Source: an optimization exercise on an open RTL-to-GDS flow (aim: small area). Production flows keep margins and buffers that such runs may drop.
At most, simulation tests tie the RTL to the original design; equivalence was not proved.
The series may have gaps, and a smaller design here may also do less where the tests do not look.
No functional check of the RTL was part of runs 7 to 12.

### design/flow/design.v
module crc_n(
   input  [31:0] q,
   input  [7:0]  t,
   output [31:0] nxt
);
wire [31:0] f;
assign f[0]  = t[0] ^ t[6];
assign f[1]  = t[0] ^ t[1] ^ t[6] ^ t[7];
assign f[2]  = t[0] ^ t[1] ^ t[2] ^ t[6] ^ t[7];
assign f[3]  = t[1] ^ t[2] ^ t[3] ^ t[7];
assign f[4]  = t[0] ^ t[2] ^ t[3] ^ t[4] ^ t[6];
assign f[5]  = t[0] ^ t[1] ^ t[3] ^ t[4] ^ t[5] ^ t[6] ^ t[7];
assign f[6]  = t[1] ^ t[2] ^ t[4] ^ t[5] ^ t[6] ^ t[7];
assign f[7]  = t[0] ^ t[2] ^ t[3] ^ t[5] ^ t[7];
assign f[8]  = t[0] ^ t[1] ^ t[3] ^ t[4];
assign f[9]  = t[1] ^ t[2] ^ t[4] ^ t[5];
assign f[10] = t[0] ^ t[2] ^ t[3] ^ t[5];
assign f[11] = t[0] ^ t[1] ^ t[3] ^ t[4];
assign f[12] = t[0] ^ t[1] ^ t[2] ^ t[4] ^ t[5] ^ t[6];
assign f[13] = t[1] ^ t[2] ^ t[3] ^ t[5] ^ t[6] ^ t[7];
assign f[14] = t[2] ^ t[3] ^ t[4] ^ t[6] ^ t[7];
assign f[15] = t[3] ^ t[4] ^ t[5] ^ t[7];
assign f[16] = t[0] ^ t[4] ^ t[5];
assign f[17] = t[1] ^ t[5] ^ t[6];
assign f[18] = t[2] ^ t[6] ^ t[7];
assign f[19] = t[3] ^ t[7];
assign f[20] = t[4];
assign f[21] = t[5];
assign f[22] = t[0];
assign f[23] = t[0] ^ t[1] ^ t[6];
assign f[24] = t[1] ^ t[2] ^ t[7];
assign f[25] = t[2] ^ t[3];
assign f[26] = t[0] ^ t[3] ^ t[4] ^ t[6];
assign f[27] = t[1] ^ t[4] ^ t[5] ^ t[7];
assign f[28] = t[2] ^ t[5] ^ t[6];
assign f[29] = t[3] ^ t[6] ^ t[7];
assign f[30] = t[4] ^ t[7];
assign f[31] = t[5];
assign nxt = {q[23:0], 8'h00} ^ f;
endmodule
module ethsend(
   input             clk,
   input             clr,
   input             txena,       
   output            txdone,      
   output            txen,        
   output     [7:0]  dataout,     
   input      [15:0] txbdata,     
   output     [9:0]  txbaddr,     
   input      [10:0] txcntb,      
   input             skipb        
);
localparam IDLE  = 3'd0;
localparam START = 3'd1;
localparam PRE   = 3'd2;
localparam DATA  = 3'd3;
localparam TAIL  = 3'd4;    
localparam DONE  = 3'd5;
reg  [2:0]  st;
reg  [10:0] p;              
reg  [31:0] crc;
wire s_idle = (st == IDLE);
wire s_pre  = (st == PRE);
wire s_data = (st == DATA);
wire s_tail = (st == TAIL);
assign txbaddr = p[10:1];
assign txdone  = (st == DONE);
assign txen    = s_pre | s_data | (s_tail & (p[3:2] == 2'b00));
wire [7:0]  dbyte  = p[0] ? txbdata[15:8] : txbdata[7:0];
wire        sfd    = (p[2:0] == 3'd7);
wire [10:0] last_p = ~txcntb + {9'd0, skipb, skipb};
wire        last   = (p == last_p);
assign dataout = s_pre  ? {sfd, 7'h55} :
                 s_data ? dbyte :
                 ~{crc[24], crc[25], crc[26], crc[27], crc[28], crc[29], crc[30], crc[31]};
wire [1:0]  u = p[1:0];
wire [7:0]  tpre = {u == 2'd1 | u == 2'd3, u == 2'd0, 1'b0, u == 2'd3,
                    u[1], u == 2'd0, u[0] ~^ u[1], u != 2'd0};
wire [7:0]  t = s_data ? (crc[31:24] ^
                {dbyte[0], dbyte[1], dbyte[2], dbyte[3], dbyte[4], dbyte[5], dbyte[6], dbyte[7]}) :
                s_tail ? 8'h00 : tpre;
wire [31:0] crc_nxt;
crc_n crc_tx(.q(crc), .t(t), .nxt(crc_nxt));
always @(posedge clk) begin
   crc <= crc_nxt;
   if (s_idle)
      p <= 11'h7F7;
   else if (s_data & last)
      p <= 11'd0;
   else if (s_pre & sfd)
      p <= {9'd0, skipb, skipb};
   else
      p <= p + 1'b1;
   if (clr)
      st <= IDLE;
   else case (st)
      IDLE:  if (txena) st <= START;
      START: st <= PRE;
      PRE:   if (sfd) st <= DATA;
      DATA:  if (last) st <= TAIL;
      TAIL:  if (p[3:0] == 4'hF) st <= DONE;
      DONE:  if (~txena) st <= IDLE;
      default: st <= IDLE;
   endcase
end
endmodule
module ethreceive(
   input             clk,
   input             clr,
   input             rxena,
   input      [7:0]  datain,
   input             rxdv,
   input             rxer,
   input             rxdone,
   output     [10:0] rxcntb,
   output     [9:0]  rxbaddr,
   output     [15:0] rxbdata,
   output reg        rxwrn,
   output reg        rxrdy,
   output reg        err_gen,
   output reg        err_crc,
   output     [47:0] mac_data,
   output reg        mac_rdy,
   input             cmp_done,
   input             cmp_res,
   output reg [1:0]  sfrtyp
);
localparam IDLE    = 3'd0;
localparam SIX_55  = 3'd1;
localparam SPD_D5  = 3'd2;
localparam RX_DATA = 3'd3;
localparam RX_LAST = 3'd4;
localparam RX_CRC  = 3'd5;
localparam CHK_MAC = 3'd6;
localparam FINISH  = 3'd7;
reg  [2:0]  st;
reg  [10:0] n;
reg  [47:0] recmac;
reg  [7:0]  hi, lo;
reg  [5:0]  tmo;
reg         crc_bad;
reg  [31:0] crc;
wire s_data = (st == RX_DATA);
wire s_last = (st == RX_LAST);
wire byte_ok = s_data & rxdv & ~rxer;
wire n3 = (n == 11'd3);
assign mac_data = recmac;
assign rxbaddr  = n[10:1];
assign rxcntb   = {n[10:1] - 1'b1, n[0]};
assign rxbdata  = {hi & {8{~s_last}}, lo};
wire [1:0]  u = n[1:0];
wire [7:0]  tpre = {u == 2'd2 | u == 2'd0, u == 2'd1, 1'b0, u == 2'd0,
                    u == 2'd3 | u == 2'd0, u == 2'd1, u == 2'd1 | u == 2'd0, u != 2'd1};
wire [7:0]  t = s_data ? (crc[31:24] ^ {datain[0], datain[1], datain[2], datain[3],
                                        datain[4], datain[5], datain[6], datain[7]}) : tpre;
wire [31:0] crc_nxt;
crc_n crc_rx(.q(crc), .t(t), .nxt(crc_nxt));
always @(posedge clk) begin
   crc <= crc_nxt;
   if (s_data) crc_bad <= (crc != 32'hC704DD7B);
   if (byte_ok & ~mac_rdy) recmac <= {datain, recmac[47:8]};
   if (byte_ok & ~n[0]) lo <= datain;
   if (byte_ok &  n[0]) hi <= datain;
   if (st == RX_CRC) tmo <= 6'd0;
   else if (st == CHK_MAC) tmo <= tmo + 1'b1;
   case (st)
      IDLE, SPD_D5: n <= 11'h7FE;
      SIX_55:  n <= n + 1'b1;
      RX_DATA: if (byte_ok) n <= n + 1'b1;
      default: ;
   endcase
   if (clr) begin
      st <= IDLE;
      rxrdy <= 1'b0;
      err_gen <= 1'b0;
      err_crc <= 1'b0;
      rxwrn <= 1'b0;
      mac_rdy <= 1'b0;
      sfrtyp <= 2'b00;
   end
   else begin
      case (st)
         IDLE: begin
            rxwrn <= 1'b0;
            mac_rdy <= 1'b0;
            sfrtyp <= 2'b00;
            if (rxdv & rxena & (datain == 8'h55)) begin
               err_gen <= 1'b0;
               err_crc <= 1'b0;
               st <= SIX_55;
            end
         end
         SIX_55: begin
            if (~rxer & rxdv & (datain == 8'h55)) begin
               if (n3) st <= SPD_D5;
            end
            else begin
               err_gen <= 1'b1;
               st <= IDLE;
            end
         end
         SPD_D5: begin
            if (~rxer & rxdv & (datain == 8'hD5))
               st <= RX_DATA;
            else begin
               err_gen <= 1'b1;
               st <= IDLE;
            end
         end
         RX_DATA: begin
            if (rxwrn & (n[10:1] == 10'd6)) begin
               if ({hi, lo} == 16'o0220) sfrtyp <= 2'b01;
               if ({hi, lo} == 16'o1140) sfrtyp <= 2'b10;
            end
            if (rxer) begin
               err_gen <= 1'b1;
               st <= IDLE;
            end
            else if (rxdv) begin
               if (n3) mac_rdy <= 1'b1;
               rxwrn <= n[0];
            end
            else begin
               rxwrn <= 1'b0;
               st <= RX_LAST;
            end
         end
         RX_LAST: begin
            if (n[0] & ~rxwrn)
               rxwrn <= 1'b1;
            else begin
               rxwrn <= 1'b0;
               st <= RX_CRC;
            end
         end
         RX_CRC: begin
            if (crc_bad) err_crc <= 1'b1;
            st <= CHK_MAC;
         end
         CHK_MAC: begin
            if (cmp_done)
               st <= cmp_res ? FINISH : IDLE;
            else if (tmo == 6'd63)
               st <= IDLE;
         end
         FINISH: begin
            if (rxdone) begin
               rxrdy <= 1'b0;
               st <= IDLE;
            end
            else rxrdy <= 1'b1;
         end
      endcase
   end
end
endmodule
module delqa_ethmac(
   input          clk,         
   input          rst,         
   input          rx_ena,      
   input          loop,        
   input          skipb,       
   input          tx_req,      
   input          rx_done,     
   input  [10:0]  tx_cnt,      
   output [9:0]   txb_adr,     
   input  [15:0]  txb_dat,     
   output         tx_done,     
   output         e_txen,      
   output [7:0]   e_txd,       
   input          e_rxdv,      
   input          e_rxer,      
   input  [7:0]   e_rxd,       
   output         rxb_we,      
   output [9:0]   rxb_adr,     
   output [15:0]  rxb_dat,     
   output [10:0]  rx_cnt,      
   output         rx_rdy,      
   output         rx_err,      
   output         rx_crc_err,  
   output [1:0]   sfrtyp,      
   output         mac_rdy,     
   output [47:0]  mac_data,    
   input          cmp_done,    
   input          cmp_res      
);
wire        txens;
wire [7:0]  txdb;
assign e_txen = ~loop & txens;
assign e_txd  = txdb;
ethsend ethsendm(
   .clk(clk),
   .clr(rst),
   .txena(tx_req),
   .txdone(tx_done),
   .txen(txens),
   .dataout(txdb),
   .txbdata(txb_dat),
   .txbaddr(txb_adr),
   .txcntb(tx_cnt),
   .skipb(skipb)
);
ethreceive ethrcvm(
   .clk(clk),
   .clr(rst),
   .rxena(loop | rx_ena),
   .datain(loop ? txdb : e_rxd),
   .rxdv(loop ? txens : e_rxdv),
   .rxer(~loop & e_rxer),
   .rxdone(rx_done),
   .rxcntb(rx_cnt),
   .rxbaddr(rxb_adr),
   .rxbdata(rxb_dat),
   .rxwrn(rxb_we),
   .rxrdy(rx_rdy),
   .err_gen(rx_err),
   .err_crc(rx_crc_err),
   .mac_data(mac_data),
   .mac_rdy(mac_rdy),
   .cmp_done(cmp_done),
   .cmp_res(cmp_res),
   .sfrtyp(sfrtyp)
);
endmodule
### design/flow/flow/run.sh
#!/bin/bash
# Standard ORFS layout (standard.sh) with three changes:
#  - synthesis maps logic with an area-oriented ABC script (flow/synth.tcl);
#  - the port buffers that global placement inserts are the smallest buffer;
#  - clock tree synthesis uses clkbuf_8 and no dummy loads.
set -euo pipefail
here=$(pwd)
export BUFFER_PORTS_ARGS="-buffer_cell sky130_fd_sc_hd__buf_1"
export CTS_ARGS="-sink_clustering_enable -repair_clock_nets -buf_list sky130_fd_sc_hd__clkbuf_8 -dont_use_dummy_load"
bash standard.sh SYNTH_SCRIPT="$here/flow/synth.tcl" finish > standard_flow.log 2>&1
### design/flow/flow/abc_area.script
strash
&get -n
&st
&dc2
&syn2
&dch -f
&nf -R 1000
&put
topo
### design/flow/flow/synth.tcl
# The standard flow's synthesis script (synth_recipe.tcl in the work folder), with one
# change: Yosys's abc step maps the logic with flow/abc_area.script, an
# area-oriented ABC script, instead of ORFS's speed script. Registers are
# mapped before abc, so they are the same as in the standard synthesis.
set flow_dir [file dirname [file normalize [info script]]]
proc abc {args} {
  global flow_dir
  set i [lsearch -exact $args -script]
  if {$i >= 0} { lset args [expr {$i + 1}] [file join $flow_dir abc_area.script] }
  yosys abc {*}$args
}
source [file join [file dirname $flow_dir] synth_recipe.tcl]
### design/flow/standard.sh
#!/bin/bash
# synth_recipe.tcl (not shown) runs the flow's synth.tcl, then flattens the netlist and writes it again
# the make line also repeats each setting of config.mk as NAME=value (left out here)
make -C /OpenROAD-flow-scripts/flow DESIGN_CONFIG=/design/flow/config.mk WORK_HOME=/design/flow/orfs CLKGATE_MAP_FILE= SYNTH_SCRIPT=/design/flow/synth_recipe.tcl "${@:-finish}"
### design/flow/config.mk
export PLATFORM = sky130hd
export DESIGN_NAME = delqa_ethmac
export DESIGN_NICKNAME = delqa_ethmac
export VERILOG_FILES = /design/flow/design.v
export SDC_FILE = /design/flow/constraint.sdc
export NUM_CORES = 4
export LEC_CHECK = 0
export CAP_MARGIN = 20
export CORE_MARGIN = 2
export CORE_UTILIZATION = 40
export SLEW_MARGIN = 20
### design/flow/constraint.sdc
create_clock -name core_clock -period 8.0 [get_ports {clk}]
set_input_delay 1.6000 -clock core_clock [delete_from_list [all_inputs] [get_ports {clk}]]
set_output_delay 1.6000 -clock core_clock [all_outputs]
set_load 0.01 [all_outputs]
==> run_1/closeup.png <==
Region (23, 95) to (48, 120) um. Cells in gray, sequential cells in the stronger gray; small squares are vias.
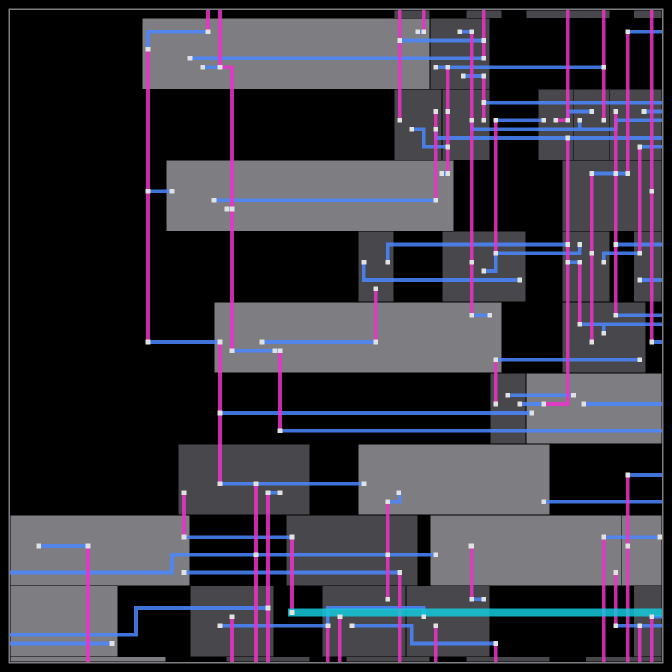
Blue marks M1. Magenta marks M2. Cyan marks M3.
Sequential cells in the window: 7. Netlist names of flops here include `ethrcvm.crc` (4), `ethrcvm.n` (3). 25 logic cells have their middle in the window. Most frequent: dfxtp_1 (4).

==> run_1/port_trees.png <==
(3 px per um)
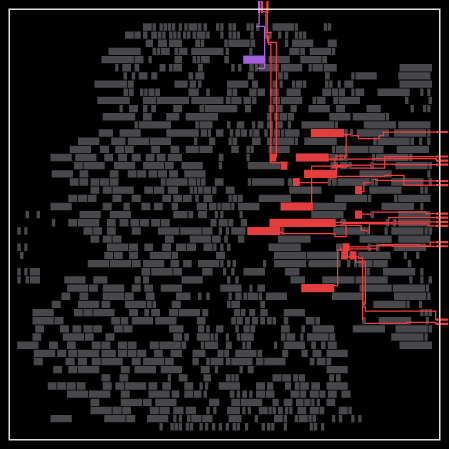
Red marks `rxb_dat`, bits 16, direction output, edge 14 right, 2 top, end cells 16, buffers 16, wire 720 um. Purple marks `mac_rdy`, bits 1, direction output, edge top, end cells 1, buffers 1, wire 23.6 um.
Port-buffer cells: 157
IO Pins: 158

==> run_1/congestion_map.png <==
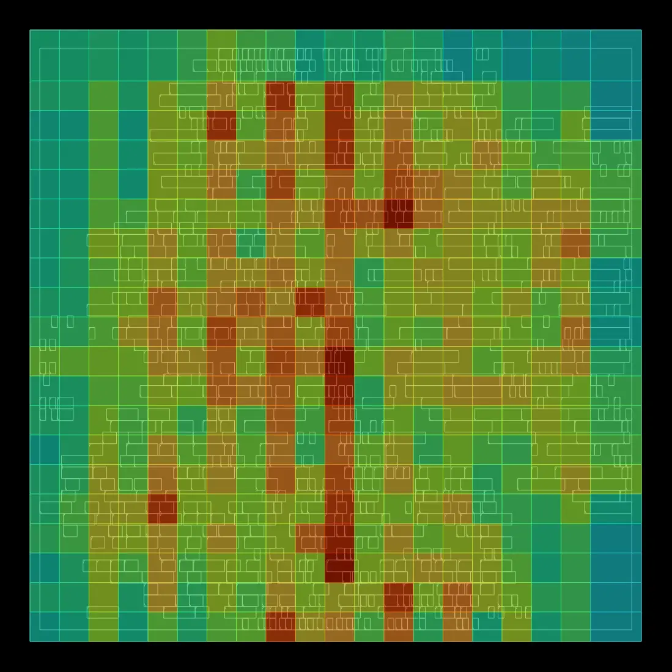
Global Route met1 Usage: 0.225
met2 GRT Util: 0.271
M3 GR Usage: 0.0412
wire per inst: 15.6 um
final core utilization: 0.470

==> flow_metrics.py, run 1 <==
metrics = {
    "cts": {
        "tritoncts": "built",
        "cts_made_buffers": 17,
        "cts_max_level": 4,
        "cts_resized": 0,
        "ctsHoldBuffers": 0,
        "clk_path_buf_depth": 2,
        "postCtsSetupBuffers": 0,
        "cts.sinks": 170,
        "clkTransAtPathRegs_ns": 0.08,
        "cts_root_buf": "clkbuf_8",
        "clkLatencyLatePin_ns": 0.45,
    },
    "sta": {
        "holdWs_ns": 0.425,
        "setup_viol": 0,
        "finalHoldViolCount": 0,
        "max_slew_margin": 0.380,
        "skew_ns": 0.0294,
        "worst_slack_ns": 3.67,
        "tightestPinTransition_ns": 0.927,
        "maxSlewViolCount": 0,
        "period_minus_slack_ns": 4.33,
        "rsz0062_at_grt": "no",
    },
    "synth": {
        "ys_ff_latch": 170,
        "ys_async_sr_fraction": 0,
        "synth.most_common_cell": "xnor2_1",
        "ys_top_cells_by_count": "xnor2_1, dfxtp_1, xor2_1",
        "synth_top_area_cell": "edfxtp_1",
        "yosysSeqAreaShare": 0.539,
        "synth_edf_count": 76,
        "synthTopCellsByArea": "edfxtp_1, dfxtp_1, xnor2_1, xor2_1, nor2_1",
        "syn_area_per_cell_sq_um": 11.3,
        "yosys_warnings": 2,
        "synth_cell_types": 46,
        "syn_nets": 747,
        "synthesis.area_sq_mm": 0.00773,
        "yosysTopAreaCellShare": 0.295,
        "syn_inst": 686,
    },
    "detailed_routing": {
        "antenna_left": 0,
        "routed_wl_mm": 17.4,
        "drt-initial-drc-count": 261,
        "firstDrtPassIters": 4,
        "vias_per_cell": 4.90,
    },
    "placed_design": {
        "place_ws_ns": 3.28,
        "place_inst": 1097,
        "place_hpwl_mm": 13.4,
    },
    "setup_path": {
        "cp_max_fo": 14,
        "reg2regPathDepth": 11,
        "endpoint_kind": "output port",
        "r2r_start": "ethsendm.st[1]",
        "reg2reg_to": "ethrcvm.crc[9]",
        "r2r_setup_slack_ns": 3.77,
        "worstPathRequired_ns": 6.40,
        "crit_path_end": "e_txd[7]",
        "crit_start": "ethsendm.st[1]",
        "crit_arrival_ns": 2.73,
        "critPathLaunchType": "flip-flop",
    },
    "run": {
        "cap_viol_max_count": 0,
    },
    "final_layout": {
        "clockBufferCount": 17,
        "seq_share": 0.471,
        "nonClkBufAreaFrac": 0.0700,
        "multi_input_area_share": 0.385,
        "num-multi-input-gates": 480,
        "largest_cell_class": "registers",
        "clockNetworkAreaShare": 0.0264,
        "finalNonFillerCells": 1114,
        "num-nonclk-inverters": 26,
        "num-nets-final": 917,
        "stdcell_area_sq_mm": 0.00885,
        "n_all_buffers": 161,
        "multi_input_area_sq_mm": 0.00341,
        "antennaDiodeCount": 0,
        "seq_cells": 170,
        "n_fill_cell": 1808,
        "drive_gt1_frac": 0.0269,
    },
    "floorplan": {
        "fp-row-count": 50,
        "dieHeight_um": 143,
        "fp.dieW_um": 143,
        "dieArea_sq_mm": 0.0205,
        "coreArea_sq_mm": 0.0188,
        "n_tap_cell": 260,
    },
    "grt": {
        "antenna_found_initial": 0,
        "grt_max_degree": 49,
        "track_usage": 0.171,
        "grt_pass1_wl_mm": 26.9,
        "overflow": 0,
    },
    "min_path": {
        "hold_path_class": "reg -> reg",
        "whs_endpoint": "ethsendm.crc[20]",
        "min_path_cells": 1,
    },
    "outcome": {
        "outcome": "timing/DRC/antenna clean",
    },
}
[run 1: cell usage in the layout (no fill, tap or decap), types with 3 or more instances in the layout]
| master | n |
|---|---|
| o22ai_1 | 5 |
| a31oi_1 | 4 |
| nand4_1 | 7 |
| or3_1 | 4 |
| nor3b_1 | 4 |
| nand2_1 | 29 |
| a22oi_1 | 3 |
| nand4b_1 | 5 |
| clkinv_1 | 26 |
| a211oi_1 | 3 |
| nor4_1 | 13 |
| xnor2_1 | 105 |
| clkbuf_8 | 17 |
| a21oi_1 | 19 |
| buf_1 | 157 |
| mux2i_1 | 17 |
| nor2_1 | 58 |
| edfxtp_1 | 76 |
| and3_1 | 11 |
| xor2_1 | 78 |
| nor2b_1 | 13 |
| nand2b_1 | 4 |
| o21ai_0 | 25 |
| nand3b_1 | 3 |
| ha_1 | 14 |
| dfxtp_1 | 94 |
| nor3_1 | 14 |
| buf_4 | 4 |
| nand3_1 | 14 |
[run 1: metal layers]
layer / vias up / share of wire / global-route usage
met5: - / 0 / 0
met4: 0 / 0.026 / 0.0719
met3: 29 / 0.055 / 0.0412
met2: 135 / 0.46 / 0.271
met1: 2588 / 0.46 / 0.225
li1: 2704 / - / -
[run 1: kinds of logic after synthesis]
family / count (synthesis) / synth area share
mux: 17 / 0.0220
simple gates: 188 / 0.123
fa+ha+maj: 15 / 0.0253
xor+xnor: 183 / 0.207
flops: 170 / 0.539
compound gates: 77 / 0.0610
buf+inv: 36 / 0.0223
[run 1: registers in the layout (all words and copies together), names as in the netlist]
register / cells
ethrcvm.n: 11
ethrcvm.crc: 32
ethrcvm.err_gen: 1
ethrcvm.tmo: 6
ethrcvm.mac_rdy: 1
ethsendm.crc: 32
ethrcvm.sfrtyp: 2
ethrcvm.rxwrn: 1
ethrcvm.recmac: 48
ethrcvm.crc_bad: 1
ethsendm.st: 3
ethrcvm.err_crc: 1
ethrcvm.lo: 8
ethsendm.p: 11
ethrcvm.rxrdy: 1
ethrcvm.hi: 8
ethrcvm.st: 3
[run 1: worst max-delay path, stage by stage (launching register included)]
cell and delay [ns]:
dfxtp_1 0.43, nor2b_1 0.66, nand2_1 0.51, o221a_1 0.48, clkinv_1 0.07, buf_1 0.14
==> run 1 -> run 2 <==
--- a/design/flow/flow/run.sh
+++ b/design/flow/flow/run.sh
@@ -6,5 +6,5 @@
 set -euo pipefail
 here=$(pwd)
 export BUFFER_PORTS_ARGS="-buffer_cell sky130_fd_sc_hd__buf_1"
-export CTS_ARGS="-sink_clustering_enable -repair_clock_nets -buf_list sky130_fd_sc_hd__clkbuf_8 -dont_use_dummy_load"
+export CTS_ARGS="-sink_clustering_enable -repair_clock_nets -buf_list sky130_fd_sc_hd__clkbuf_16 -dont_use_dummy_load"
 bash standard.sh SYNTH_SCRIPT="$here/flow/synth.tcl" finish > standard_flow.log 2>&1
==> run_2/gates.png <==
(4 px per um)
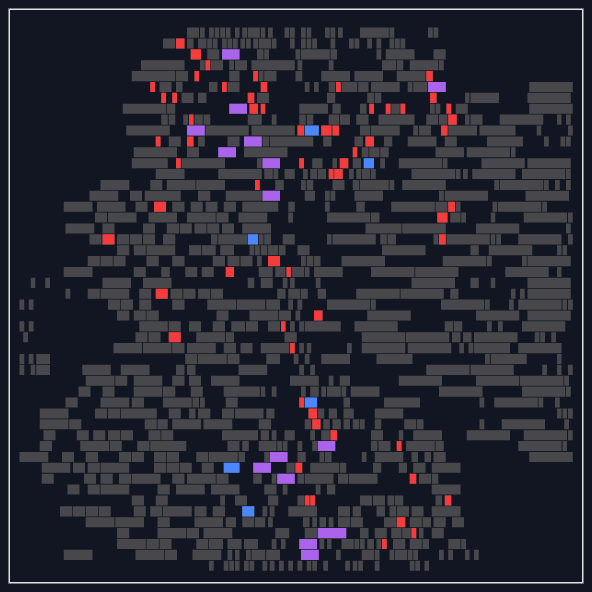
Red marks nand cells, cells 62. Blue marks non-inverting ao/oa cells, cells 6. Purple marks fa/ha/maj cells, cells 15.
final std cells w/o fill: 1,114
commonest non-fill, non-tap cell in the layout: buf_1
multi-input gate share of total cell area: 0.377

==> flow_metrics.py, run 2 <==
metrics = {
    "setup_path": {
        "reg2reg_to": "ethrcvm.crc[9]",
        "worstPathRequired_ns": 8.27,
        "r2r_setup_slack_ns": 3.80,
        "reg2regPathDepth": 11,
        "crit_start": "loop",
        "critPathLaunchType": "input pin",
        "cp_max_fo": 13,
        "endpoint_kind": "flip-flop",
    },
    "synth": {
        "synthTopCellsByArea": "edfxtp_1, dfxtp_1, xnor2_1, xor2_1, nor2_1",
        "syn_nets": 747,
        "synth.most_common_cell": "xnor2_1",
        "synth_edf_count": 76,
        "syn_inst": 686,
        "yosys_warnings": 2,
        "syn_area_per_cell_sq_um": 11.3,
        "synthesis.area_sq_mm": 0.00773,
        "yosysSeqAreaShare": 0.539,
        "synth_top_area_cell": "edfxtp_1",
        "ys_top_cells_by_count": "xnor2_1, dfxtp_1, xor2_1",
        "synth_cell_types": 46,
        "yosysTopAreaCellShare": 0.295,
    },
    "final_layout": {
        "top_register": "ethrcvm.recmac",
        "antennaDiodeCount": 0,
        "num-nets-final": 917,
        "n_fill_cell": 1783,
        "stdcell_area_sq_mm": 0.00904,
        "largest_reg_flops": 48,
    },
    "floorplan": {
        "dieHeight_um": 143,
        "coreArea_sq_mm": 0.0188,
        "io_pins": 158,
        "fp-row-count": 50,
        "fp.dieW_um": 143,
        "dieArea_sq_mm": 0.0205,
    },
    "cts": {
        "cts_made_buffers": 17,
        "clk_path_buf_depth": 2,
        "tritoncts": "built",
        "ctsHoldBuffers": 0,
        "cts_root_buf": "clkbuf_16",
        "postCtsSetupBuffers": 0,
        "clkLatencyLatePin_ns": 0.42,
        "cts_max_level": 4,
    },
    "sta": {
        "rsz0062_at_grt": "no",
        "period_minus_slack_ns": 4.31,
        "tightestPinTransition_ns": 0.919,
        "max_slew_margin": 0.385,
        "maxSlewViolCount": 0,
        "skew_ns": 0.0219,
        "finalHoldViolCount": 0,
        "setup_viol": 0,
        "holdWs_ns": 0.422,
    },
    "placed_design": {
        "port-buffer-count": 157,
        "place_hpwl_mm": 13.4,
    },
    "grt": {
        "overflow": 0,
        "grt_pass1_wl_mm": 27.0,
        "grt_max_degree": 49,
    },
    "min_path": {
        "whs_endpoint": "ethsendm.crc[20]",
        "min_path_cells": 1,
        "hold_path_class": "reg -> reg",
    },
    "detailed_routing": {
        "firstDrtPassIters": 5,
        "antenna_left": 0,
        "routed_wl_mm": 17.4,
        "drt-initial-drc-count": 308,
    },
    "outcome": {
        "outcome": "timing/DRC/antenna clean",
    },
    "run": {
        "cap_viol_max_count": 0,
    },
}
==> run_2/congestion_map.png <==
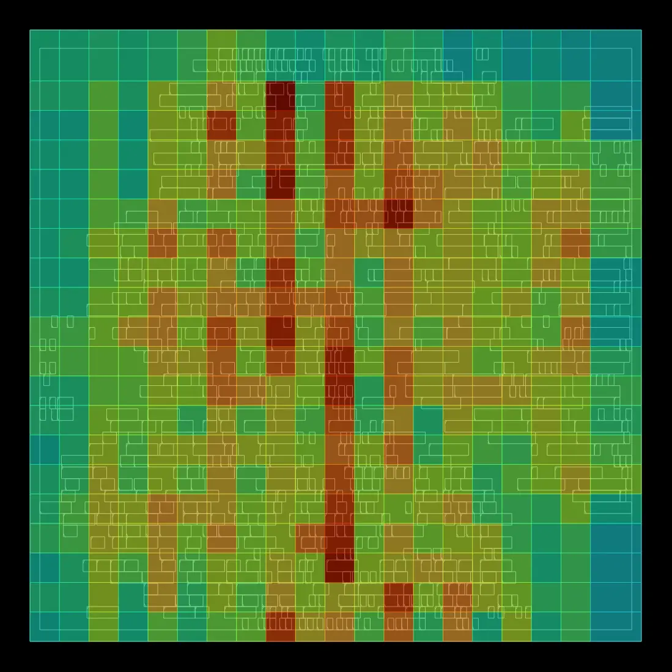
wire per inst: 15.6 um
gr busiest metal: met2
Tot GR Track Use: 0.172
met2 GRT Util: 0.274
M3 GR Usage: 0.0469

## run 2: kinds of logic (layout without fill, tap and decap cells)
family                     count (synthesis)  after routing  synth area share
and+or+nand+nor                          188            188             0.123
DFF                                      170            170             0.539
adders and majority gates                 15             15            0.0253
muxes                                     17             17            0.0220
xor gates and xnor gates                 183            183             0.207
AOI/OAI and AO/OA                         77             77            0.0610
buffers and inverters                     36            204            0.0223
## run 2: worst max-delay path by stage
| stage | to | slack, ns | cells past startpoint |
|---|---|---|---|
| final | ethrcvm.st[2] | 3.69 | 9 |
| after global routing | ethrcvm.crc[9] | 3.42 | 11 |
| after CTS | ethrcvm.st[2] | 3.72 | 9 |
| after detailed placement | ethrcvm.st[2] | 3.28 | 9 |
| after global placement | ethrcvm.st[2] | 3.43 | 9 |
| after floorplan | ethrcvm.recmac[0] | 3.31 | 4 |
## run 2: final cells by class
type,instances,area [sq um],share of cell area
Inverter,26,97.6,0.0108
Sequential cell,170,4160,0.461
Multi-Input combinational cell,480,3410,0.377
Timing Repair Buffer,161,619,0.0685
Tap cell,260,325,0.0360
Clock buffer,17,425,0.0471
## run 2: worst max-delay path, stage by stage
cell      delay (ns)
buf_1           0.50
clkinv_1        0.40
nor2_1          0.19
nor2_1          0.11
nor4_1          0.46
a41oi_1         0.28
or4_1           0.66
nor4_1          0.30
nor3_1          0.07
## run 2: per-layer routing
layer,vias to the layer above,global-route usage,part of all wire
met4,0,0.0589,0.022
met5,-,0,0
met2,132,0.274,0.46
met3,20,0.0469,0.054
met1,2583,0.227,0.47
li1,2706,-,-
## run 2: per-stage QoR
stage	util	setup slack, ns
6_report	0.480	3.69
5_1_grt	0.480	3.42
4_1_cts	0.480	3.72
3_5_place_dp	0.457	3.28
3_3_place_gp	0.457	3.43
2_1_floorplan	-	3.31
==> run 2 -> run 3 <==
--- a/design/flow/flow/run.sh
+++ b/design/flow/flow/run.sh
@@ -6,5 +6,5 @@
 set -euo pipefail
 here=$(pwd)
 export BUFFER_PORTS_ARGS="-buffer_cell sky130_fd_sc_hd__buf_1"
-export CTS_ARGS="-sink_clustering_enable -repair_clock_nets -buf_list sky130_fd_sc_hd__clkbuf_16 -dont_use_dummy_load"
+export CTS_ARGS="-sink_clustering_enable -repair_clock_nets -buf_list sky130_fd_sc_hd__clkbuf_8 -sink_clustering_size 25 -dont_use_dummy_load"
 bash standard.sh SYNTH_SCRIPT="$here/flow/synth.tcl" finish > standard_flow.log 2>&1
==> run_3/clock_wires.png <==
(2 px per um)
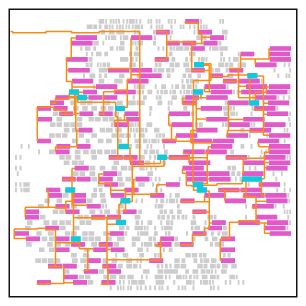
Orange marks clock wires, length 1,900 um. Magenta marks flip-flops, count 170. Cyan marks clock-net drivers, count 17.
Position of the flops: all over the die. There are 18 routed clock nets.
Layout Skew: 0.0294 ns

==> flow_metrics.py, run 3 <==
metrics = {
    "sta": {
        "setup_tns_ns": 0,
        "setup_viol": 0,
        "tightestPinTransition_ns": 0.927,
        "max_slew_margin": 0.380,
        "period_minus_slack_ns": 4.33,
        "worst_slack_ns": 3.67,
        "period_share": 0.541,
        "max_freq_mhz": 231,
        "rsz0062_at_grt": "no",
        "finalHoldViolCount": 0,
        "maxSlewViolCount": 0,
    },
    "floorplan": {
        "io_pins": 158,
        "fp.dieW_um": 143,
        "dieHeight_um": 143,
        "fp-row-count": 50,
        "coreArea_sq_mm": 0.0188,
        "dieArea_sq_mm": 0.0205,
        "initial_core_util": 0.410,
    },
    "grt": {
        "first_global_vias": 5181,
        "track_usage": 0.171,
        "grt_pass1_wl_mm": 26.9,
        "antenna_found_initial": 0,
        "grt_max_degree": 49,
        "overflow": 0,
    },
    "detailed_routing": {
        "wl_per_cell_um": 15.6,
        "antenna_left": 0,
        "routed_wl_mm": 17.4,
        "vias_per_cell": 4.90,
        "drc": 0,
        "num_vias": 5456,
        "drt-initial-drc-count": 261,
        "firstDrtPassIters": 4,
    },
    "cts": {
        "clkLatencyLatePin_ns": 0.45,
        "cts_resized": 0,
        "cts.sinks": 170,
        "cts_made_buffers": 17,
        "clkTransAtPathRegs_ns": 0.08,
        "tritoncts": "built",
        "cts_max_level": 4,
        "ctsHoldBuffers": 0,
        "clk_path_buf_depth": 2,
        "postCtsSetupBuffers": 0,
        "cts_root_buf": "clkbuf_8",
    },
    "placed_design": {
        "port-buffer-count": 157,
        "place_hpwl_mm": 13.4,
        "place_ws_ns": 3.28,
        "gp_congestion": 0.853,
    },
    "synth": {
        "syn_nets": 747,
        "ys_async_sr_fraction": 0,
        "synthesis.area_sq_mm": 0.00773,
        "synthTopCellsByArea": "edfxtp_1, dfxtp_1, xnor2_1, xor2_1, nor2_1",
        "yosys_warnings": 2,
        "ys_ff_latch": 170,
        "ys_top_cells_by_count": "xnor2_1, dfxtp_1, xor2_1",
        "synth_cell_types": 46,
        "yosysTopAreaCellShare": 0.295,
        "syn_inst": 686,
        "synth_top_area_cell": "edfxtp_1",
        "synth.most_common_cell": "xnor2_1",
        "synth_edf_count": 76,
        "synthFlopType": "dfxtp_1",
        "syn_area_per_cell_sq_um": 11.3,
        "yosysSeqAreaShare": 0.539,
    },
    "min_path": {
        "min_path_cells": 1,
        "holdCritStartpoint": "ethsendm.crc[12]",
        "whs_endpoint": "ethsendm.crc[20]",
        "hold_path_class": "reg -> reg",
    },
    "setup_path": {
        "worstPathRequired_ns": 6.40,
        "reg2reg_to": "ethrcvm.crc[9]",
        "slowest_stage": "nor2b_1",
        "critPathLaunchType": "flip-flop",
        "worstPathCellList": "nor2b_1 > nand2_1 > o221a_1 > clkinv_1 > buf_1",
        "r2r_start": "ethsendm.st[1]",
        "crit_arrival_ns": 2.73,
        "crit_buf_inv": 2,
        "critPathMaxStageDelay_ns": 0.66,
        "cp_max_fo": 14,
        "reg2regPathDepth": 11,
        "r2r_setup_slack_ns": 3.77,
        "endpoint_kind": "output port",
        "crit_type": "reg -> out",
        "cpLargestDelayFamily": "simple AND/OR/NAND/NOR gates",
    },
    "final_layout": {
        "layout_common_cells": "buf_1, xnor2_1, dfxtp_1, xor2_1, edfxtp_1",
        "drive_gt1_frac": 0.0269,
        "syn2layout_area_growth_pct": 14.5,
        "largest_reg_flops": 48,
        "final_common_cell": "buf_1",
        "top_register": "ethrcvm.recmac",
        "antennaDiodeCount": 0,
        "top_regs": "ethrcvm.recmac x48, ethrcvm.crc x32, ethsendm.crc x32",
        "num-nets-final": 917,
    },
    "run": {
        "cap_viol_max_count": 0,
    },
    "outcome": {
        "outcome": "timing/DRC/antenna clean",
    },
}
==> run_3/gates.png <==
(4 px per um)
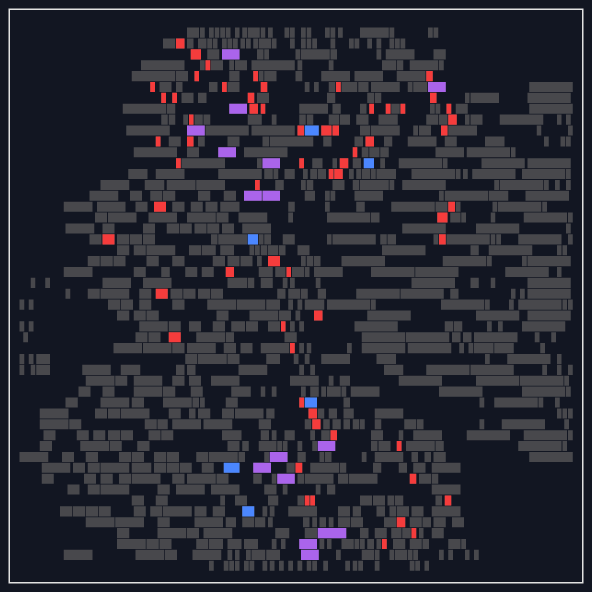
Blue marks non-inverting ao/oa cells, cells 6. Purple marks fa/ha/maj cells, cells 15. Red marks nand cells, cells 62.

## run 3: cell counts after synthesis
Identical to the previous run, type by type.
## run 3: per-layer routing
layer / vias up / part of all wire / routed length (um) / global-route usage
li1: 2704 / - / - / -
met1: 2588 / 0.46 / 8070 / 0.225
met2: 135 / 0.46 / 7940 / 0.271
met3: 29 / 0.055 / 959 / 0.0412
met4: 0 / 0.026 / 454 / 0.0719
met5: - / 0 / 0 / 0
## run 3: layout make-up
| cell class | count | area (sq um) |
|---|---|---|
| clock buffer | 17 | 234 |
| fill | 1808 | 9980 |
| inverter | 26 | 97.6 |
| multi-input combinational | 480 | 3410 |
| sequential | 170 | 4160 |
| tap | 260 | 325 |
| timing repair buffer | 161 | 619 |
## run 3: cell families (layout without fill, tap and decap cells)
kind of cell / after synthesis / in the layout / synth area share
AOI/OAI and AO/OA: 77 / 77 / 0.0610
xor gates and xnor gates: 183 / 183 / 0.207
adders and majority gates: 15 / 15 / 0.0253
buffers and inverters: 36 / 204 / 0.0223
DFF: 170 / 170 / 0.539
muxes: 17 / 17 / 0.0220
and+or+nand+nor: 188 / 188 / 0.123
## run 3: worst max-delay path by stage
stage,end,startpoint,depth (start not counted)
floorplan,ethrcvm.recmac[0],loop,4
global placement,ethrcvm.st[2],loop,9
detailed placement,ethrcvm.st[2],loop,9
CTS,e_txd[7],ethsendm.st[1],5
global route,ethrcvm.crc[9],ethsendm.st[1],11
finish,e_txd[7],ethsendm.st[1],5
## run 3: through the flow
stage          cell area, sq um   util  hold slack, ns  cells
2_1_floorplan              7730      -           0.409    686
3_3_place_gp               8610  0.457           0.412   1097
3_5_place_dp               8610  0.457           0.415   1097
4_1_cts                    8840  0.470           0.426   1114
5_1_grt                    8850  0.470           0.435   1114
6_report                   8850  0.470           0.425   1114
==> run 3 -> run 4 <==
--- a/design/flow/flow/run.sh
+++ b/design/flow/flow/run.sh
@@ -6,5 +6,5 @@
 set -euo pipefail
 here=$(pwd)
 export BUFFER_PORTS_ARGS="-buffer_cell sky130_fd_sc_hd__buf_1"
-export CTS_ARGS="-sink_clustering_enable -repair_clock_nets -buf_list sky130_fd_sc_hd__clkbuf_8 -sink_clustering_size 25 -dont_use_dummy_load"
+export CTS_ARGS="-sink_clustering_enable -repair_clock_nets -buf_list {sky130_fd_sc_hd__clkbuf_4 sky130_fd_sc_hd__clkbuf_8} -dont_use_dummy_load"
 bash standard.sh SYNTH_SCRIPT="$here/flow/synth.tcl" finish > standard_flow.log 2>&1
==> flow_metrics.py, run 4 <==
metrics = {
    "outcome": {
        "outcome": "timing/DRC/antenna clean",
    },
    "detailed_routing": {
        "num_vias": 5456,
        "wl_per_cell_um": 15.6,
        "firstDrtPassIters": 4,
        "drt-initial-drc-count": 261,
        "vias_per_cell": 4.90,
        "routed_wl_mm": 17.4,
        "antenna_left": 0,
        "drc": 0,
    },
    "synth": {
        "ys_async_sr_fraction": 0,
        "syn_inst": 686,
        "syn_area_per_cell_sq_um": 11.3,
        "syn_nets": 747,
        "yosys_warnings": 2,
        "synth_top_area_cell": "edfxtp_1",
        "synthesis.area_sq_mm": 0.00773,
        "synth.most_common_cell": "xnor2_1",
        "synth_edf_count": 76,
        "yosysTopAreaCellShare": 0.295,
        "yosysSeqAreaShare": 0.539,
        "synthFlopType": "dfxtp_1",
        "synthTopCellsByArea": "edfxtp_1, dfxtp_1, xnor2_1, xor2_1, nor2_1",
        "synth_cell_types": 46,
        "ys_top_cells_by_count": "xnor2_1, dfxtp_1, xor2_1",
        "ys_ff_latch": 170,
    },
    "cts": {
        "cts.sinks": 170,
        "clk_path_buf_depth": 2,
        "cts_resized": 0,
        "clkTransAtPathRegs_ns": 0.08,
        "cts_made_buffers": 17,
        "clkLatencyLatePin_ns": 0.45,
        "tritoncts": "built",
        "postCtsSetupBuffers": 0,
        "ctsHoldBuffers": 0,
        "cts_root_buf": "clkbuf_8",
        "cts_max_level": 4,
    },
    "floorplan": {
        "dieArea_sq_mm": 0.0205,
        "io_pins": 158,
        "fp-row-count": 50,
        "dieHeight_um": 143,
        "coreArea_sq_mm": 0.0188,
        "initial_core_util": 0.410,
        "fp.dieW_um": 143,
    },
    "sta": {
        "setup_tns_ns": 0,
        "skew_ns": 0.0294,
        "period_share": 0.541,
        "rsz0062_at_grt": "no",
        "period_minus_slack_ns": 4.33,
        "setup_viol": 0,
        "finalHoldViolCount": 0,
        "max_slew_margin": 0.380,
        "max_freq_mhz": 231,
        "tightestPinTransition_ns": 0.927,
        "holdWs_ns": 0.425,
        "maxSlewViolCount": 0,
    },
    "final_layout": {
        "antennaDiodeCount": 0,
        "drive_gt1_frac": 0.0269,
        "finalNonFillerCells": 1114,
        "num-nets-final": 917,
        "layout_common_cells": "buf_1, xnor2_1, dfxtp_1, xor2_1, edfxtp_1",
        "syn2layout_area_growth_pct": 14.5,
        "top_register": "ethrcvm.recmac",
        "largest_reg_flops": 48,
        "stdcell_area_sq_mm": 0.00885,
        "top_regs": "ethrcvm.recmac x48, ethrcvm.crc x32, ethsendm.crc x32",
        "final_common_cell": "buf_1",
    },
    "setup_path": {
        "endpoint_kind": "output port",
        "critPathLaunchType": "flip-flop",
        "crit_type": "reg -> out",
        "cp_max_fo": 14,
        "crit_arrival_ns": 2.73,
        "worstPathRequired_ns": 6.40,
    },
    "grt": {
        "overflow": 0,
        "met2_usage": 0.271,
        "grt_max_degree": 49,
        "track_usage": 0.171,
        "antenna_found_initial": 0,
        "met3_usage": 0.0412,
        "grt_pass1_wl_mm": 26.9,
        "top_usage_layer": "met2",
        "grtUsageMet1": 0.225,
        "first_global_vias": 5181,
    },
    "placed_design": {
        "place_hpwl_mm": 13.4,
        "port-buffer-count": 157,
        "place_area_sq_mm": 0.00861,
        "gp_congestion": 0.853,
        "place_inst": 1097,
    },
    "min_path": {
        "hold_path_class": "reg -> reg",
    },
    "run": {
        "cap_viol_max_count": 0,
    },
}
-- run 4: cell counts in the layout (fill, tap and decap cells not counted) --
No cell type changed its count.
-- run 4: cell type report --
| class | instances | area (sq um) |
|---|---|---|
| well taps | 260 | 325 |
| flip-flops and latches | 170 | 4160 |
| fillers | 1808 | 9980 |
| clock buffers | 17 | 234 |
| repair buffers | 161 | 619 |
| inverters | 26 | 97.6 |
| multi-input cells | 480 | 3410 |
-- run 4: metal layers --
layer  vias to the layer above  share of wire
li1                       2704              -
met1                      2588           0.46
met2                       135           0.46
met3                        29          0.055
met4                         0          0.026
met5                         -              0
-- run 4: critical path, cell delays in order, from the launching register on --
cell and delay [ns]:
dfxtp_1 0.43, nor2b_1 0.66, nand2_1 0.51, o221a_1 0.48, clkinv_1 0.07, buf_1 0.14
-- run 4: kinds of logic (layout without fill, tap and decap cells) --
group,count (synthesis),in the layout,share of synthesized area
multiplexers,17,17,0.0220
buffers and inverters,36,204,0.0223
flip-flops,170,170,0.539
XOR/XNOR,183,183,0.207
adder cells (fa/ha/maj),15,15,0.0253
AND/OR/NAND/NOR,188,188,0.123
AO/OA/AOI/OAI,77,77,0.0610
-- run 4: path summary, 6_finish.rpt --
check | slack (ns) | cells past startpoint | start | end
worst max-delay path | 3.67 | 5 | ethsendm.st[1] | e_txd[7]
worst max register to register | 3.77 | 11 | ethsendm.st[1] | ethrcvm.crc[9]
worst min register to register | 0.43 | 1 | ethsendm.crc[12] | ethsendm.crc[20]
worst min-delay path | 0.43 | 1 | ethsendm.crc[12] | ethsendm.crc[20]
-- run 4: through the flow --
step | setup slack (ns) | util
2_1_floorplan | 3.31 | -
3_3_place_gp | 3.43 | 0.457
3_5_place_dp | 3.28 | 0.457
4_1_cts | 3.70 | 0.470
5_1_grt | 3.42 | 0.470
6_report | 3.67 | 0.470
==> run 4 -> run 5 <==
--- a/design/flow/flow/run.sh
+++ b/design/flow/flow/run.sh
@@ -6,5 +6,5 @@
 set -euo pipefail
 here=$(pwd)
 export BUFFER_PORTS_ARGS="-buffer_cell sky130_fd_sc_hd__buf_1"
-export CTS_ARGS="-sink_clustering_enable -repair_clock_nets -buf_list {sky130_fd_sc_hd__clkbuf_4 sky130_fd_sc_hd__clkbuf_8} -dont_use_dummy_load"
+export CTS_ARGS="-sink_clustering_enable -repair_clock_nets -buf_list sky130_fd_sc_hd__clkbuf_8 -sink_clustering_size 30 -sink_clustering_max_diameter 100 -dont_use_dummy_load"
 bash standard.sh SYNTH_SCRIPT="$here/flow/synth.tcl" finish > standard_flow.log 2>&1
==> flow_metrics.py, run 5 <==
metrics = {
    "outcome": {
        "outcome": "timing/DRC/antenna clean",
    },
    "synth": {
        "ys_top_cells_by_count": "xnor2_1, dfxtp_1, xor2_1",
        "synth_cell_types": 46,
        "yosysTopAreaCellShare": 0.295,
        "syn_area_per_cell_sq_um": 11.3,
        "yosys_warnings": 2,
        "synthTopCellsByArea": "edfxtp_1, dfxtp_1, xnor2_1, xor2_1, nor2_1",
        "ys_async_sr_fraction": 0,
        "synth.most_common_cell": "xnor2_1",
        "syn_nets": 747,
        "syn_inst": 686,
        "synth_edf_count": 76,
        "synth_top_area_cell": "edfxtp_1",
        "ys_ff_latch": 170,
        "synthFlopType": "dfxtp_1",
        "yosysSeqAreaShare": 0.539,
        "synthesis.area_sq_mm": 0.00773,
    },
    "setup_path": {
        "critPathLaunchType": "flip-flop",
        "endpoint_kind": "output port",
        "r2r_setup_slack_ns": 3.77,
        "cp_max_fo": 14,
        "crit_arrival_ns": 2.73,
        "crit_type": "reg -> out",
        "worstPathRequired_ns": 6.40,
    },
    "sta": {
        "period_minus_slack_ns": 4.33,
        "setup_tns_ns": 0,
        "skew_ns": 0.0294,
        "max_freq_mhz": 231,
        "maxSlewViolCount": 0,
        "max_slew_margin": 0.380,
        "rsz0062_at_grt": "no",
        "period_share": 0.541,
        "finalHoldViolCount": 0,
        "setup_viol": 0,
        "worst_slack_ns": 3.67,
        "tightestPinTransition_ns": 0.927,
    },
    "grt": {
        "top_usage_layer": "met2",
        "track_usage": 0.171,
        "met3_usage": 0.0412,
        "first_global_vias": 5181,
        "grt_max_degree": 49,
        "overflow": 0,
        "grtUsageMet1": 0.225,
        "met2_usage": 0.271,
        "grt_pass1_wl_mm": 26.9,
        "antenna_found_initial": 0,
    },
    "final_layout": {
        "final_common_cell": "buf_1",
        "largest_reg_flops": 48,
        "top_register": "ethrcvm.recmac",
        "top_regs": "ethrcvm.recmac x48, ethrcvm.crc x32, ethsendm.crc x32",
        "syn2layout_area_growth_pct": 14.5,
        "drive_gt1_frac": 0.0269,
        "num-nets-final": 917,
        "layout_common_cells": "buf_1, xnor2_1, dfxtp_1, xor2_1, edfxtp_1",
        "antennaDiodeCount": 0,
        "n_fill_cell": 1808,
    },
    "detailed_routing": {
        "routed_wl_mm": 17.4,
        "drt-initial-drc-count": 261,
        "antenna_left": 0,
        "vias_per_cell": 4.90,
        "firstDrtPassIters": 4,
        "wl_per_cell_um": 15.6,
        "num_vias": 5456,
        "drc": 0,
    },
    "cts": {
        "postCtsSetupBuffers": 0,
        "cts_max_level": 4,
        "ctsHoldBuffers": 0,
        "cts.sinks": 170,
        "cts_made_buffers": 17,
        "cts_resized": 0,
        "cts_root_buf": "clkbuf_8",
        "clk_path_buf_depth": 2,
        "clkLatencyLatePin_ns": 0.45,
        "clkTransAtPathRegs_ns": 0.08,
        "tritoncts": "built",
    },
    "floorplan": {
        "fp-row-count": 50,
        "coreArea_sq_mm": 0.0188,
        "dieHeight_um": 143,
        "dieArea_sq_mm": 0.0205,
        "initial_core_util": 0.410,
        "fp.dieW_um": 143,
        "io_pins": 158,
    },
    "placed_design": {
        "place_hpwl_mm": 13.4,
        "gp_congestion": 0.853,
        "place_ws_ns": 3.28,
        "port-buffer-count": 157,
    },
    "run": {
        "cap_viol_max_count": 0,
    },
    "min_path": {
        "hold_path_class": "reg -> reg",
    },
}
[run 5: cell counts in the layout (fill, tap and decap cells not counted)]
No cell type changed its count.
[run 5: worst paths after layout]
check             cells after the start              from          endpoint
setup / recovery                      5    ethsendm.st[1]          e_txd[7]
hold / removal                        1  ethsendm.crc[12]  ethsendm.crc[20]
setup reg to reg                     11    ethsendm.st[1]    ethrcvm.crc[9]
hold reg to reg                       1  ethsendm.crc[12]  ethsendm.crc[20]
[run 5: layer usage]
metal / vias to the layer above / wire [um]
met2: 135 / 7940
met5: - / 0
met4: 0 / 454
met1: 2588 / 8070
met3: 29 / 959
li1: 2704 / -
[run 5: cell type report]
| type | count | area, sq um | share of cell area |
|---|---|---|---|
| Tap cell | 260 | 325 | 0.0368 |
| Timing Repair Buffer | 161 | 619 | 0.0700 |
| Inverter | 26 | 97.6 | 0.0110 |
| Sequential cell | 170 | 4160 | 0.471 |
| Multi-Input combinational cell | 480 | 3410 | 0.385 |
| Clock buffer | 17 | 234 | 0.0264 |
[run 5: stage by stage]
| stage | util | cell area (sq um) | instances | hold slack [ns] |
|---|---|---|---|---|
| final | 0.470 | 8850 | 1114 | 0.425 |
| after global routing | 0.470 | 8850 | 1114 | 0.435 |
| after CTS | 0.470 | 8840 | 1114 | 0.426 |
| after detailed placement | 0.457 | 8610 | 1097 | 0.415 |
| after global placement | 0.457 | 8610 | 1097 | 0.412 |
| after floorplan | - | 7730 | 686 | 0.409 |
[run 5: logic make-up after synthesis]
family | share of synthesized area
and+or+nand+nor | 0.123
xor gates and xnor gates | 0.207
DFF | 0.539
AOI/OAI and AO/OA | 0.0610
buffers and inverters | 0.0223
muxes | 0.0220
adders and majority gates | 0.0253
[run 5: worst max-delay path, stage by stage (launching register included)]
cell and delay (ns):
dfxtp_1 0.43, nor2b_1 0.66, nand2_1 0.51, o221a_1 0.48, clkinv_1 0.07, buf_1 0.14
==> run 5 -> run 6 <==
==> design/flow/run.sh (new file) <==
#!/bin/bash
# synth_recipe.tcl (not shown) runs the flow's synth.tcl, then flattens the netlist and writes it again
# the make line also repeats each setting of config.mk as NAME=value (left out here)
make -C /OpenROAD-flow-scripts/flow DESIGN_CONFIG=/design/flow/config.mk WORK_HOME=/design/flow/orfs CLKGATE_MAP_FILE= SYNTH_SCRIPT=/design/flow/synth_recipe.tcl finish
removed: design/flow/flow/run.sh
removed: design/flow/flow/abc_area.script
removed: design/flow/flow/synth.tcl
removed: design/flow/standard.sh
==> run_6/closeup.png <==
Region (25, 100) to (50, 125) um. Cells in gray, sequential cells in the stronger gray; small squares are vias.
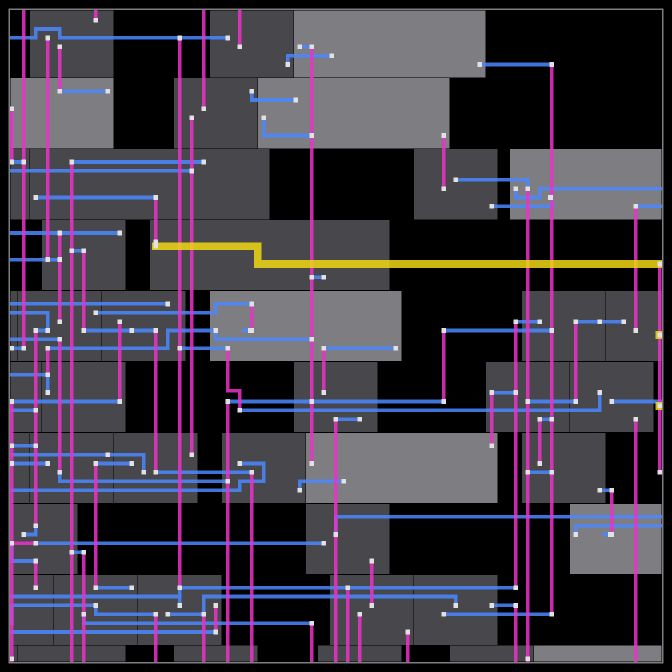
Blue marks M1. Yellow marks M3. Magenta marks M2.
32 logic cells have their middle in the window. Netlist names of flops here include `ethsendm.crc` (6). Most frequent: xnor2_1 (17), xor2_1 (6), dfxtp_1 (6). Sequential cells in the window: 6.

==> flow_metrics.py, run 6 <==
metrics = {
    "setup_path": {
        "cp_max_fo": 3,
        "timing.critical_path.mode_cell": "clkdlybuf4s50_1",
        "critPathLaunchType": "input pin",
        "crit_buf_inv": 3,
        "worstPathCellList": "clkdlybuf4s50_1 > mux2i_1 > a221o_2 > inv_1 > clkdlybuf4s50_1",
        "critPathMaxStageDelay_ns": 0.53,
        "slowest_stage": "clkdlybuf4s50_1",
    },
    "detailed_routing": {
        "antenna_left": 0,
        "drc": 0,
        "firstDrtPassIters": 4,
        "routed_wl_mm": 20.3,
        "num_vias": 6139,
    },
    "floorplan": {
        "coreArea_sq_mm": 0.0210,
        "initial_core_util": 0.408,
        "dieArea_sq_mm": 0.0226,
        "fp.dieW_um": 150,
        "fp-row-count": 53,
        "io_pins": 158,
        "dieHeight_um": 150,
    },
    "final_layout": {
        "num-nets-final": 993,
        "largest_reg_flops": 48,
        "layout_common_cells": "clkdlybuf4s50_1, xnor2_1, dfxtp_1, edfxtp_1, xor2_1",
        "syn2layout_area_growth_pct": 27.5,
        "drive_gt1_frac": 0.0762,
        "top_register": "ethrcvm.recmac",
    },
    "synth": {
        "ys_top_cells_by_count": "xnor2_1, dfxtp_1, edfxtp_1",
        "ys_ff_latch": 170,
        "syn_area_per_cell_sq_um": 10.9,
        "syn_nets": 848,
        "synth_top_area_cell": "edfxtp_1",
        "synthFlopType": "dfxtp_1",
        "yosysSeqAreaShare": 0.485,
        "syn_inst": 787,
        "synth.most_common_cell": "xnor2_1",
        "ys_async_sr_fraction": 0,
        "yosysTopAreaCellShare": 0.266,
        "yosys_warnings": 2,
        "synthesis.area_sq_mm": 0.00858,
    },
    "sta": {
        "rsz0062_at_grt": "no",
        "tightestPinTransition_ns": 0.911,
        "finalHoldViolCount": 0,
        "setup_viol": 0,
        "max_freq_mhz": 206,
        "setup_tns_ns": 0,
        "skew_ns": 0.0121,
        "period_minus_slack_ns": 4.86,
        "maxSlewViolCount": 0,
        "period_share": 0.607,
    },
    "cts": {
        "cts_max_level": 4,
        "clk_path_buf_depth": 2,
        "tritoncts": "built",
        "clkLatencyLatePin_ns": 0.43,
        "cts_root_buf": "clkbuf_16",
        "cts.sinks": 170,
        "ctsHoldBuffers": 0,
        "clkTransAtPathRegs_ns": 0.07,
    },
    "grt": {
        "antenna_found_initial": 1,
        "first_global_vias": 5920,
        "track_usage": 0.181,
        "grt_pass1_wl_mm": 31.8,
    },
    "placed_design": {
        "place_hpwl_mm": 15.4,
        "gp_congestion": 0.830,
    },
    "min_path": {
        "hold_path_class": "reg -> reg",
    },
    "run": {
        "cap_viol_max_count": 0,
    },
    "outcome": {
        "outcome": "timing/DRC/antenna clean",
    },
}
==> run_6/congestion_map.png <==
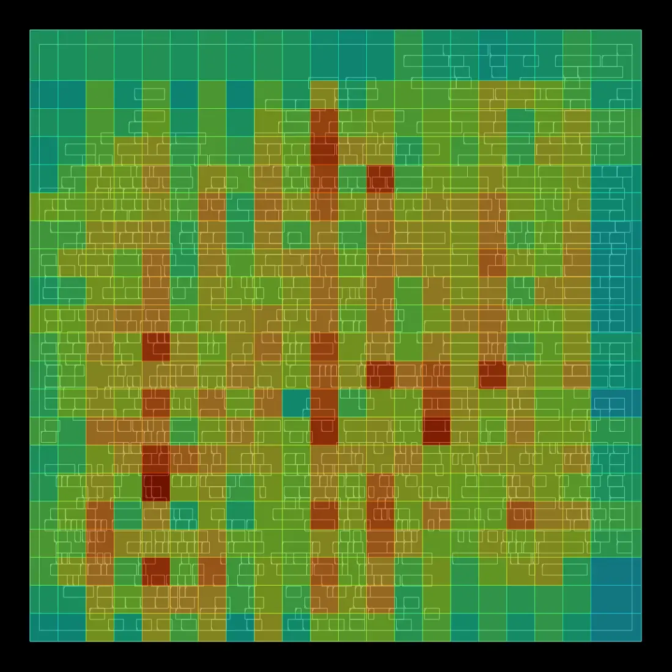
M3 GR Usage: 0.0424
Global Route met1 Usage: 0.250
wire per inst: 16.7 um
final core utilization: 0.520
met2 GRT Util: 0.286

==> run 6: cell count changes after synthesis, moves of 6 or more <==
cell	previous run	this run
xor2_1	78	61
nand2_1	29	44
nor3_1	14	24
nor2b_1	13	19
and2_1	0	15
clkinv_1	26	0
clkbuf_1	0	11
inv_1	0	26
buf_2	0	9
o21ai_0	25	16
mux2i_1	17	8
==> run 6: cells by family (layout without fill, tap and decap cells) <==
group	Yosys count	in the layout	synth area share
flip-flops	170	170	0.485
AND/OR/NAND/NOR	245	245	0.151
other	0	1	0
AO/OA/AOI/OAI	114	114	0.103
multiplexers	11	11	0.0162
buffers and inverters	61	219	0.0373
adder cells (fa/ha/maj)	15	15	0.0228
XOR/XNOR	171	171	0.184
==> run 6: area by class of cell <==
class	instances	area, sq um
Timing Repair Buffer	161	1600
Tap cell	275	344
Multi-Input combinational cell	556	4100
Clock buffer	17	425
Inverter	26	97.6
Fill cell	1903	10100
Antenna cell	1	2.50
Sequential cell	170	4160
Clock inverter	15	203
==> run 6: path summary, 6_finish.rpt <==
check,startpoint,to,slack (ns),cells past startpoint
hold reg to reg,ethsendm.crc[12],ethsendm.crc[20],0.43,1
setup reg to reg,ethsendm.p[0],ethrcvm.crc[7],4.30,9
hold / removal,ethsendm.crc[12],ethsendm.crc[20],0.43,1
setup / recovery,txb_dat[15],e_txd[7],3.14,5
==> run 6: metrics by stage <==
stage	worst slack (ns)	util	cell area [sq um]	hold slack (ns)
after floorplan	2.87	-	8580	0.409
after global placement	3.14	0.490	10300	0.414
after detailed placement	3.14	0.490	10300	0.418
after CTS	3.14	0.520	10900	0.429
after global routing	3.09	0.520	10900	0.441
final	3.14	0.520	10900	0.427
==> run 6: metal layers <==
metal | track usage | share of wire | vias up
met2 | 0.286 | 0.45 | 182
met5 | 0 | 0.00064 | -
met1 | 0.250 | 0.47 | 2881
li1 | - | - | 3055
met4 | 0.0448 | 0.0098 | 2
met3 | 0.0424 | 0.065 | 19
==> run 6 -> run 7 <==
--- a/design/flow/design.v
+++ b/design/flow/design.v
@@ -137,7 +137,6 @@
 reg  [10:0] n;
 reg  [47:0] recmac;
 reg  [7:0]  hi, lo;
-reg  [5:0]  tmo;
 reg         crc_bad;
 reg  [31:0] crc;
 wire s_data = (st == RX_DATA);
@@ -160,9 +159,9 @@
    if (s_data) crc_bad <= (crc != 32'hC704DD7B);
    if (byte_ok & ~mac_rdy) recmac <= {datain, recmac[47:8]};
    if (byte_ok & ~n[0]) lo <= datain;
-   if (byte_ok &  n[0]) hi <= datain;
-   if (st == RX_CRC) tmo <= 6'd0;
-   else if (st == CHK_MAC) tmo <= tmo + 1'b1;
+   if (byte_ok & n[0]) hi <= datain;
+   else if (st == RX_CRC) hi[5:0] <= 6'd0;
+   else if (st == CHK_MAC) hi[5:0] <= hi[5:0] + 1'b1;
    case (st)
       IDLE, SPD_D5: n <= 11'h7FE;
       SIX_55:  n <= n + 1'b1;
@@ -240,7 +239,7 @@
          CHK_MAC: begin
             if (cmp_done)
                st <= cmp_res ? FINISH : IDLE;
-            else if (tmo == 6'd63)
+            else if (hi[5:0] == 6'd63)
                st <= IDLE;
          end
          FINISH: begin
==> design/flow/flow/run.sh (new file) <==
#!/bin/bash
# Standard ORFS layout with two changes: the port buffers that global
# placement inserts are the smallest buffer cell, and clock tree synthesis
# uses clkbuf_8 and no dummy loads.
set -euo pipefail
export BUFFER_PORTS_ARGS="-buffer_cell sky130_fd_sc_hd__buf_1"
export CTS_ARGS="-sink_clustering_enable -repair_clock_nets -buf_list sky130_fd_sc_hd__clkbuf_8 -dont_use_dummy_load"
bash standard.sh finish > standard_flow.log 2>&1
==> design/flow/standard.sh (new file) <==
#!/bin/bash
# synth_recipe.tcl (not shown) runs the flow's synth.tcl, then flattens the netlist and writes it again
# the make line also repeats each setting of config.mk as NAME=value (left out here)
make -C /OpenROAD-flow-scripts/flow DESIGN_CONFIG=/design/flow/config.mk WORK_HOME=/design/flow/orfs CLKGATE_MAP_FILE= SYNTH_SCRIPT=/design/flow/synth_recipe.tcl "${@:-finish}"
removed: design/flow/run.sh
==> run_7/gates.png <==
(4 px per um)
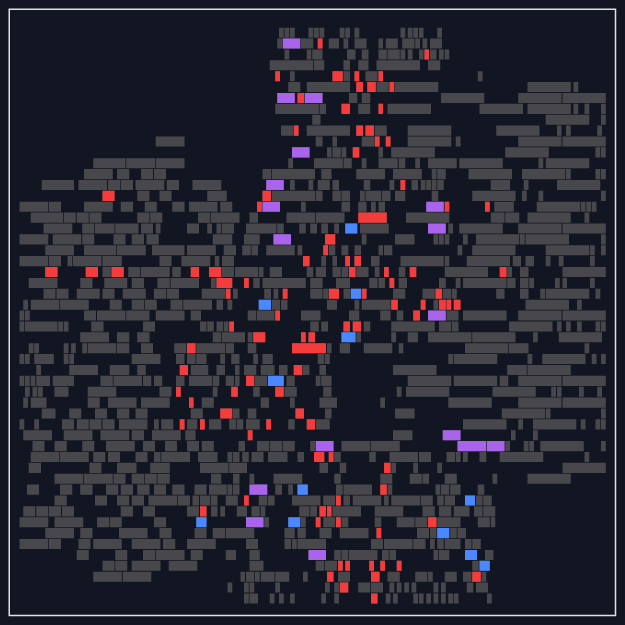
Red marks nand cells, cells 99. Blue marks non-inverting ao/oa cells, cells 12. Purple marks fa/ha/maj cells, cells 17.

==> flow_metrics.py, run 7 <==
metrics = {
    "outcome": {
        "outcome": "timing/DRC/antenna clean",
    },
    "sta": {
        "tightestPinTransition_ns": 0.959,
        "holdWs_ns": 0.428,
        "period_share": 0.560,
        "worst_slack_ns": 3.52,
        "maxSlewViolCount": 0,
        "max_freq_mhz": 223,
        "finalHoldViolCount": 0,
        "setup_tns_ns": 0,
        "rsz0062_at_grt": "no",
        "setup_viol": 0,
        "period_minus_slack_ns": 4.48,
    },
    "cts": {
        "cts_max_level": 4,
        "clkTransAtPathRegs_ns": 0.08,
        "cts.sinks": 164,
        "tritoncts": "built",
        "ctsHoldBuffers": 0,
        "clk_path_buf_depth": 2,
        "cts_made_buffers": 17,
        "cts_root_buf": "clkbuf_8",
    },
    "floorplan": {
        "coreArea_sq_mm": 0.0212,
        "io_pins": 158,
        "fp.dieW_um": 151,
        "dieHeight_um": 151,
        "fp-row-count": 53,
        "initial_core_util": 0.410,
        "dieArea_sq_mm": 0.0229,
    },
    "synth": {
        "yosysSeqAreaShare": 0.467,
        "synth.most_common_cell": "xnor2_1",
        "ys_ff_latch": 164,
        "ys_top_cells_by_count": "xnor2_1, dfxtp_1, edfxtp_1",
        "ys_async_sr_fraction": 0,
        "syn_area_per_cell_sq_um": 10.6,
        "synth_top_area_cell": "edfxtp_1",
        "syn_inst": 816,
        "synthFlopType": "dfxtp_1",
        "yosys_warnings": 2,
        "syn_nets": 879,
        "yosysTopAreaCellShare": 0.263,
        "synthesis.area_sq_mm": 0.00867,
    },
    "detailed_routing": {
        "wl_per_cell_um": 17.3,
        "antenna_left": 0,
        "drc": 0,
        "routed_wl_mm": 21.1,
        "firstDrtPassIters": 4,
        "num_vias": 6442,
    },
    "final_layout": {
        "num-nets-final": 1013,
        "largest_reg_flops": 48,
        "layout_common_cells": "buf_1, xnor2_1, dfxtp_1, edfxtp_1, xor2_1",
        "fin_util": 0.454,
        "top_register": "ethrcvm.recmac",
        "drive_gt1_frac": 0.0643,
        "antennaDiodeCount": 0,
        "stdcell_area_sq_mm": 0.00960,
        "syn2layout_area_growth_pct": 10.8,
    },
    "setup_path": {
        "slowest_stage": "dfxtp_1",
        "crit_type": "reg -> out",
        "timing.critical_path.mode_cell": "ha_1",
        "cp_max_fo": 16,
        "crit_buf_inv": 1,
        "critPathLaunchType": "flip-flop",
        "cpLargestDelayFamily": "flip-flops",
        "worstPathCellList": "ha_1 > ha_1 > nor4b_1 > a221oi_1 > buf_1",
        "critPathMaxStageDelay_ns": 0.95,
        "reg2reg_to": "ethrcvm.crc[5]",
        "r2r_start": "ethsendm.p[0]",
        "r2r_setup_slack_ns": 4.49,
        "reg2regPathDepth": 9,
    },
    "grt": {
        "first_global_vias": 6060,
        "track_usage": 0.188,
        "grt_pass1_wl_mm": 32.8,
        "antenna_found_initial": 1,
    },
    "min_path": {
        "whs_endpoint": "ethsendm.crc[11]",
        "hold_path_class": "reg -> reg",
        "holdCritStartpoint": "ethsendm.crc[3]",
        "min_path_cells": 1,
    },
    "run": {
        "cap_viol_max_count": 0,
    },
    "placed_design": {
        "place_area_sq_mm": 0.00937,
        "place_hpwl_mm": 16.0,
        "gp_congestion": 0.868,
        "place_ws_ns": 3.40,
    },
}
==> run_7/clock_wires.png <==
(2 px per um)
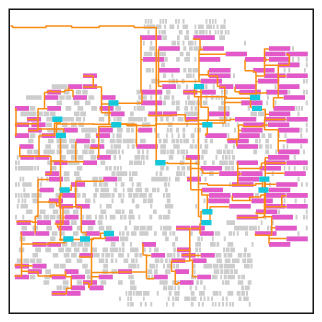
Cyan marks clock-net drivers, count 17. Orange marks clock wires, length 1,990 um. Magenta marks flip-flops, count 164.
There are 18 routed clock nets. Position of the flops: all over the die.
Layout Skew: 0.0301 ns
clock latency (worst-skew pair): 0.45 ns

run 7: area by class of cell:
| cell class | instances | area, sq um |
|---|---|---|
| clock buffer | 17 | 234 |
| fill | 2082 | 11600 |
| inverter | 25 | 93.8 |
| tap | 275 | 344 |
| sequential | 164 | 4040 |
| timing repair buffer | 160 | 612 |
| multi-input combinational | 582 | 4280 |
run 7: worst max path at each step:
stage             startpoint           endpoint  slack, ns  cells after the start
2_1_floorplan           loop  ethrcvm.recmac[0]       3.32                      5
3_3_place_gp           skipb     ethsendm.p[10]       3.54                     10
3_5_place_dp           skipb     ethsendm.p[10]       3.40                     10
4_1_cts        ethsendm.p[0]           e_txd[7]       3.39                      5
5_1_grt        ethsendm.p[0]           e_txd[7]       3.31                      5
6_report       ethsendm.p[0]           e_txd[7]       3.52                      5
run 7: per-layer routing:
layer  track usage  vias to the layer above  share of wire
li1              -                     3119              -
met1         0.265                     3107           0.47
met2         0.291                      194           0.45
met3        0.0370                       20          0.059
met4        0.0575                        2          0.015
met5             0                        -        0.00061
run 7: logic make-up (layout without fill, tap and decap cells):
kind of cell             after synthesis  count (layout)  share of synthesized area
AO/OA/AOI/OAI                        133             133                      0.103
XOR/XNOR                             169             169                      0.185
adder cells (fa/ha/maj)               17              17                     0.0254
buffers and inverters                 70             202                     0.0409
flip-flops                           164             164                      0.467
multiplexers                          12              12                     0.0166
AND/OR/NAND/NOR                      251             251                      0.163
run 7: worst register-to-register path: cells and delay by family, from the launching register on:
family | cells | cell delay, ns
AND/OR/NAND/NOR | 3 | 0.78
flip-flops | 1 | 0.95
XOR/XNOR | 3 | 0.79
AO/OA/AOI/OAI | 1 | 0.10
adder cells (fa/ha/maj) | 2 | 0.76
==> run 7 -> run 8 <==
--- a/design/flow/design.v
+++ b/design/flow/design.v
@@ -67,28 +67,22 @@
 assign txdone  = (st == DONE);
 assign txen    = s_pre | s_data | (s_tail & (p[3:2] == 2'b00));
 wire [7:0]  dbyte  = p[0] ? txbdata[15:8] : txbdata[7:0];
-wire        sfd    = (p[2:0] == 3'd7);
+wire        sfd    = (p[2:0] == {~skipb, 1'b1, ~skipb});
 wire [10:0] last_p = ~txcntb + {9'd0, skipb, skipb};
 wire        last   = (p == last_p);
 assign dataout = s_pre  ? {sfd, 7'h55} :
                  s_data ? dbyte :
                  ~{crc[24], crc[25], crc[26], crc[27], crc[28], crc[29], crc[30], crc[31]};
-wire [1:0]  u = p[1:0];
-wire [7:0]  tpre = {u == 2'd1 | u == 2'd3, u == 2'd0, 1'b0, u == 2'd3,
-                    u[1], u == 2'd0, u[0] ~^ u[1], u != 2'd0};
-wire [7:0]  t = s_data ? (crc[31:24] ^
-                {dbyte[0], dbyte[1], dbyte[2], dbyte[3], dbyte[4], dbyte[5], dbyte[6], dbyte[7]}) :
-                s_tail ? 8'h00 : tpre;
+wire [7:0]  t = {8{s_data}} & (crc[31:24] ^
+                {dbyte[0], dbyte[1], dbyte[2], dbyte[3], dbyte[4], dbyte[5], dbyte[6], dbyte[7]});
 wire [31:0] crc_nxt;
 crc_n crc_tx(.q(crc), .t(t), .nxt(crc_nxt));
 always @(posedge clk) begin
-   crc <= crc_nxt;
+   crc <= (s_data | s_tail) ? crc_nxt : 32'hFFFFFFFF;
    if (s_idle)
-      p <= 11'h7F7;
+      p <= {7'h7F, skipb, ~skipb, 1'b1, ~skipb};
    else if (s_data & last)
       p <= 11'd0;
-   else if (s_pre & sfd)
-      p <= {9'd0, skipb, skipb};
    else
       p <= p + 1'b1;
    if (clr)
@@ -137,6 +131,7 @@
 reg  [10:0] n;
 reg  [47:0] recmac;
 reg  [7:0]  hi, lo;
+reg  [5:0]  tmo;
 reg         crc_bad;
 reg  [31:0] crc;
 wire s_data = (st == RX_DATA);
@@ -147,21 +142,18 @@
 assign rxbaddr  = n[10:1];
 assign rxcntb   = {n[10:1] - 1'b1, n[0]};
 assign rxbdata  = {hi & {8{~s_last}}, lo};
-wire [1:0]  u = n[1:0];
-wire [7:0]  tpre = {u == 2'd2 | u == 2'd0, u == 2'd1, 1'b0, u == 2'd0,
-                    u == 2'd3 | u == 2'd0, u == 2'd1, u == 2'd1 | u == 2'd0, u != 2'd1};
-wire [7:0]  t = s_data ? (crc[31:24] ^ {datain[0], datain[1], datain[2], datain[3],
-                                        datain[4], datain[5], datain[6], datain[7]}) : tpre;
+wire [7:0]  t = crc[31:24] ^ {datain[0], datain[1], datain[2], datain[3],
+                              datain[4], datain[5], datain[6], datain[7]};
 wire [31:0] crc_nxt;
 crc_n crc_rx(.q(crc), .t(t), .nxt(crc_nxt));
 always @(posedge clk) begin
-   crc <= crc_nxt;
+   crc <= s_data ? crc_nxt : 32'hFFFFFFFF;
    if (s_data) crc_bad <= (crc != 32'hC704DD7B);
    if (byte_ok & ~mac_rdy) recmac <= {datain, recmac[47:8]};
    if (byte_ok & ~n[0]) lo <= datain;
-   if (byte_ok & n[0]) hi <= datain;
-   else if (st == RX_CRC) hi[5:0] <= 6'd0;
-   else if (st == CHK_MAC) hi[5:0] <= hi[5:0] + 1'b1;
+   if (byte_ok &  n[0]) hi <= datain;
+   if (st == RX_CRC) tmo <= 6'd0;
+   else if (st == CHK_MAC) tmo <= tmo + 1'b1;
    case (st)
       IDLE, SPD_D5: n <= 11'h7FE;
       SIX_55:  n <= n + 1'b1;
@@ -239,7 +231,7 @@
          CHK_MAC: begin
             if (cmp_done)
                st <= cmp_res ? FINISH : IDLE;
-            else if (hi[5:0] == 6'd63)
+            else if (tmo == 6'd63)
                st <= IDLE;
          end
          FINISH: begin
==> design/flow/run.sh (new file) <==
#!/bin/bash
# synth_recipe.tcl (not shown) runs the flow's synth.tcl, then flattens the netlist and writes it again
# the make line also repeats each setting of config.mk as NAME=value (left out here)
make -C /OpenROAD-flow-scripts/flow DESIGN_CONFIG=/design/flow/config.mk WORK_HOME=/design/flow/orfs CLKGATE_MAP_FILE= SYNTH_SCRIPT=/design/flow/synth_recipe.tcl finish
removed: design/flow/flow/run.sh
removed: design/flow/standard.sh
==> run_8/congestion_map.png <==
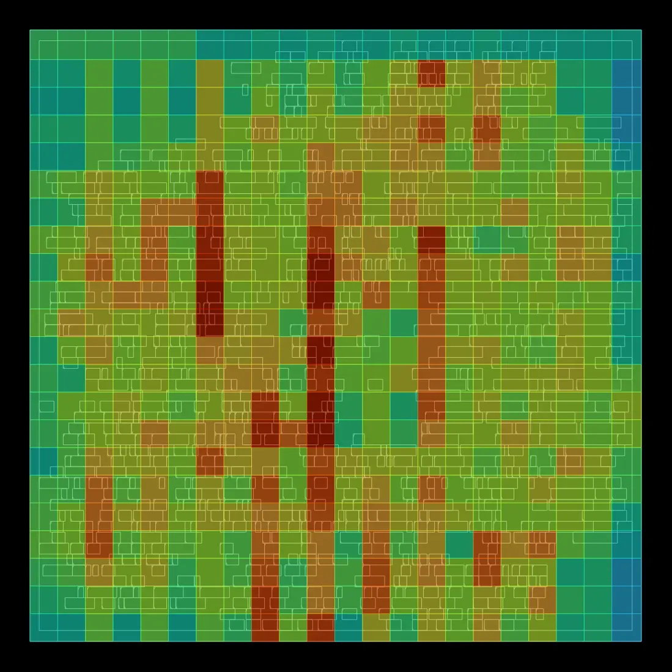
Tot GR Track Use: 0.184
wire per inst: 17.1 um
M3 GR Usage: 0.0455

==> flow_metrics.py, run 8 <==
metrics = {
    "detailed_routing": {
        "drt-initial-drc-count": 371,
        "routed_wl_mm": 21.3,
        "firstDrtPassIters": 4,
        "vias_per_cell": 5.07,
        "drc": 0,
        "num_vias": 6304,
        "antenna_left": 0,
    },
    "cts": {
        "tritoncts": "built",
        "cts_max_level": 4,
        "cts_made_buffers": 17,
        "clk_path_buf_depth": 2,
        "cts_resized": 0,
        "clkTransAtPathRegs_ns": 0.07,
        "cts_root_buf": "clkbuf_16",
        "cts.sinks": 170,
        "clkLatencyLatePin_ns": 0.43,
        "postCtsSetupBuffers": 0,
        "ctsHoldBuffers": 0,
    },
    "sta": {
        "period_minus_slack_ns": 5.57,
        "maxSlewViolCount": 0,
        "skew_ns": 0.0134,
        "setup_viol": 0,
        "max_slew_margin": 0.371,
        "max_freq_mhz": 180,
        "finalHoldViolCount": 0,
        "rsz0062_at_grt": "no",
        "setup_tns_ns": 0,
        "holdWs_ns": 0.448,
        "period_share": 0.696,
        "tightestPinTransition_ns": 0.942,
    },
    "grt": {
        "overflow": 0,
        "grt_max_degree": 49,
        "antenna_found_initial": 1,
        "first_global_vias": 6135,
        "grt_pass1_wl_mm": 33.6,
    },
    "synth": {
        "synth_top_area_cell": "edfxtp_1",
        "synth_cell_types": 83,
        "synth_top_family_by_area": "XOR/XNOR gates",
        "synthTopCellsByArea": "edfxtp_1, dfxtp_1, xnor2_1, xor2_1, nand2_1",
        "synth.most_common_cell": "nand2_1",
        "synth_xor_area_frac": 0.205,
        "yosysSeqAreaShare": 0.474,
        "synthFlopType": "dfxtp_1",
        "synth-simple-area-share": 0.164,
        "synth-adder-area-share": 0.0137,
        "synth-compound-area-share": 0.0835,
        "synth_edf_count": 76,
        "synthMuxAreaShare": 0.0248,
        "syn_inst": 812,
        "ys_ff_latch": 170,
        "yosysTopAreaCellShare": 0.260,
        "yosys_warnings": 2,
        "syn_area_per_cell_sq_um": 10.8,
        "synthesis.area_sq_mm": 0.00879,
        "syn_nets": 867,
        "ys_top_cells_by_count": "nand2_1, dfxtp_1, xnor2_1",
        "ys_async_sr_fraction": 0,
    },
    "floorplan": {
        "fp.dieW_um": 152,
        "initial_core_util": 0.405,
        "io_pins": 158,
        "dieHeight_um": 152,
        "fp-row-count": 54,
        "coreArea_sq_mm": 0.0217,
        "dieArea_sq_mm": 0.0232,
    },
    "final_layout": {
        "largest_reg_flops": 48,
        "num-nets-final": 1005,
        "drive_gt1_frac": 0.0768,
        "syn2layout_area_growth_pct": 26.3,
        "top_register": "ethrcvm.recmac",
        "fin_util": 0.512,
        "n_fill_cell": 1965,
        "stdcell_area_sq_mm": 0.0111,
        "layout_common_cells": "clkdlybuf4s50_1, nand2_1, dfxtp_1, xnor2_1, edfxtp_1",
        "top_regs": "ethrcvm.recmac x48, ethrcvm.crc x32, ethsendm.crc x32",
    },
    "min_path": {
        "holdCritStartpoint": "ethrcvm.recmac[40]",
        "hold_path_class": "reg -> reg",
        "min_path_cells": 0,
        "whs_endpoint": "ethrcvm.recmac[32]",
    },
    "run": {
        "cap_viol_max_count": 0,
    },
    "setup_path": {
        "critPathLaunchType": "input pin",
        "reg2reg_to": "ethrcvm.crc[6]",
        "crit_arrival_ns": 3.97,
        "r2r_start": "ethsendm.st[0]",
        "worstPathRequired_ns": 6.40,
        "cp_max_fo": 5,
        "r2r_setup_slack_ns": 4.65,
        "endpoint_kind": "output port",
        "crit_type": "in -> out",
        "reg2regPathDepth": 6,
    },
    "placed_design": {
        "place_area_sq_mm": 0.0105,
        "port-buffer-count": 157,
        "gp_congestion": 0.810,
        "place_hpwl_mm": 15.9,
    },
    "outcome": {
        "outcome": "timing/DRC/antenna clean",
    },
}
==> run_8/gates.png <==
(4 px per um)
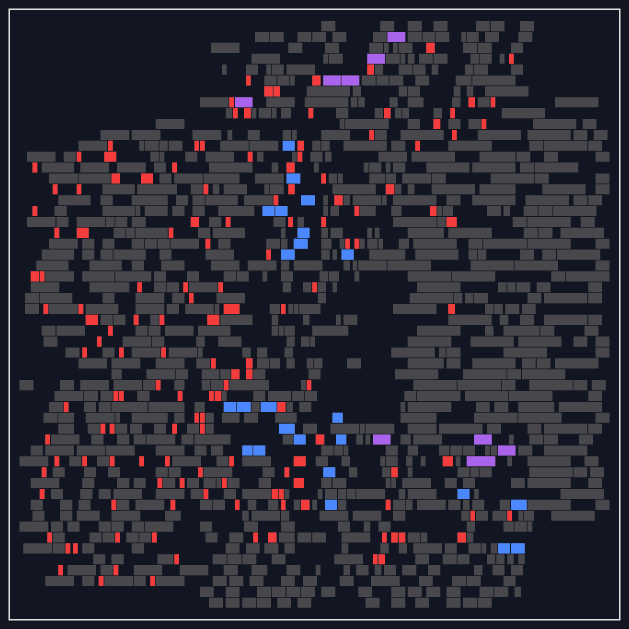
Red marks nand cells, cells 145. Blue marks non-inverting ao/oa cells, cells 24. Purple marks fa/ha/maj cells, cells 9.
multi-input gate share of total cell area: 0.389
final std cells w/o fill: 1,244
commonest non-fill, non-tap cell in the layout: clkdlybuf4s50_1

==> run 8: cell types whose count changed after synthesis, sizes merged, moves of 8 or more <==
cell   before  now
a21oi      26   17
and2       13    5
ha         16    8
nand2      46  102
nor2       58   47
nor2b       6   14
o21ai      50   14
xnor2      99   91
xnor3       5   17
==> run 8: per-stage QoR <==
stage | cells | setup WS (ns)
after global placement | 1211 | 2.44
after CTS | 1243 | 2.43
final | 1244 | 2.43
after detailed placement | 1211 | 2.45
after floorplan | 812 | 3.14
after global routing | 1243 | 2.25
==> run 8: critical path: stages <==
cell and delay [ns]:
clkdlybuf4s50_1 0.55, or3b_2 0.45, a21boi_1 0.33, o211ai_1 0.19
o21ai_0 0.23, clkdlybuf4s50_1 0.61
==> run 8: worst max path at each step <==
stage / start / slack (ns) / depth (start not counted) / endpoint
6_report: skipb / 2.43 / 6 / e_txd[7]
5_1_grt: skipb / 2.25 / 6 / e_txd[7]
4_1_cts: skipb / 2.43 / 6 / e_txd[7]
3_5_place_dp: skipb / 2.45 / 6 / e_txd[7]
3_3_place_gp: skipb / 2.44 / 6 / e_txd[7]
2_1_floorplan: loop / 3.14 / 6 / ethrcvm.recmac[0]
==> run 8: cell type report <==
type,count,area (sq um),area share
Multi-Input combinational cell,576,4320,0.389
Sequential cell,170,4160,0.375
Clock inverter,14,145,0.0131
Antenna cell,1,2.50,0.000225
Tap cell,280,350,0.0316
Inverter,24,90.1,0.00811
Timing Repair Buffer,161,1600,0.144
Clock buffer,18,429,0.0387
==> run 8: metal layers <==
metal	track usage	part of all wire	vias up
li1	-	-	3127
met1	0.237	0.46	3038
met2	0.307	0.49	127
met3	0.0455	0.044	12
met4	0.0503	0.0094	0
met5	0	0	-
==> run 8: kinds of logic after synthesis <==
| logic type | after synthesis |
|---|---|
| simple gates | 278 |
| flops | 170 |
| xor+xnor | 168 |
| compound gates | 100 |
| buf+inv | 66 |
| mux | 21 |
| fa+ha+maj | 9 |
==> run 8 -> run 9 <==
--- a/design/flow/config.mk
+++ b/design/flow/config.mk
@@ -7,5 +7,5 @@
 export LEC_CHECK = 0
 export CAP_MARGIN = 20
 export CORE_MARGIN = 2
-export CORE_UTILIZATION = 40
+export CORE_UTILIZATION = 65
 export SLEW_MARGIN = 20
==> run_9/port_trees.png <==
(4 px per um)
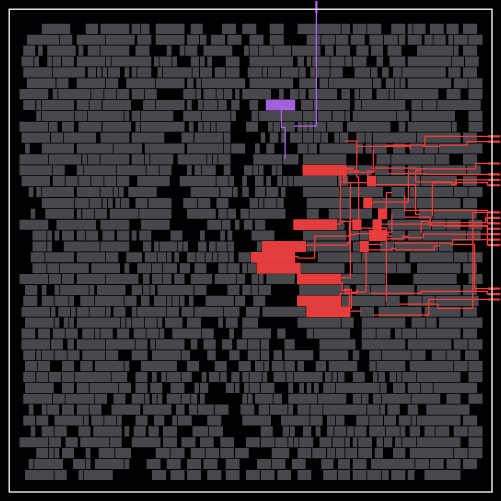
Purple marks `mac_rdy`, bits 1, direction output, edge top, end cells 1, buffers 1, wire 51.0 um. Red marks `rxb_dat`, bits 16, direction output, edge right, end cells 16, buffers 16, wire 766 um.

==> flow_metrics.py, run 9 <==
metrics = {
    "final_layout": {
        "final_common_cell": "clkdlybuf4s50_1",
        "num-nets-final": 1003,
        "drive_gt1_frac": 0.0780,
        "antennaDiodeCount": 0,
        "largest_reg_flops": 48,
        "layout_common_cells": "clkdlybuf4s50_1, nand2_1, dfxtp_1, xnor2_1, edfxtp_1",
        "top_regs": "ethrcvm.recmac x48, ethrcvm.crc x32, ethsendm.crc x32",
        "top_register": "ethrcvm.recmac",
    },
    "setup_path": {
        "r2r_start": "ethrcvm.st[0]",
        "crit_arrival_ns": 3.87,
        "crit_start": "skipb",
        "reg2reg_to": "ethrcvm.recmac[19]",
        "reg2regPathDepth": 6,
        "r2r_setup_slack_ns": 4.03,
        "crit_type": "in -> out",
        "critPathMaxStageDelay_ns": 0.61,
        "cp_max_fo": 5,
        "endpoint_kind": "output port",
    },
    "synth": {
        "syn_area_per_cell_sq_um": 10.8,
        "syn_nets": 867,
        "synth_top_area_cell": "edfxtp_1",
        "synth.most_common_cell": "nand2_1",
        "synthesis.area_sq_mm": 0.00879,
        "yosysTopAreaCellShare": 0.260,
        "ys_async_sr_fraction": 0,
        "ys_ff_latch": 170,
        "syn_inst": 812,
        "yosysSeqAreaShare": 0.474,
        "ys_top_cells_by_count": "nand2_1, dfxtp_1, xnor2_1",
    },
    "min_path": {
        "whs_endpoint": "ethrcvm.recmac[37]",
        "hold_path_class": "reg -> reg",
        "min_path_cells": 0,
    },
    "cts": {
        "clkTransAtPathRegs_ns": 0.06,
        "cts.sinks": 170,
        "ctsHoldBuffers": 0,
        "clk_path_buf_depth": 2,
        "tritoncts": "built",
        "postCtsSetupBuffers": 0,
    },
    "placed_design": {
        "gp_congestion": 0.909,
        "port-buffer-count": 157,
    },
    "sta": {
        "skew_ns": 0.0107,
        "max_freq_mhz": 183,
        "period_share": 0.684,
        "setup_viol": 0,
        "tightestPinTransition_ns": 1.02,
        "period_minus_slack_ns": 5.47,
        "finalHoldViolCount": 0,
    },
    "floorplan": {
        "fp.dieW_um": 120,
        "initial_core_util": 0.664,
        "fp-row-count": 42,
        "io_pins": 158,
        "dieArea_sq_mm": 0.0145,
        "dieHeight_um": 120,
    },
    "grt": {
        "met3_usage": 0.0642,
        "overflow": 0,
        "grt_pass1_wl_mm": 33.6,
        "met2_usage": 0.523,
        "top_usage_layer": "met2",
    },
    "detailed_routing": {
        "antenna_left": 0,
        "vias_per_cell": 5.88,
        "wl_per_cell_um": 18.9,
        "num_vias": 6681,
        "drc": 0,
        "drt-initial-drc-count": 648,
    },
    "outcome": {
        "outcome": "timing/DRC/antenna clean",
    },
}
==> run_9/closeup.png <==
Region (18, 78) to (43, 103) um. Cells in gray, sequential cells in the stronger gray; small squares are vias.
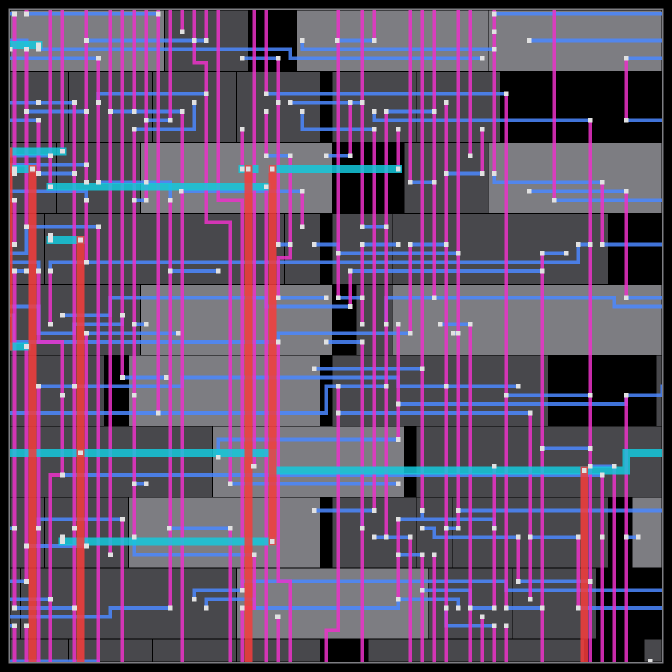
Red marks M4. Blue marks M1. Magenta marks M2. Cyan marks M3.
37 logic cells have their middle in the window. Sequential cells in the window: 11. Most frequent: dfxtp_1 (10), xnor2_1 (7). Netlist names of flops here include `ethrcvm.crc` (8), `ethrcvm.tmo` (2).

[run 9: worst max path at each step]
| stage | end | slack, ns | cells past startpoint |
|---|---|---|---|
| 6_report | e_txd[7] | 2.53 | 6 |
| 5_1_grt | e_txd[7] | 2.44 | 6 |
| 4_1_cts | e_txd[7] | 2.53 | 6 |
| 3_5_place_dp | e_txd[7] | 2.55 | 6 |
| 3_3_place_gp | e_txd[7] | 2.56 | 6 |
| 2_1_floorplan | ethrcvm.recmac[0] | 3.14 | 6 |
[run 9: kinds of logic (layout without fill, tap and decap cells)]
| kind of cell | count (synthesis) | count (layout) | synth area share |
|---|---|---|---|
| AND/OR/NAND/NOR | 278 | 278 | 0.164 |
| AO/OA/AOI/OAI | 100 | 100 | 0.0835 |
| XOR/XNOR | 168 | 168 | 0.205 |
| flip-flops | 170 | 170 | 0.474 |
| buffers and inverters | 66 | 215 | 0.0361 |
| adder cells (fa/ha/maj) | 9 | 9 | 0.0137 |
| multiplexers | 21 | 21 | 0.0248 |
[run 9: metal layers]
metal | share of wire | up-vias
met2 | 0.51 | 271
met3 | 0.062 | 64
met1 | 0.40 | 3223
li1 | - | 3123
met5 | 0 | -
met4 | 0.035 | 0
[run 9: final cells by class]
| cell class | count | area, sq um |
|---|---|---|
| multi-input cells | 576 | 4320 |
| flip-flops and latches | 170 | 4160 |
| fillers | 763 | 2270 |
| repair buffers | 159 | 1590 |
| clock buffers | 17 | 425 |
| well taps | 176 | 220 |
| clock inverters | 15 | 165 |
| inverters | 24 | 90.1 |
[run 9: worst max-delay path, delay by kind of cell]
kind	cells	cell delay, ns
buffers and inverters	2	1.17
AOI/OAI and AO/OA	3	0.63
and+or+nand+nor	1	0.47
[run 9: metrics by stage]
step           cell area [sq um]  cells  hold WS, ns  utilization
6_report                   11000   1137        0.448        0.828
5_1_grt                    11000   1137        0.468        0.828
4_1_cts                    11000   1137        0.454        0.828
3_5_place_dp               10400   1105        0.435        0.784
3_3_place_gp               10400   1105        0.431        0.784
2_1_floorplan               8790    812        0.443            -
==> run 9 -> run 10 <==
--- a/design/flow/config.mk
+++ b/design/flow/config.mk
@@ -7,5 +7,6 @@
 export LEC_CHECK = 0
 export CAP_MARGIN = 20
 export CORE_MARGIN = 2
-export CORE_UTILIZATION = 65
+export CORE_UTILIZATION = 40
+export CTS_BUF_LIST = sky130_fd_sc_hd__clkbuf_8
 export SLEW_MARGIN = 20
==> run_10/gates.png <==
(4 px per um)
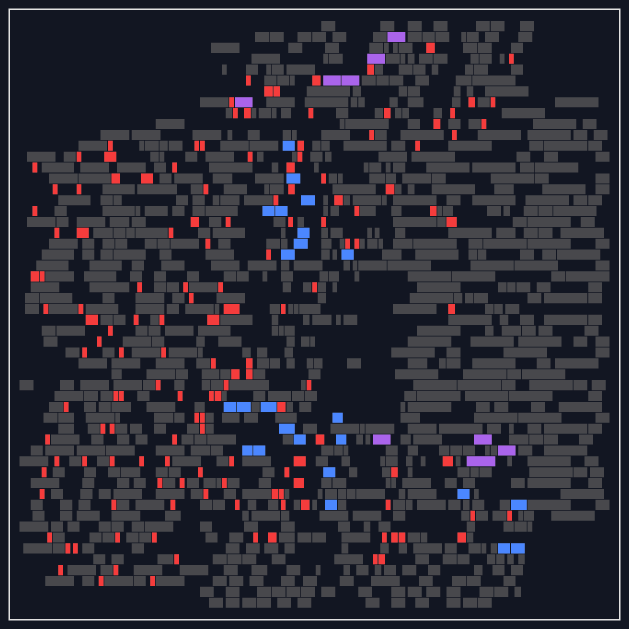
Blue marks non-inverting ao/oa cells, cells 24. Red marks nand cells, cells 145. Purple marks fa/ha/maj cells, cells 9.

==> flow_metrics.py, run 10 <==
metrics = {
    "final_layout": {
        "finalNonFillerCells": 1244,
        "num-nets-final": 1005,
        "final_common_cell": "clkdlybuf4s50_1",
        "drive_gt1_frac": 0.0768,
        "largest_reg_flops": 48,
        "top_regs": "ethrcvm.recmac x48, ethrcvm.crc x32, ethsendm.crc x32",
        "top_register": "ethrcvm.recmac",
    },
    "synth": {
        "syn_area_per_cell_sq_um": 10.8,
        "ys_ff_latch": 170,
        "syn_nets": 867,
        "yosysSeqAreaShare": 0.474,
        "yosysTopAreaCellShare": 0.260,
        "syn_inst": 812,
        "ys_top_cells_by_count": "nand2_1, dfxtp_1, xnor2_1",
        "synth_top_area_cell": "edfxtp_1",
        "synth.most_common_cell": "nand2_1",
        "ys_async_sr_fraction": 0,
        "synthesis.area_sq_mm": 0.00879,
    },
    "detailed_routing": {
        "vias_per_cell": 5.09,
        "num_vias": 6330,
        "drc": 0,
        "drt-initial-drc-count": 406,
        "antenna_left": 0,
    },
    "sta": {
        "max_freq_mhz": 180,
        "maxSlewViolCount": 0,
        "setup_viol": 0,
        "holdWs_ns": 0.444,
        "finalHoldViolCount": 0,
        "setup_tns_ns": 0,
        "period_share": 0.695,
        "worst_slack_ns": 2.44,
        "period_minus_slack_ns": 5.56,
        "tightestPinTransition_ns": 0.952,
    },
    "setup_path": {
        "reg2reg_to": "ethrcvm.crc[27]",
        "endpoint_kind": "output port",
        "reg2regPathDepth": 7,
        "cp_max_fo": 5,
        "r2r_start": "ethsendm.p[0]",
        "critPathMaxStageDelay_ns": 0.62,
        "crit_arrival_ns": 3.96,
        "worstPathRequired_ns": 6.40,
        "crit_type": "in -> out",
        "r2r_setup_slack_ns": 4.64,
    },
    "cts": {
        "ctsHoldBuffers": 0,
        "cts_resized": 0,
        "clk_path_buf_depth": 2,
        "postCtsSetupBuffers": 0,
        "clkTransAtPathRegs_ns": 0.09,
        "cts.sinks": 170,
        "tritoncts": "built",
    },
    "min_path": {
        "hold_path_class": "reg -> reg",
        "min_path_cells": 0,
        "whs_endpoint": "ethrcvm.recmac[32]",
        "holdCritStartpoint": "ethrcvm.recmac[40]",
    },
    "grt": {
        "overflow": 0,
        "grt_pass1_wl_mm": 33.4,
        "top_usage_layer": "met2",
    },
    "placed_design": {
        "gp_congestion": 0.810,
        "port-buffer-count": 157,
        "place_inst": 1211,
    },
    "floorplan": {
        "fp.dieW_um": 152,
        "io_pins": 158,
        "initial_core_util": 0.405,
        "dieArea_sq_mm": 0.0232,
        "fp-row-count": 54,
        "dieHeight_um": 152,
    },
    "outcome": {
        "outcome": "timing/DRC/antenna clean",
    },
}
==> run_10/congestion_map.png <==
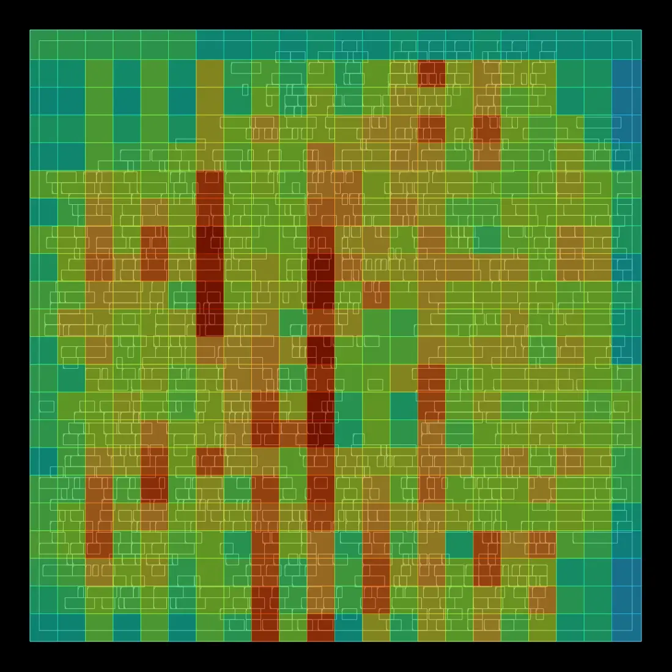
met2 GRT Util: 0.305
Tot GR Track Use: 0.183
M3 GR Usage: 0.0429
wire per inst: 17.0 um

## run 10: changes by cell type in the layout (fill, tap and decap cells not counted), moves of 2 or more
cell       previous run  this run
buf_4                 2         4
clkbuf_16            17         0
inv_6                 5         3
clkinv_1              0         2
clkbuf_8              0        17
## run 10: worst max-delay path, delay by kind of cell
family                 cells  cell delay [ns]
AOI/OAI and AO/OA          3             0.73
and+or+nand+nor            1             0.45
buffers and inverters      2             1.17
## run 10: per-stage QoR
stage                util  area, sq um
global route        0.503        10900
detailed placement  0.485        10500
global placement    0.485        10500
CTS                 0.503        10900
floorplan               -         8790
finish              0.503        10900
## run 10: how the worst max path moves through the flow
| stage | startpoint | end | slack, ns | depth (start not counted) |
|---|---|---|---|---|
| 6_report | skipb | e_txd[7] | 2.44 | 6 |
| 5_1_grt | skipb | e_txd[7] | 2.25 | 6 |
| 4_1_cts | skipb | e_txd[7] | 2.43 | 6 |
| 3_5_place_dp | skipb | e_txd[7] | 2.45 | 6 |
| 3_3_place_gp | skipb | e_txd[7] | 2.44 | 6 |
| 2_1_floorplan | loop | ethrcvm.recmac[0] | 3.14 | 6 |
## run 10: metal layers
metal,wire length (um),part of all wire
met1,9860,0.47
met3,895,0.042
met4,355,0.017
met2,10100,0.48
met5,0,0
## run 10: cell families after synthesis
kind of cell             count (synthesis)  share of synthesized area
AND/OR/NAND/NOR                        278                      0.164
buffers and inverters                   66                     0.0361
flip-flops                             170                      0.474
adder cells (fa/ha/maj)                  9                     0.0137
XOR/XNOR                               168                      0.205
AO/OA/AOI/OAI                          100                     0.0835
multiplexers                            21                     0.0248
## run 10: final cells by class
type / count / area [sq um]
antenna: 1 / 2.50
clock buffer: 17 / 234
clock inverter: 15 / 149
fill: 1989 / 10800
inverter: 24 / 90.1
multi-input combinational: 576 / 4320
sequential: 170 / 4160
tap: 280 / 350
timing repair buffer: 161 / 1600
==> run 10 -> run 11 <==
==> design/flow/flow/run.sh (new file) <==
#!/bin/bash
# Standard ORFS layout, but the port buffers that global placement inserts
# are the smallest buffer cell instead of the default choice.
set -euo pipefail
export BUFFER_PORTS_ARGS="-buffer_cell sky130_fd_sc_hd__buf_1"
bash standard.sh finish > standard_flow.log 2>&1
==> design/flow/standard.sh (new file) <==
#!/bin/bash
# synth_recipe.tcl (not shown) runs the flow's synth.tcl, then flattens the netlist and writes it again
# the make line also repeats each setting of config.mk as NAME=value (left out here)
make -C /OpenROAD-flow-scripts/flow DESIGN_CONFIG=/design/flow/config.mk WORK_HOME=/design/flow/orfs CLKGATE_MAP_FILE= SYNTH_SCRIPT=/design/flow/synth_recipe.tcl "${@:-finish}"
--- a/design/flow/config.mk
+++ b/design/flow/config.mk
@@ -8,5 +8,4 @@
 export CAP_MARGIN = 20
 export CORE_MARGIN = 2
 export CORE_UTILIZATION = 40
-export CTS_BUF_LIST = sky130_fd_sc_hd__clkbuf_8
 export SLEW_MARGIN = 20
removed: design/flow/run.sh
==> run_11/port_trees.png <==
(3 px per um)
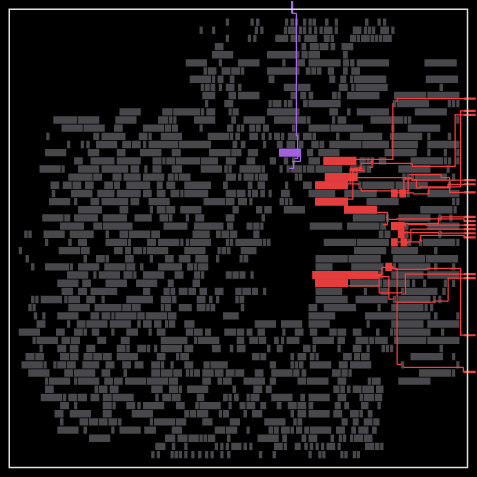
Purple marks `mac_rdy`, bits 1, direction output, edge top, end cells 1, buffers 1, wire 60.5 um. Red marks `rxb_dat`, bits 16, direction output, edge right, end cells 16, buffers 16, wire 683 um.

==> flow_metrics.py, run 11 <==
metrics = {
    "outcome": {
        "outcome": "timing/DRC/antenna clean",
    },
    "final_layout": {
        "fin_util": 0.468,
        "top_register": "ethrcvm.recmac",
        "n_fill_cell": 2120,
        "clockNetworkAreaShare": 0.0595,
        "clockBufferCount": 17,
        "largest_reg_flops": 48,
        "num-multi-input-gates": 576,
        "finalNonFillerCells": 1243,
        "multi_input_area_sq_mm": 0.00432,
        "seq_cells": 170,
        "drive_gt1_frac": 0.0790,
        "nonClkBufAreaFrac": 0.0603,
        "final_common_cell": "buf_1",
        "n_all_buffers": 160,
        "seqCellArea_sq_mm": 0.00416,
        "layout_common_cells": "buf_1, nand2_1, dfxtp_1, xnor2_1, edfxtp_1",
        "syn2layout_area_growth_pct": 15.3,
        "num-nonclk-inverters": 24,
        "stdcell_area_sq_mm": 0.0101,
        "antennaDiodeCount": 1,
        "largest_cell_class": "multi-input gates",
        "seq_share": 0.411,
        "multi_input_area_share": 0.426,
        "top_regs": "ethrcvm.recmac x48, ethrcvm.crc x32, ethsendm.crc x32",
        "num-nets-final": 1004,
    },
    "cts": {
        "postCtsSetupBuffers": 0,
        "ctsHoldBuffers": 0,
        "cts_max_level": 4,
        "cts.sinks": 170,
        "cts_root_buf": "clkbuf_16",
        "cts_made_buffers": 17,
        "clk_path_buf_depth": 2,
        "cts_resized": 0,
        "tritoncts": "built",
        "clkTransAtPathRegs_ns": 0.07,
    },
    "floorplan": {
        "fp.dieW_um": 152,
        "dieArea_sq_mm": 0.0232,
        "io_pins": 158,
        "dieHeight_um": 152,
        "initial_core_util": 0.405,
        "coreArea_sq_mm": 0.0217,
        "fp-row-count": 54,
        "n_tap_cell": 280,
    },
    "synth": {
        "synthTopCellsByArea": "edfxtp_1, dfxtp_1, xnor2_1, xor2_1, nand2_1",
        "yosysSeqAreaShare": 0.474,
        "synth_cell_types": 83,
        "syn_inst": 812,
        "ys_top_cells_by_count": "nand2_1, dfxtp_1, xnor2_1",
        "yosys_warnings": 2,
        "syn_nets": 867,
        "synthesis.area_sq_mm": 0.00879,
        "ys_ff_latch": 170,
        "ys_async_sr_fraction": 0,
        "synth.most_common_cell": "nand2_1",
        "synth_edf_count": 76,
        "yosysTopAreaCellShare": 0.260,
        "synthFlopType": "dfxtp_1",
        "synth_top_area_cell": "edfxtp_1",
        "syn_area_per_cell_sq_um": 10.8,
    },
    "grt": {
        "track_usage": 0.179,
        "antenna_found_initial": 1,
        "grt_pass1_wl_mm": 32.8,
        "grt_max_degree": 49,
        "overflow": 0,
        "first_global_vias": 6109,
    },
    "min_path": {
        "hold_path_class": "reg -> reg",
        "min_path_cells": 0,
    },
    "setup_path": {
        "crit_type": "in -> out",
        "critPathLaunchType": "input pin",
        "reg2regPathDepth": 6,
        "cp_max_fo": 5,
        "worstPathRequired_ns": 6.40,
        "crit_arrival_ns": 3.15,
        "endpoint_kind": "output port",
    },
    "placed_design": {
        "place_inst": 1210,
        "place_area_sq_mm": 0.00954,
        "port-buffer-count": 157,
        "place_hpwl_mm": 15.5,
        "gp_congestion": 0.797,
    },
    "sta": {
        "setup_tns_ns": 0,
        "max_slew_margin": 0.312,
        "period_share": 0.594,
        "rsz0062_at_grt": "no",
        "tightestPinTransition_ns": 1.03,
        "finalHoldViolCount": 0,
        "period_minus_slack_ns": 4.75,
        "setup_viol": 0,
        "maxSlewViolCount": 0,
        "max_freq_mhz": 210,
    },
    "run": {
        "cap_viol_max_count": 0,
    },
    "detailed_routing": {
        "firstDrtPassIters": 4,
        "num_vias": 6298,
        "wl_per_cell_um": 16.5,
        "antenna_left": 0,
        "drt-initial-drc-count": 382,
        "routed_wl_mm": 20.5,
        "vias_per_cell": 5.07,
        "drc": 0,
    },
}
==> run_11/clock_wires.png <==
(2 px per um)
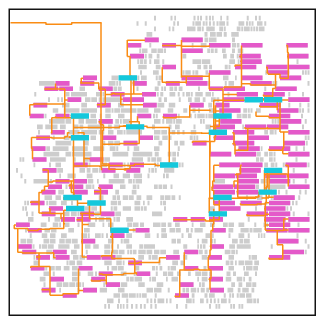
Magenta marks flip-flops, count 170. Orange marks clock wires, length 2,020 um. Cyan marks clock-net drivers, count 17.
There are 18 routed clock nets.
clock latency (worst-skew pair): 0.43 ns
Layout Skew: 0.0146 ns

run 11: cell types whose count changed in the layout (fill, tap and decap cells not counted), moves of 2 or more:
cell / before / now
buf_1: 0 / 157
clkbuf_16: 0 / 17
clkbuf_8: 17 / 0
clkdlybuf4s50_1: 157 / 0
clkinv_1: 2 / 0
clkinv_8: 0 / 2
inv_8: 0 / 5
run 11: path summary, 6_finish.rpt:
kind | startpoint | to | slack, ns
setup / recovery | skipb | e_txd[7] | 3.25
hold / removal | ethrcvm.recmac[40] | ethrcvm.recmac[32] | 0.44
setup reg to reg | ethrcvm.st[0] | ethrcvm.recmac[40] | 4.17
hold reg to reg | ethrcvm.recmac[40] | ethrcvm.recmac[32] | 0.44
run 11: through the flow:
step / hold WS (ns) / worst slack, ns
global route: 0.453 / 3.12
detailed placement: 0.432 / 3.25
global placement: 0.429 / 3.25
CTS: 0.445 / 3.24
finish: 0.440 / 3.25
floorplan: 0.443 / 3.14
run 11: critical path, stage by stage:
cell and delay, ns:
buf_1 0.17, or3b_2 0.45, a21boi_1 0.30, o211ai_1 0.19
o21ai_0 0.24, buf_1 0.20
run 11: cells by family after synthesis:
kind of cell	synth area share
buffers and inverters	0.0361
muxes	0.0248
xor gates and xnor gates	0.205
adders and majority gates	0.0137
and+or+nand+nor	0.164
DFF	0.474
AOI/OAI and AO/OA	0.0835
run 11: metal layers:
| layer | GRT usage | share of wire | vias to the layer above | wire, um |
|---|---|---|---|---|
| met3 | 0.0410 | 0.048 | 15 | 974 |
| met2 | 0.303 | 0.48 | 147 | 9880 |
| met4 | 0.0503 | 0.012 | 0 | 253 |
| li1 | - | - | 3111 | - |
| met5 | 0 | 0 | - | 0 |
| met1 | 0.230 | 0.46 | 3025 | 9390 |
==> run 11 -> run 12 <==
--- a/design/flow/design.v
+++ b/design/flow/design.v
@@ -67,22 +67,28 @@
 assign txdone  = (st == DONE);
 assign txen    = s_pre | s_data | (s_tail & (p[3:2] == 2'b00));
 wire [7:0]  dbyte  = p[0] ? txbdata[15:8] : txbdata[7:0];
-wire        sfd    = (p[2:0] == {~skipb, 1'b1, ~skipb});
+wire        sfd    = (p[2:0] == 3'd7);
 wire [10:0] last_p = ~txcntb + {9'd0, skipb, skipb};
 wire        last   = (p == last_p);
 assign dataout = s_pre  ? {sfd, 7'h55} :
                  s_data ? dbyte :
                  ~{crc[24], crc[25], crc[26], crc[27], crc[28], crc[29], crc[30], crc[31]};
-wire [7:0]  t = {8{s_data}} & (crc[31:24] ^
-                {dbyte[0], dbyte[1], dbyte[2], dbyte[3], dbyte[4], dbyte[5], dbyte[6], dbyte[7]});
+wire [1:0]  u = p[1:0];
+wire [7:0]  tpre = {u == 2'd1 | u == 2'd3, u == 2'd0, 1'b0, u == 2'd3,
+                    u[1], u == 2'd0, u[0] ~^ u[1], u != 2'd0};
+wire [7:0]  t = s_data ? (crc[31:24] ^
+                {dbyte[0], dbyte[1], dbyte[2], dbyte[3], dbyte[4], dbyte[5], dbyte[6], dbyte[7]}) :
+                s_tail ? 8'h00 : tpre;
 wire [31:0] crc_nxt;
 crc_n crc_tx(.q(crc), .t(t), .nxt(crc_nxt));
 always @(posedge clk) begin
-   crc <= (s_data | s_tail) ? crc_nxt : 32'hFFFFFFFF;
+   crc <= crc_nxt;
    if (s_idle)
-      p <= {7'h7F, skipb, ~skipb, 1'b1, ~skipb};
+      p <= 11'h7F7;
    else if (s_data & last)
       p <= 11'd0;
+   else if (s_pre & sfd)
+      p <= {9'd0, skipb, skipb};
    else
       p <= p + 1'b1;
    if (clr)
@@ -131,7 +137,6 @@
 reg  [10:0] n;
 reg  [47:0] recmac;
 reg  [7:0]  hi, lo;
-reg  [5:0]  tmo;
 reg         crc_bad;
 reg  [31:0] crc;
 wire s_data = (st == RX_DATA);
@@ -142,18 +147,21 @@
 assign rxbaddr  = n[10:1];
 assign rxcntb   = {n[10:1] - 1'b1, n[0]};
 assign rxbdata  = {hi & {8{~s_last}}, lo};
-wire [7:0]  t = crc[31:24] ^ {datain[0], datain[1], datain[2], datain[3],
-                              datain[4], datain[5], datain[6], datain[7]};
+wire [1:0]  u = n[1:0];
+wire [7:0]  tpre = {u == 2'd2 | u == 2'd0, u == 2'd1, 1'b0, u == 2'd0,
+                    u == 2'd3 | u == 2'd0, u == 2'd1, u == 2'd1 | u == 2'd0, u != 2'd1};
+wire [7:0]  t = s_data ? (crc[31:24] ^ {datain[0], datain[1], datain[2], datain[3],
+                                        datain[4], datain[5], datain[6], datain[7]}) : tpre;
 wire [31:0] crc_nxt;
 crc_n crc_rx(.q(crc), .t(t), .nxt(crc_nxt));
 always @(posedge clk) begin
-   crc <= s_data ? crc_nxt : 32'hFFFFFFFF;
+   crc <= crc_nxt;
    if (s_data) crc_bad <= (crc != 32'hC704DD7B);
-   if (byte_ok & ~mac_rdy) recmac <= {datain, recmac[47:8]};
+   if (~mac_rdy) recmac <= {datain, recmac[47:8]};
    if (byte_ok & ~n[0]) lo <= datain;
-   if (byte_ok &  n[0]) hi <= datain;
-   if (st == RX_CRC) tmo <= 6'd0;
-   else if (st == CHK_MAC) tmo <= tmo + 1'b1;
+   if (byte_ok & n[0]) hi <= datain;
+   else if (st == RX_CRC) hi[5:0] <= 6'd0;
+   else if (st == CHK_MAC) hi[5:0] <= hi[5:0] + 1'b1;
    case (st)
       IDLE, SPD_D5: n <= 11'h7FE;
       SIX_55:  n <= n + 1'b1;
@@ -231,7 +239,7 @@
          CHK_MAC: begin
             if (cmp_done)
                st <= cmp_res ? FINISH : IDLE;
-            else if (tmo == 6'd63)
+            else if (hi[5:0] == 6'd63)
                st <= IDLE;
          end
          FINISH: begin
==> design/flow/flow/run.sh (replaced) <==
#!/bin/bash
# Standard ORFS layout (standard.sh) with three changes:
#  - synthesis maps logic with the best of several area-oriented ABC
#    scripts (flow/synth.tcl);
#  - the port buffers that global placement inserts are the smallest buffer;
#  - clock tree synthesis uses clkbuf_8 and no dummy loads.
set -euo pipefail
here=$(pwd)
export BUFFER_PORTS_ARGS="-buffer_cell sky130_fd_sc_hd__buf_1"
export CTS_ARGS="-sink_clustering_enable -repair_clock_nets -buf_list sky130_fd_sc_hd__clkbuf_8 -dont_use_dummy_load"
bash standard.sh SYNTH_SCRIPT="$here/flow/synth.tcl" finish > standard_flow.log 2>&1
==> design/flow/flow/abc_a11.script (new file) <==
strash
&get -n
&st
&dc2
&syn2
&dch -f
&nf -R 1000
&put
topo
==> design/flow/flow/abc_a13.script (new file) <==
strash
&get -n
&st
&syn2
&dch -f
&put
amap
topo
==> design/flow/flow/abc_a14.script (new file) <==
strash
&get -n
&st
&syn3
&dch -f
&nf -R 1000
&put
topo
==> design/flow/flow/abc_a15.script (new file) <==
strash
&get -n
&st
&syn2
&dch
&nf -R 1000
&put
topo
==> design/flow/flow/abc_a2.script (new file) <==
strash
&get -n
&st
&dch -f
&nf -R 1000
&put
topo
==> design/flow/flow/abc_a4.script (new file) <==
strash
dch -f
amap
topo
==> design/flow/flow/abc_a6.script (new file) <==
strash
&get -n
&st
&syn2
&dch -f
&nf -R 1000
&put
topo
==> design/flow/flow/abc_a8.script (new file) <==
strash
dc2
dch -f
amap
topo
==> design/flow/flow/synth.tcl (new file) <==
# The standard flow's synthesis script (synth_recipe.tcl in the work folder), with one
# change: Yosys's abc step maps the logic with each of the area-oriented ABC
# scripts flow/abc_*.script in turn and keeps the mapping with the smallest
# cell area, instead of using ORFS's speed script. Registers are mapped
# before abc, so they are the same as in the standard synthesis.
set flow_dir [file dirname [file normalize [info script]]]
proc abc {args} {
  global flow_dir
  set i [lsearch -exact $args -script]
  set best ""
  set best_area 1e18
  yosys design -save pre_abc
  foreach s [lsort [glob [file join $flow_dir abc_*.script]]] {
    yosys design -load pre_abc
    lset args [expr {$i + 1}] $s
    yosys abc {*}$args
    set f $::env(OBJECTS_DIR)/abc_try_stat.txt
    yosys tee -q -o $f stat -liberty [lindex $::env(LIB_FILES) 0]
    set fp [open $f r]
    set txt [read $fp]
    close $fp
    regexp {Chip area for module '[^']*': ([0-9.]+)} $txt -> area
    puts "ABC script [file tail $s]: area $area"
    if {$area < $best_area} {
      set best_area $area
      set best $s
      yosys design -save best_abc
    }
  }
  yosys design -load best_abc
  puts "ABC script kept: [file tail $best], area $best_area"
}
source [file join [file dirname $flow_dir] synth_recipe.tcl]
==> run_12/closeup.png <==
Region (23, 94) to (48, 119) um. Cells in gray, sequential cells in the stronger gray; small squares are vias.
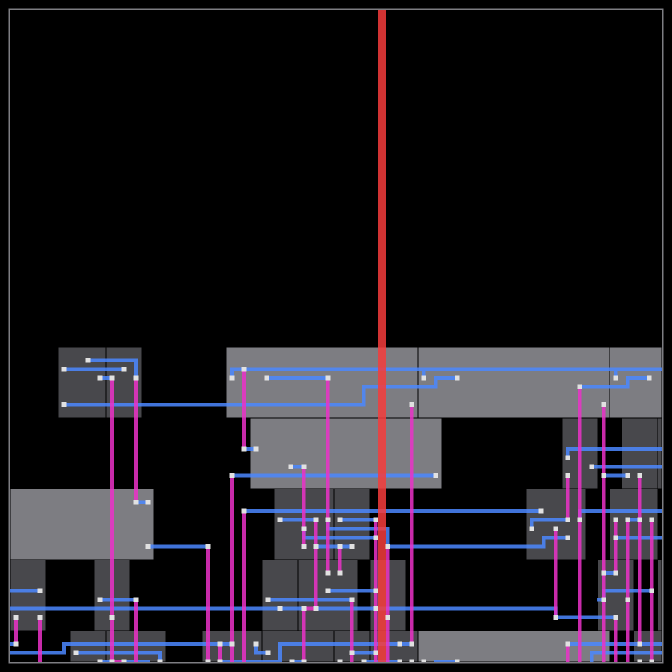
Blue marks M1. Red marks M4. Magenta marks M2.
Most frequent: clkinv_1 (6), dfxtp_1 (4), o22ai_1 (3). Netlist names of flops here include `ethrcvm.crc` (4). 18 logic cells have their middle in the window. Sequential cells in the window: 4.

==> flow_metrics.py, run 12 <==
metrics = {
    "synth": {
        "synthTopCellsByArea": "edfxtp_1, dfxtp_1, nor2_1, o22ai_1, clkinv_1",
        "synth_xor_area_frac": 0.00229,
        "ys_ff_latch": 164,
        "syn_nets": 939,
        "synthesis.area_sq_mm": 0.00766,
        "synth.most_common_cell": "nor2_1",
        "synthFlopType": "dfxtp_1",
        "synth_cell_types": 36,
        "synth_top_area_cell": "edfxtp_1",
        "yosysTopAreaCellShare": 0.298,
        "synth-compound-area-share": 0.212,
        "ys_top_cells_by_count": "nor2_1, clkinv_1, a21oi_1",
        "synth_edf_count": 76,
        "synth-simple-area-share": 0.158,
        "yosys_warnings": 2,
        "ys_async_sr_fraction": 0,
        "yosysSeqAreaShare": 0.528,
        "synth-adder-area-share": 0.0287,
        "synth_top_family_by_area": "compound AO/OA/AOI/OAI gates",
        "synthMuxAreaShare": 0,
        "syn_inst": 876,
        "syn_area_per_cell_sq_um": 8.75,
    },
    "floorplan": {
        "fp.dieW_um": 142,
        "initial_core_util": 0.408,
        "io_pins": 158,
        "fp-row-count": 50,
        "dieArea_sq_mm": 0.0203,
        "dieHeight_um": 142,
        "coreArea_sq_mm": 0.0188,
    },
    "setup_path": {
        "critPathMaxStageDelay_ns": 0.68,
        "endpoint_kind": "flip-flop",
        "cp_max_fo": 12,
        "timing.critical_path.mode_cell": "clkinv_1",
        "worstPathRequired_ns": 8.31,
        "crit_type": "in -> reg",
        "critPathLaunchType": "input pin",
        "worstPathCellList": "buf_1 > clkinv_1 > o22ai_1 > clkinv_1 > o221ai_1 > clkinv_1 > o22ai_1 > clkinv_1 > o22ai_1 > clkinv_1 > nor2_1 > a21oi_1",
        "slowest_stage": "o221ai_1",
        "crit_arrival_ns": 5.48,
    },
    "placed_design": {
        "gp_congestion": 0.937,
        "port-buffer-count": 157,
        "place_hpwl_mm": 15.3,
    },
    "cts": {
        "clkTransAtPathRegs_ns": 0.07,
        "tritoncts": "built",
        "cts_root_buf": "clkbuf_8",
        "clk_path_buf_depth": 2,
        "clkLatencyLatePin_ns": 0.45,
        "cts_resized": 0,
        "cts_max_level": 4,
        "postCtsSetupBuffers": 0,
        "cts.sinks": 164,
        "cts_made_buffers": 17,
        "ctsHoldBuffers": 0,
    },
    "grt": {
        "first_global_vias": 6035,
        "grt_pass1_wl_mm": 30.5,
        "top_usage_layer": "met2",
        "track_usage": 0.193,
        "overflow": 0,
        "antenna_found_initial": 0,
        "grt_max_degree": 49,
        "met2_usage": 0.308,
        "grtUsageMet1": 0.256,
        "met3_usage": 0.0491,
    },
    "run": {
        "cap_viol_max_count": 0,
    },
    "final_layout": {
        "largest_reg_flops": 48,
        "n_fill_cell": 1889,
        "top_register": "ethrcvm.recmac",
        "drive_gt1_frac": 0.0201,
        "num-nets-final": 1109,
        "seqCellArea_sq_mm": 0.00404,
        "syn2layout_area_growth_pct": 14.0,
        "multi_input_area_sq_mm": 0.00307,
        "layout_common_cells": "buf_1, nor2_1, clkinv_1, a21oi_1, dfxtp_1",
        "final_common_cell": "buf_1",
        "antennaDiodeCount": 0,
        "top_regs": "ethrcvm.recmac x48, ethrcvm.crc x32, ethsendm.crc x32",
        "fin_util": 0.465,
    },
    "sta": {
        "period_minus_slack_ns": 5.17,
        "setup_viol": 0,
        "rsz0062_at_grt": "no",
        "setup_tns_ns": 0,
        "max_freq_mhz": 193,
        "tightestPinTransition_ns": 0.826,
        "finalHoldViolCount": 0,
        "maxSlewViolCount": 0,
        "max_slew_margin": 0.449,
        "period_share": 0.646,
    },
    "detailed_routing": {
        "num_vias": 6667,
        "firstDrtPassIters": 5,
        "drc": 0,
        "drt-initial-drc-count": 376,
        "routed_wl_mm": 19.5,
        "antenna_left": 0,
        "vias_per_cell": 5.22,
        "wl_per_cell_um": 15.2,
    },
    "min_path": {
        "hold_path_class": "reg -> reg",
    },
    "outcome": {
        "outcome": "timing/DRC/antenna clean",
    },
}
==> run_12/clock_wires.png <==
(3 px per um)
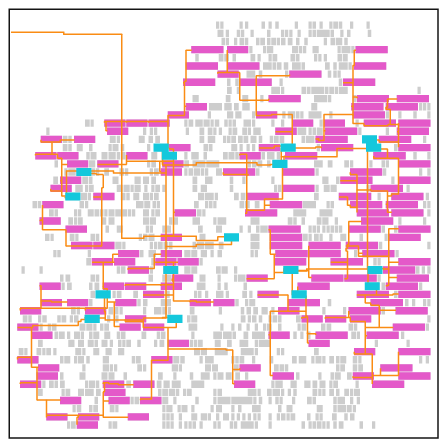
Cyan marks clock-net drivers, count 17. Orange marks clock wires, length 1,820 um. Magenta marks flip-flops, count 164.
Position of the flops: all over the die. There are 18 routed clock nets.
Layout Skew: 0.0356 ns

-- run 12: cell count changes in the layout (fill, tap and decap cells not counted), moves of 13 or more --
cell and change:
clkinv_1 +127, nor2_1 +95, xnor2_1 -84, o22ai_1 +75, a21oi_1 +73, xor2_1 -57
o21ai_0 +45, nand2_1 -37, inv_1 -23, clkbuf_16 -17, clkbuf_8 +17, xnor3_1 -17
mux2i_1 -15, nor3_1 +13
-- run 12: worst paths after layout --
kind                                        from  slack (ns)  cells past startpoint          endpoint
worst max register to register    ethsendm.st[1]        2.88                     15    ethrcvm.crc[9]
worst min register to register  ethsendm.crc[11]        0.43                      1  ethsendm.crc[19]
worst min-delay path            ethsendm.crc[11]        0.43                      1  ethsendm.crc[19]
worst max-delay path                        loop        2.83                     12    ethrcvm.crc[9]
-- run 12: area by class of cell --
cell class / instances / share of cell area
well taps: 234 / 0.0335
repair buffers: 161 / 0.0709
clock buffers: 17 / 0.0268
multi-input cells: 575 / 0.351
inverters: 127 / 0.0546
flip-flops and latches: 164 / 0.463
-- run 12: worst max-delay path, delay by kind of cell --
family	cells	cell delay, ns
AO/OA/AOI/OAI	5	1.92
buffers and inverters	6	1.84
AND/OR/NAND/NOR	1	0.11
-- run 12: routing by layer --
metal  vias up  part of all wire
li1       3480                 -
met1      2964              0.47
met2       194              0.45
met3        29             0.061
met4         0             0.023
met5         -                 0
-- run 12: through the flow --
stage               cells  instance area, sq um  setup WS [ns]  hold WS (ns)
floorplan             876                  7660           3.52         0.407
global placement     1261                  8500           2.69         0.411
detailed placement   1261                  8500           2.50         0.413
CTS                  1278                  8730           2.95         0.430
global route         1278                  8730           2.32         0.444
finish               1278                  8730           2.83         0.429

-- re-timing with driven ports --
The results above use ideal ports. As a check the final layouts listed here were re-extracted and re-timed, cells and wires unchanged. Step 1: set_driving_cell puts a clkbuf_16 on clk and a buf_2 on each other input, an assumption about the parent block. Step 2, shift: input delay + t, output delay - t, t = (earliest + latest rising clock arrival at the registers) / 2. This alone moves slack from input paths to output paths. a / b / c = ideal / step 1 / step 2; a / b = the first two.
run | t, ns | setup slack, ns | cell pins on the clock port's net
run 1 | 0.479 | 3.670 / 3.627 / 3.241 | 1
run 2 | 0.456 | 3.687 / 3.662 / 3.249 | 1
run 3 | 0.479 | 3.670 / 3.627 / 3.241 | 1
run 4 | 0.479 | 3.670 / 3.627 / 3.241 | 1
run 5 | 0.479 | 3.670 / 3.627 / 3.241 | 1
run 6 | 0.466 | 3.144 / 3.118 / 3.118 | 1
run 7 | 0.478 | 3.519 / 3.477 / 3.409 | 1
run 8 | 0.469 | 2.434 / 2.391 / 2.391 | 1
run 9 | 0.476 | 2.529 / 2.507 / 2.507 | 1
run 10 | 0.506 | 2.438 / 2.395 / 2.395 | 1
run 11 | 0.472 | 3.248 / 3.205 / 3.205 | 1
run 12 | 0.476 | 2.828 / 2.841 / 2.365 | 1
After both steps every run listed still meets setup and hold. For run 12, which loses most, drivers alone change the setup slack by +0.013 ns; drivers and shift together by -0.463 ns.
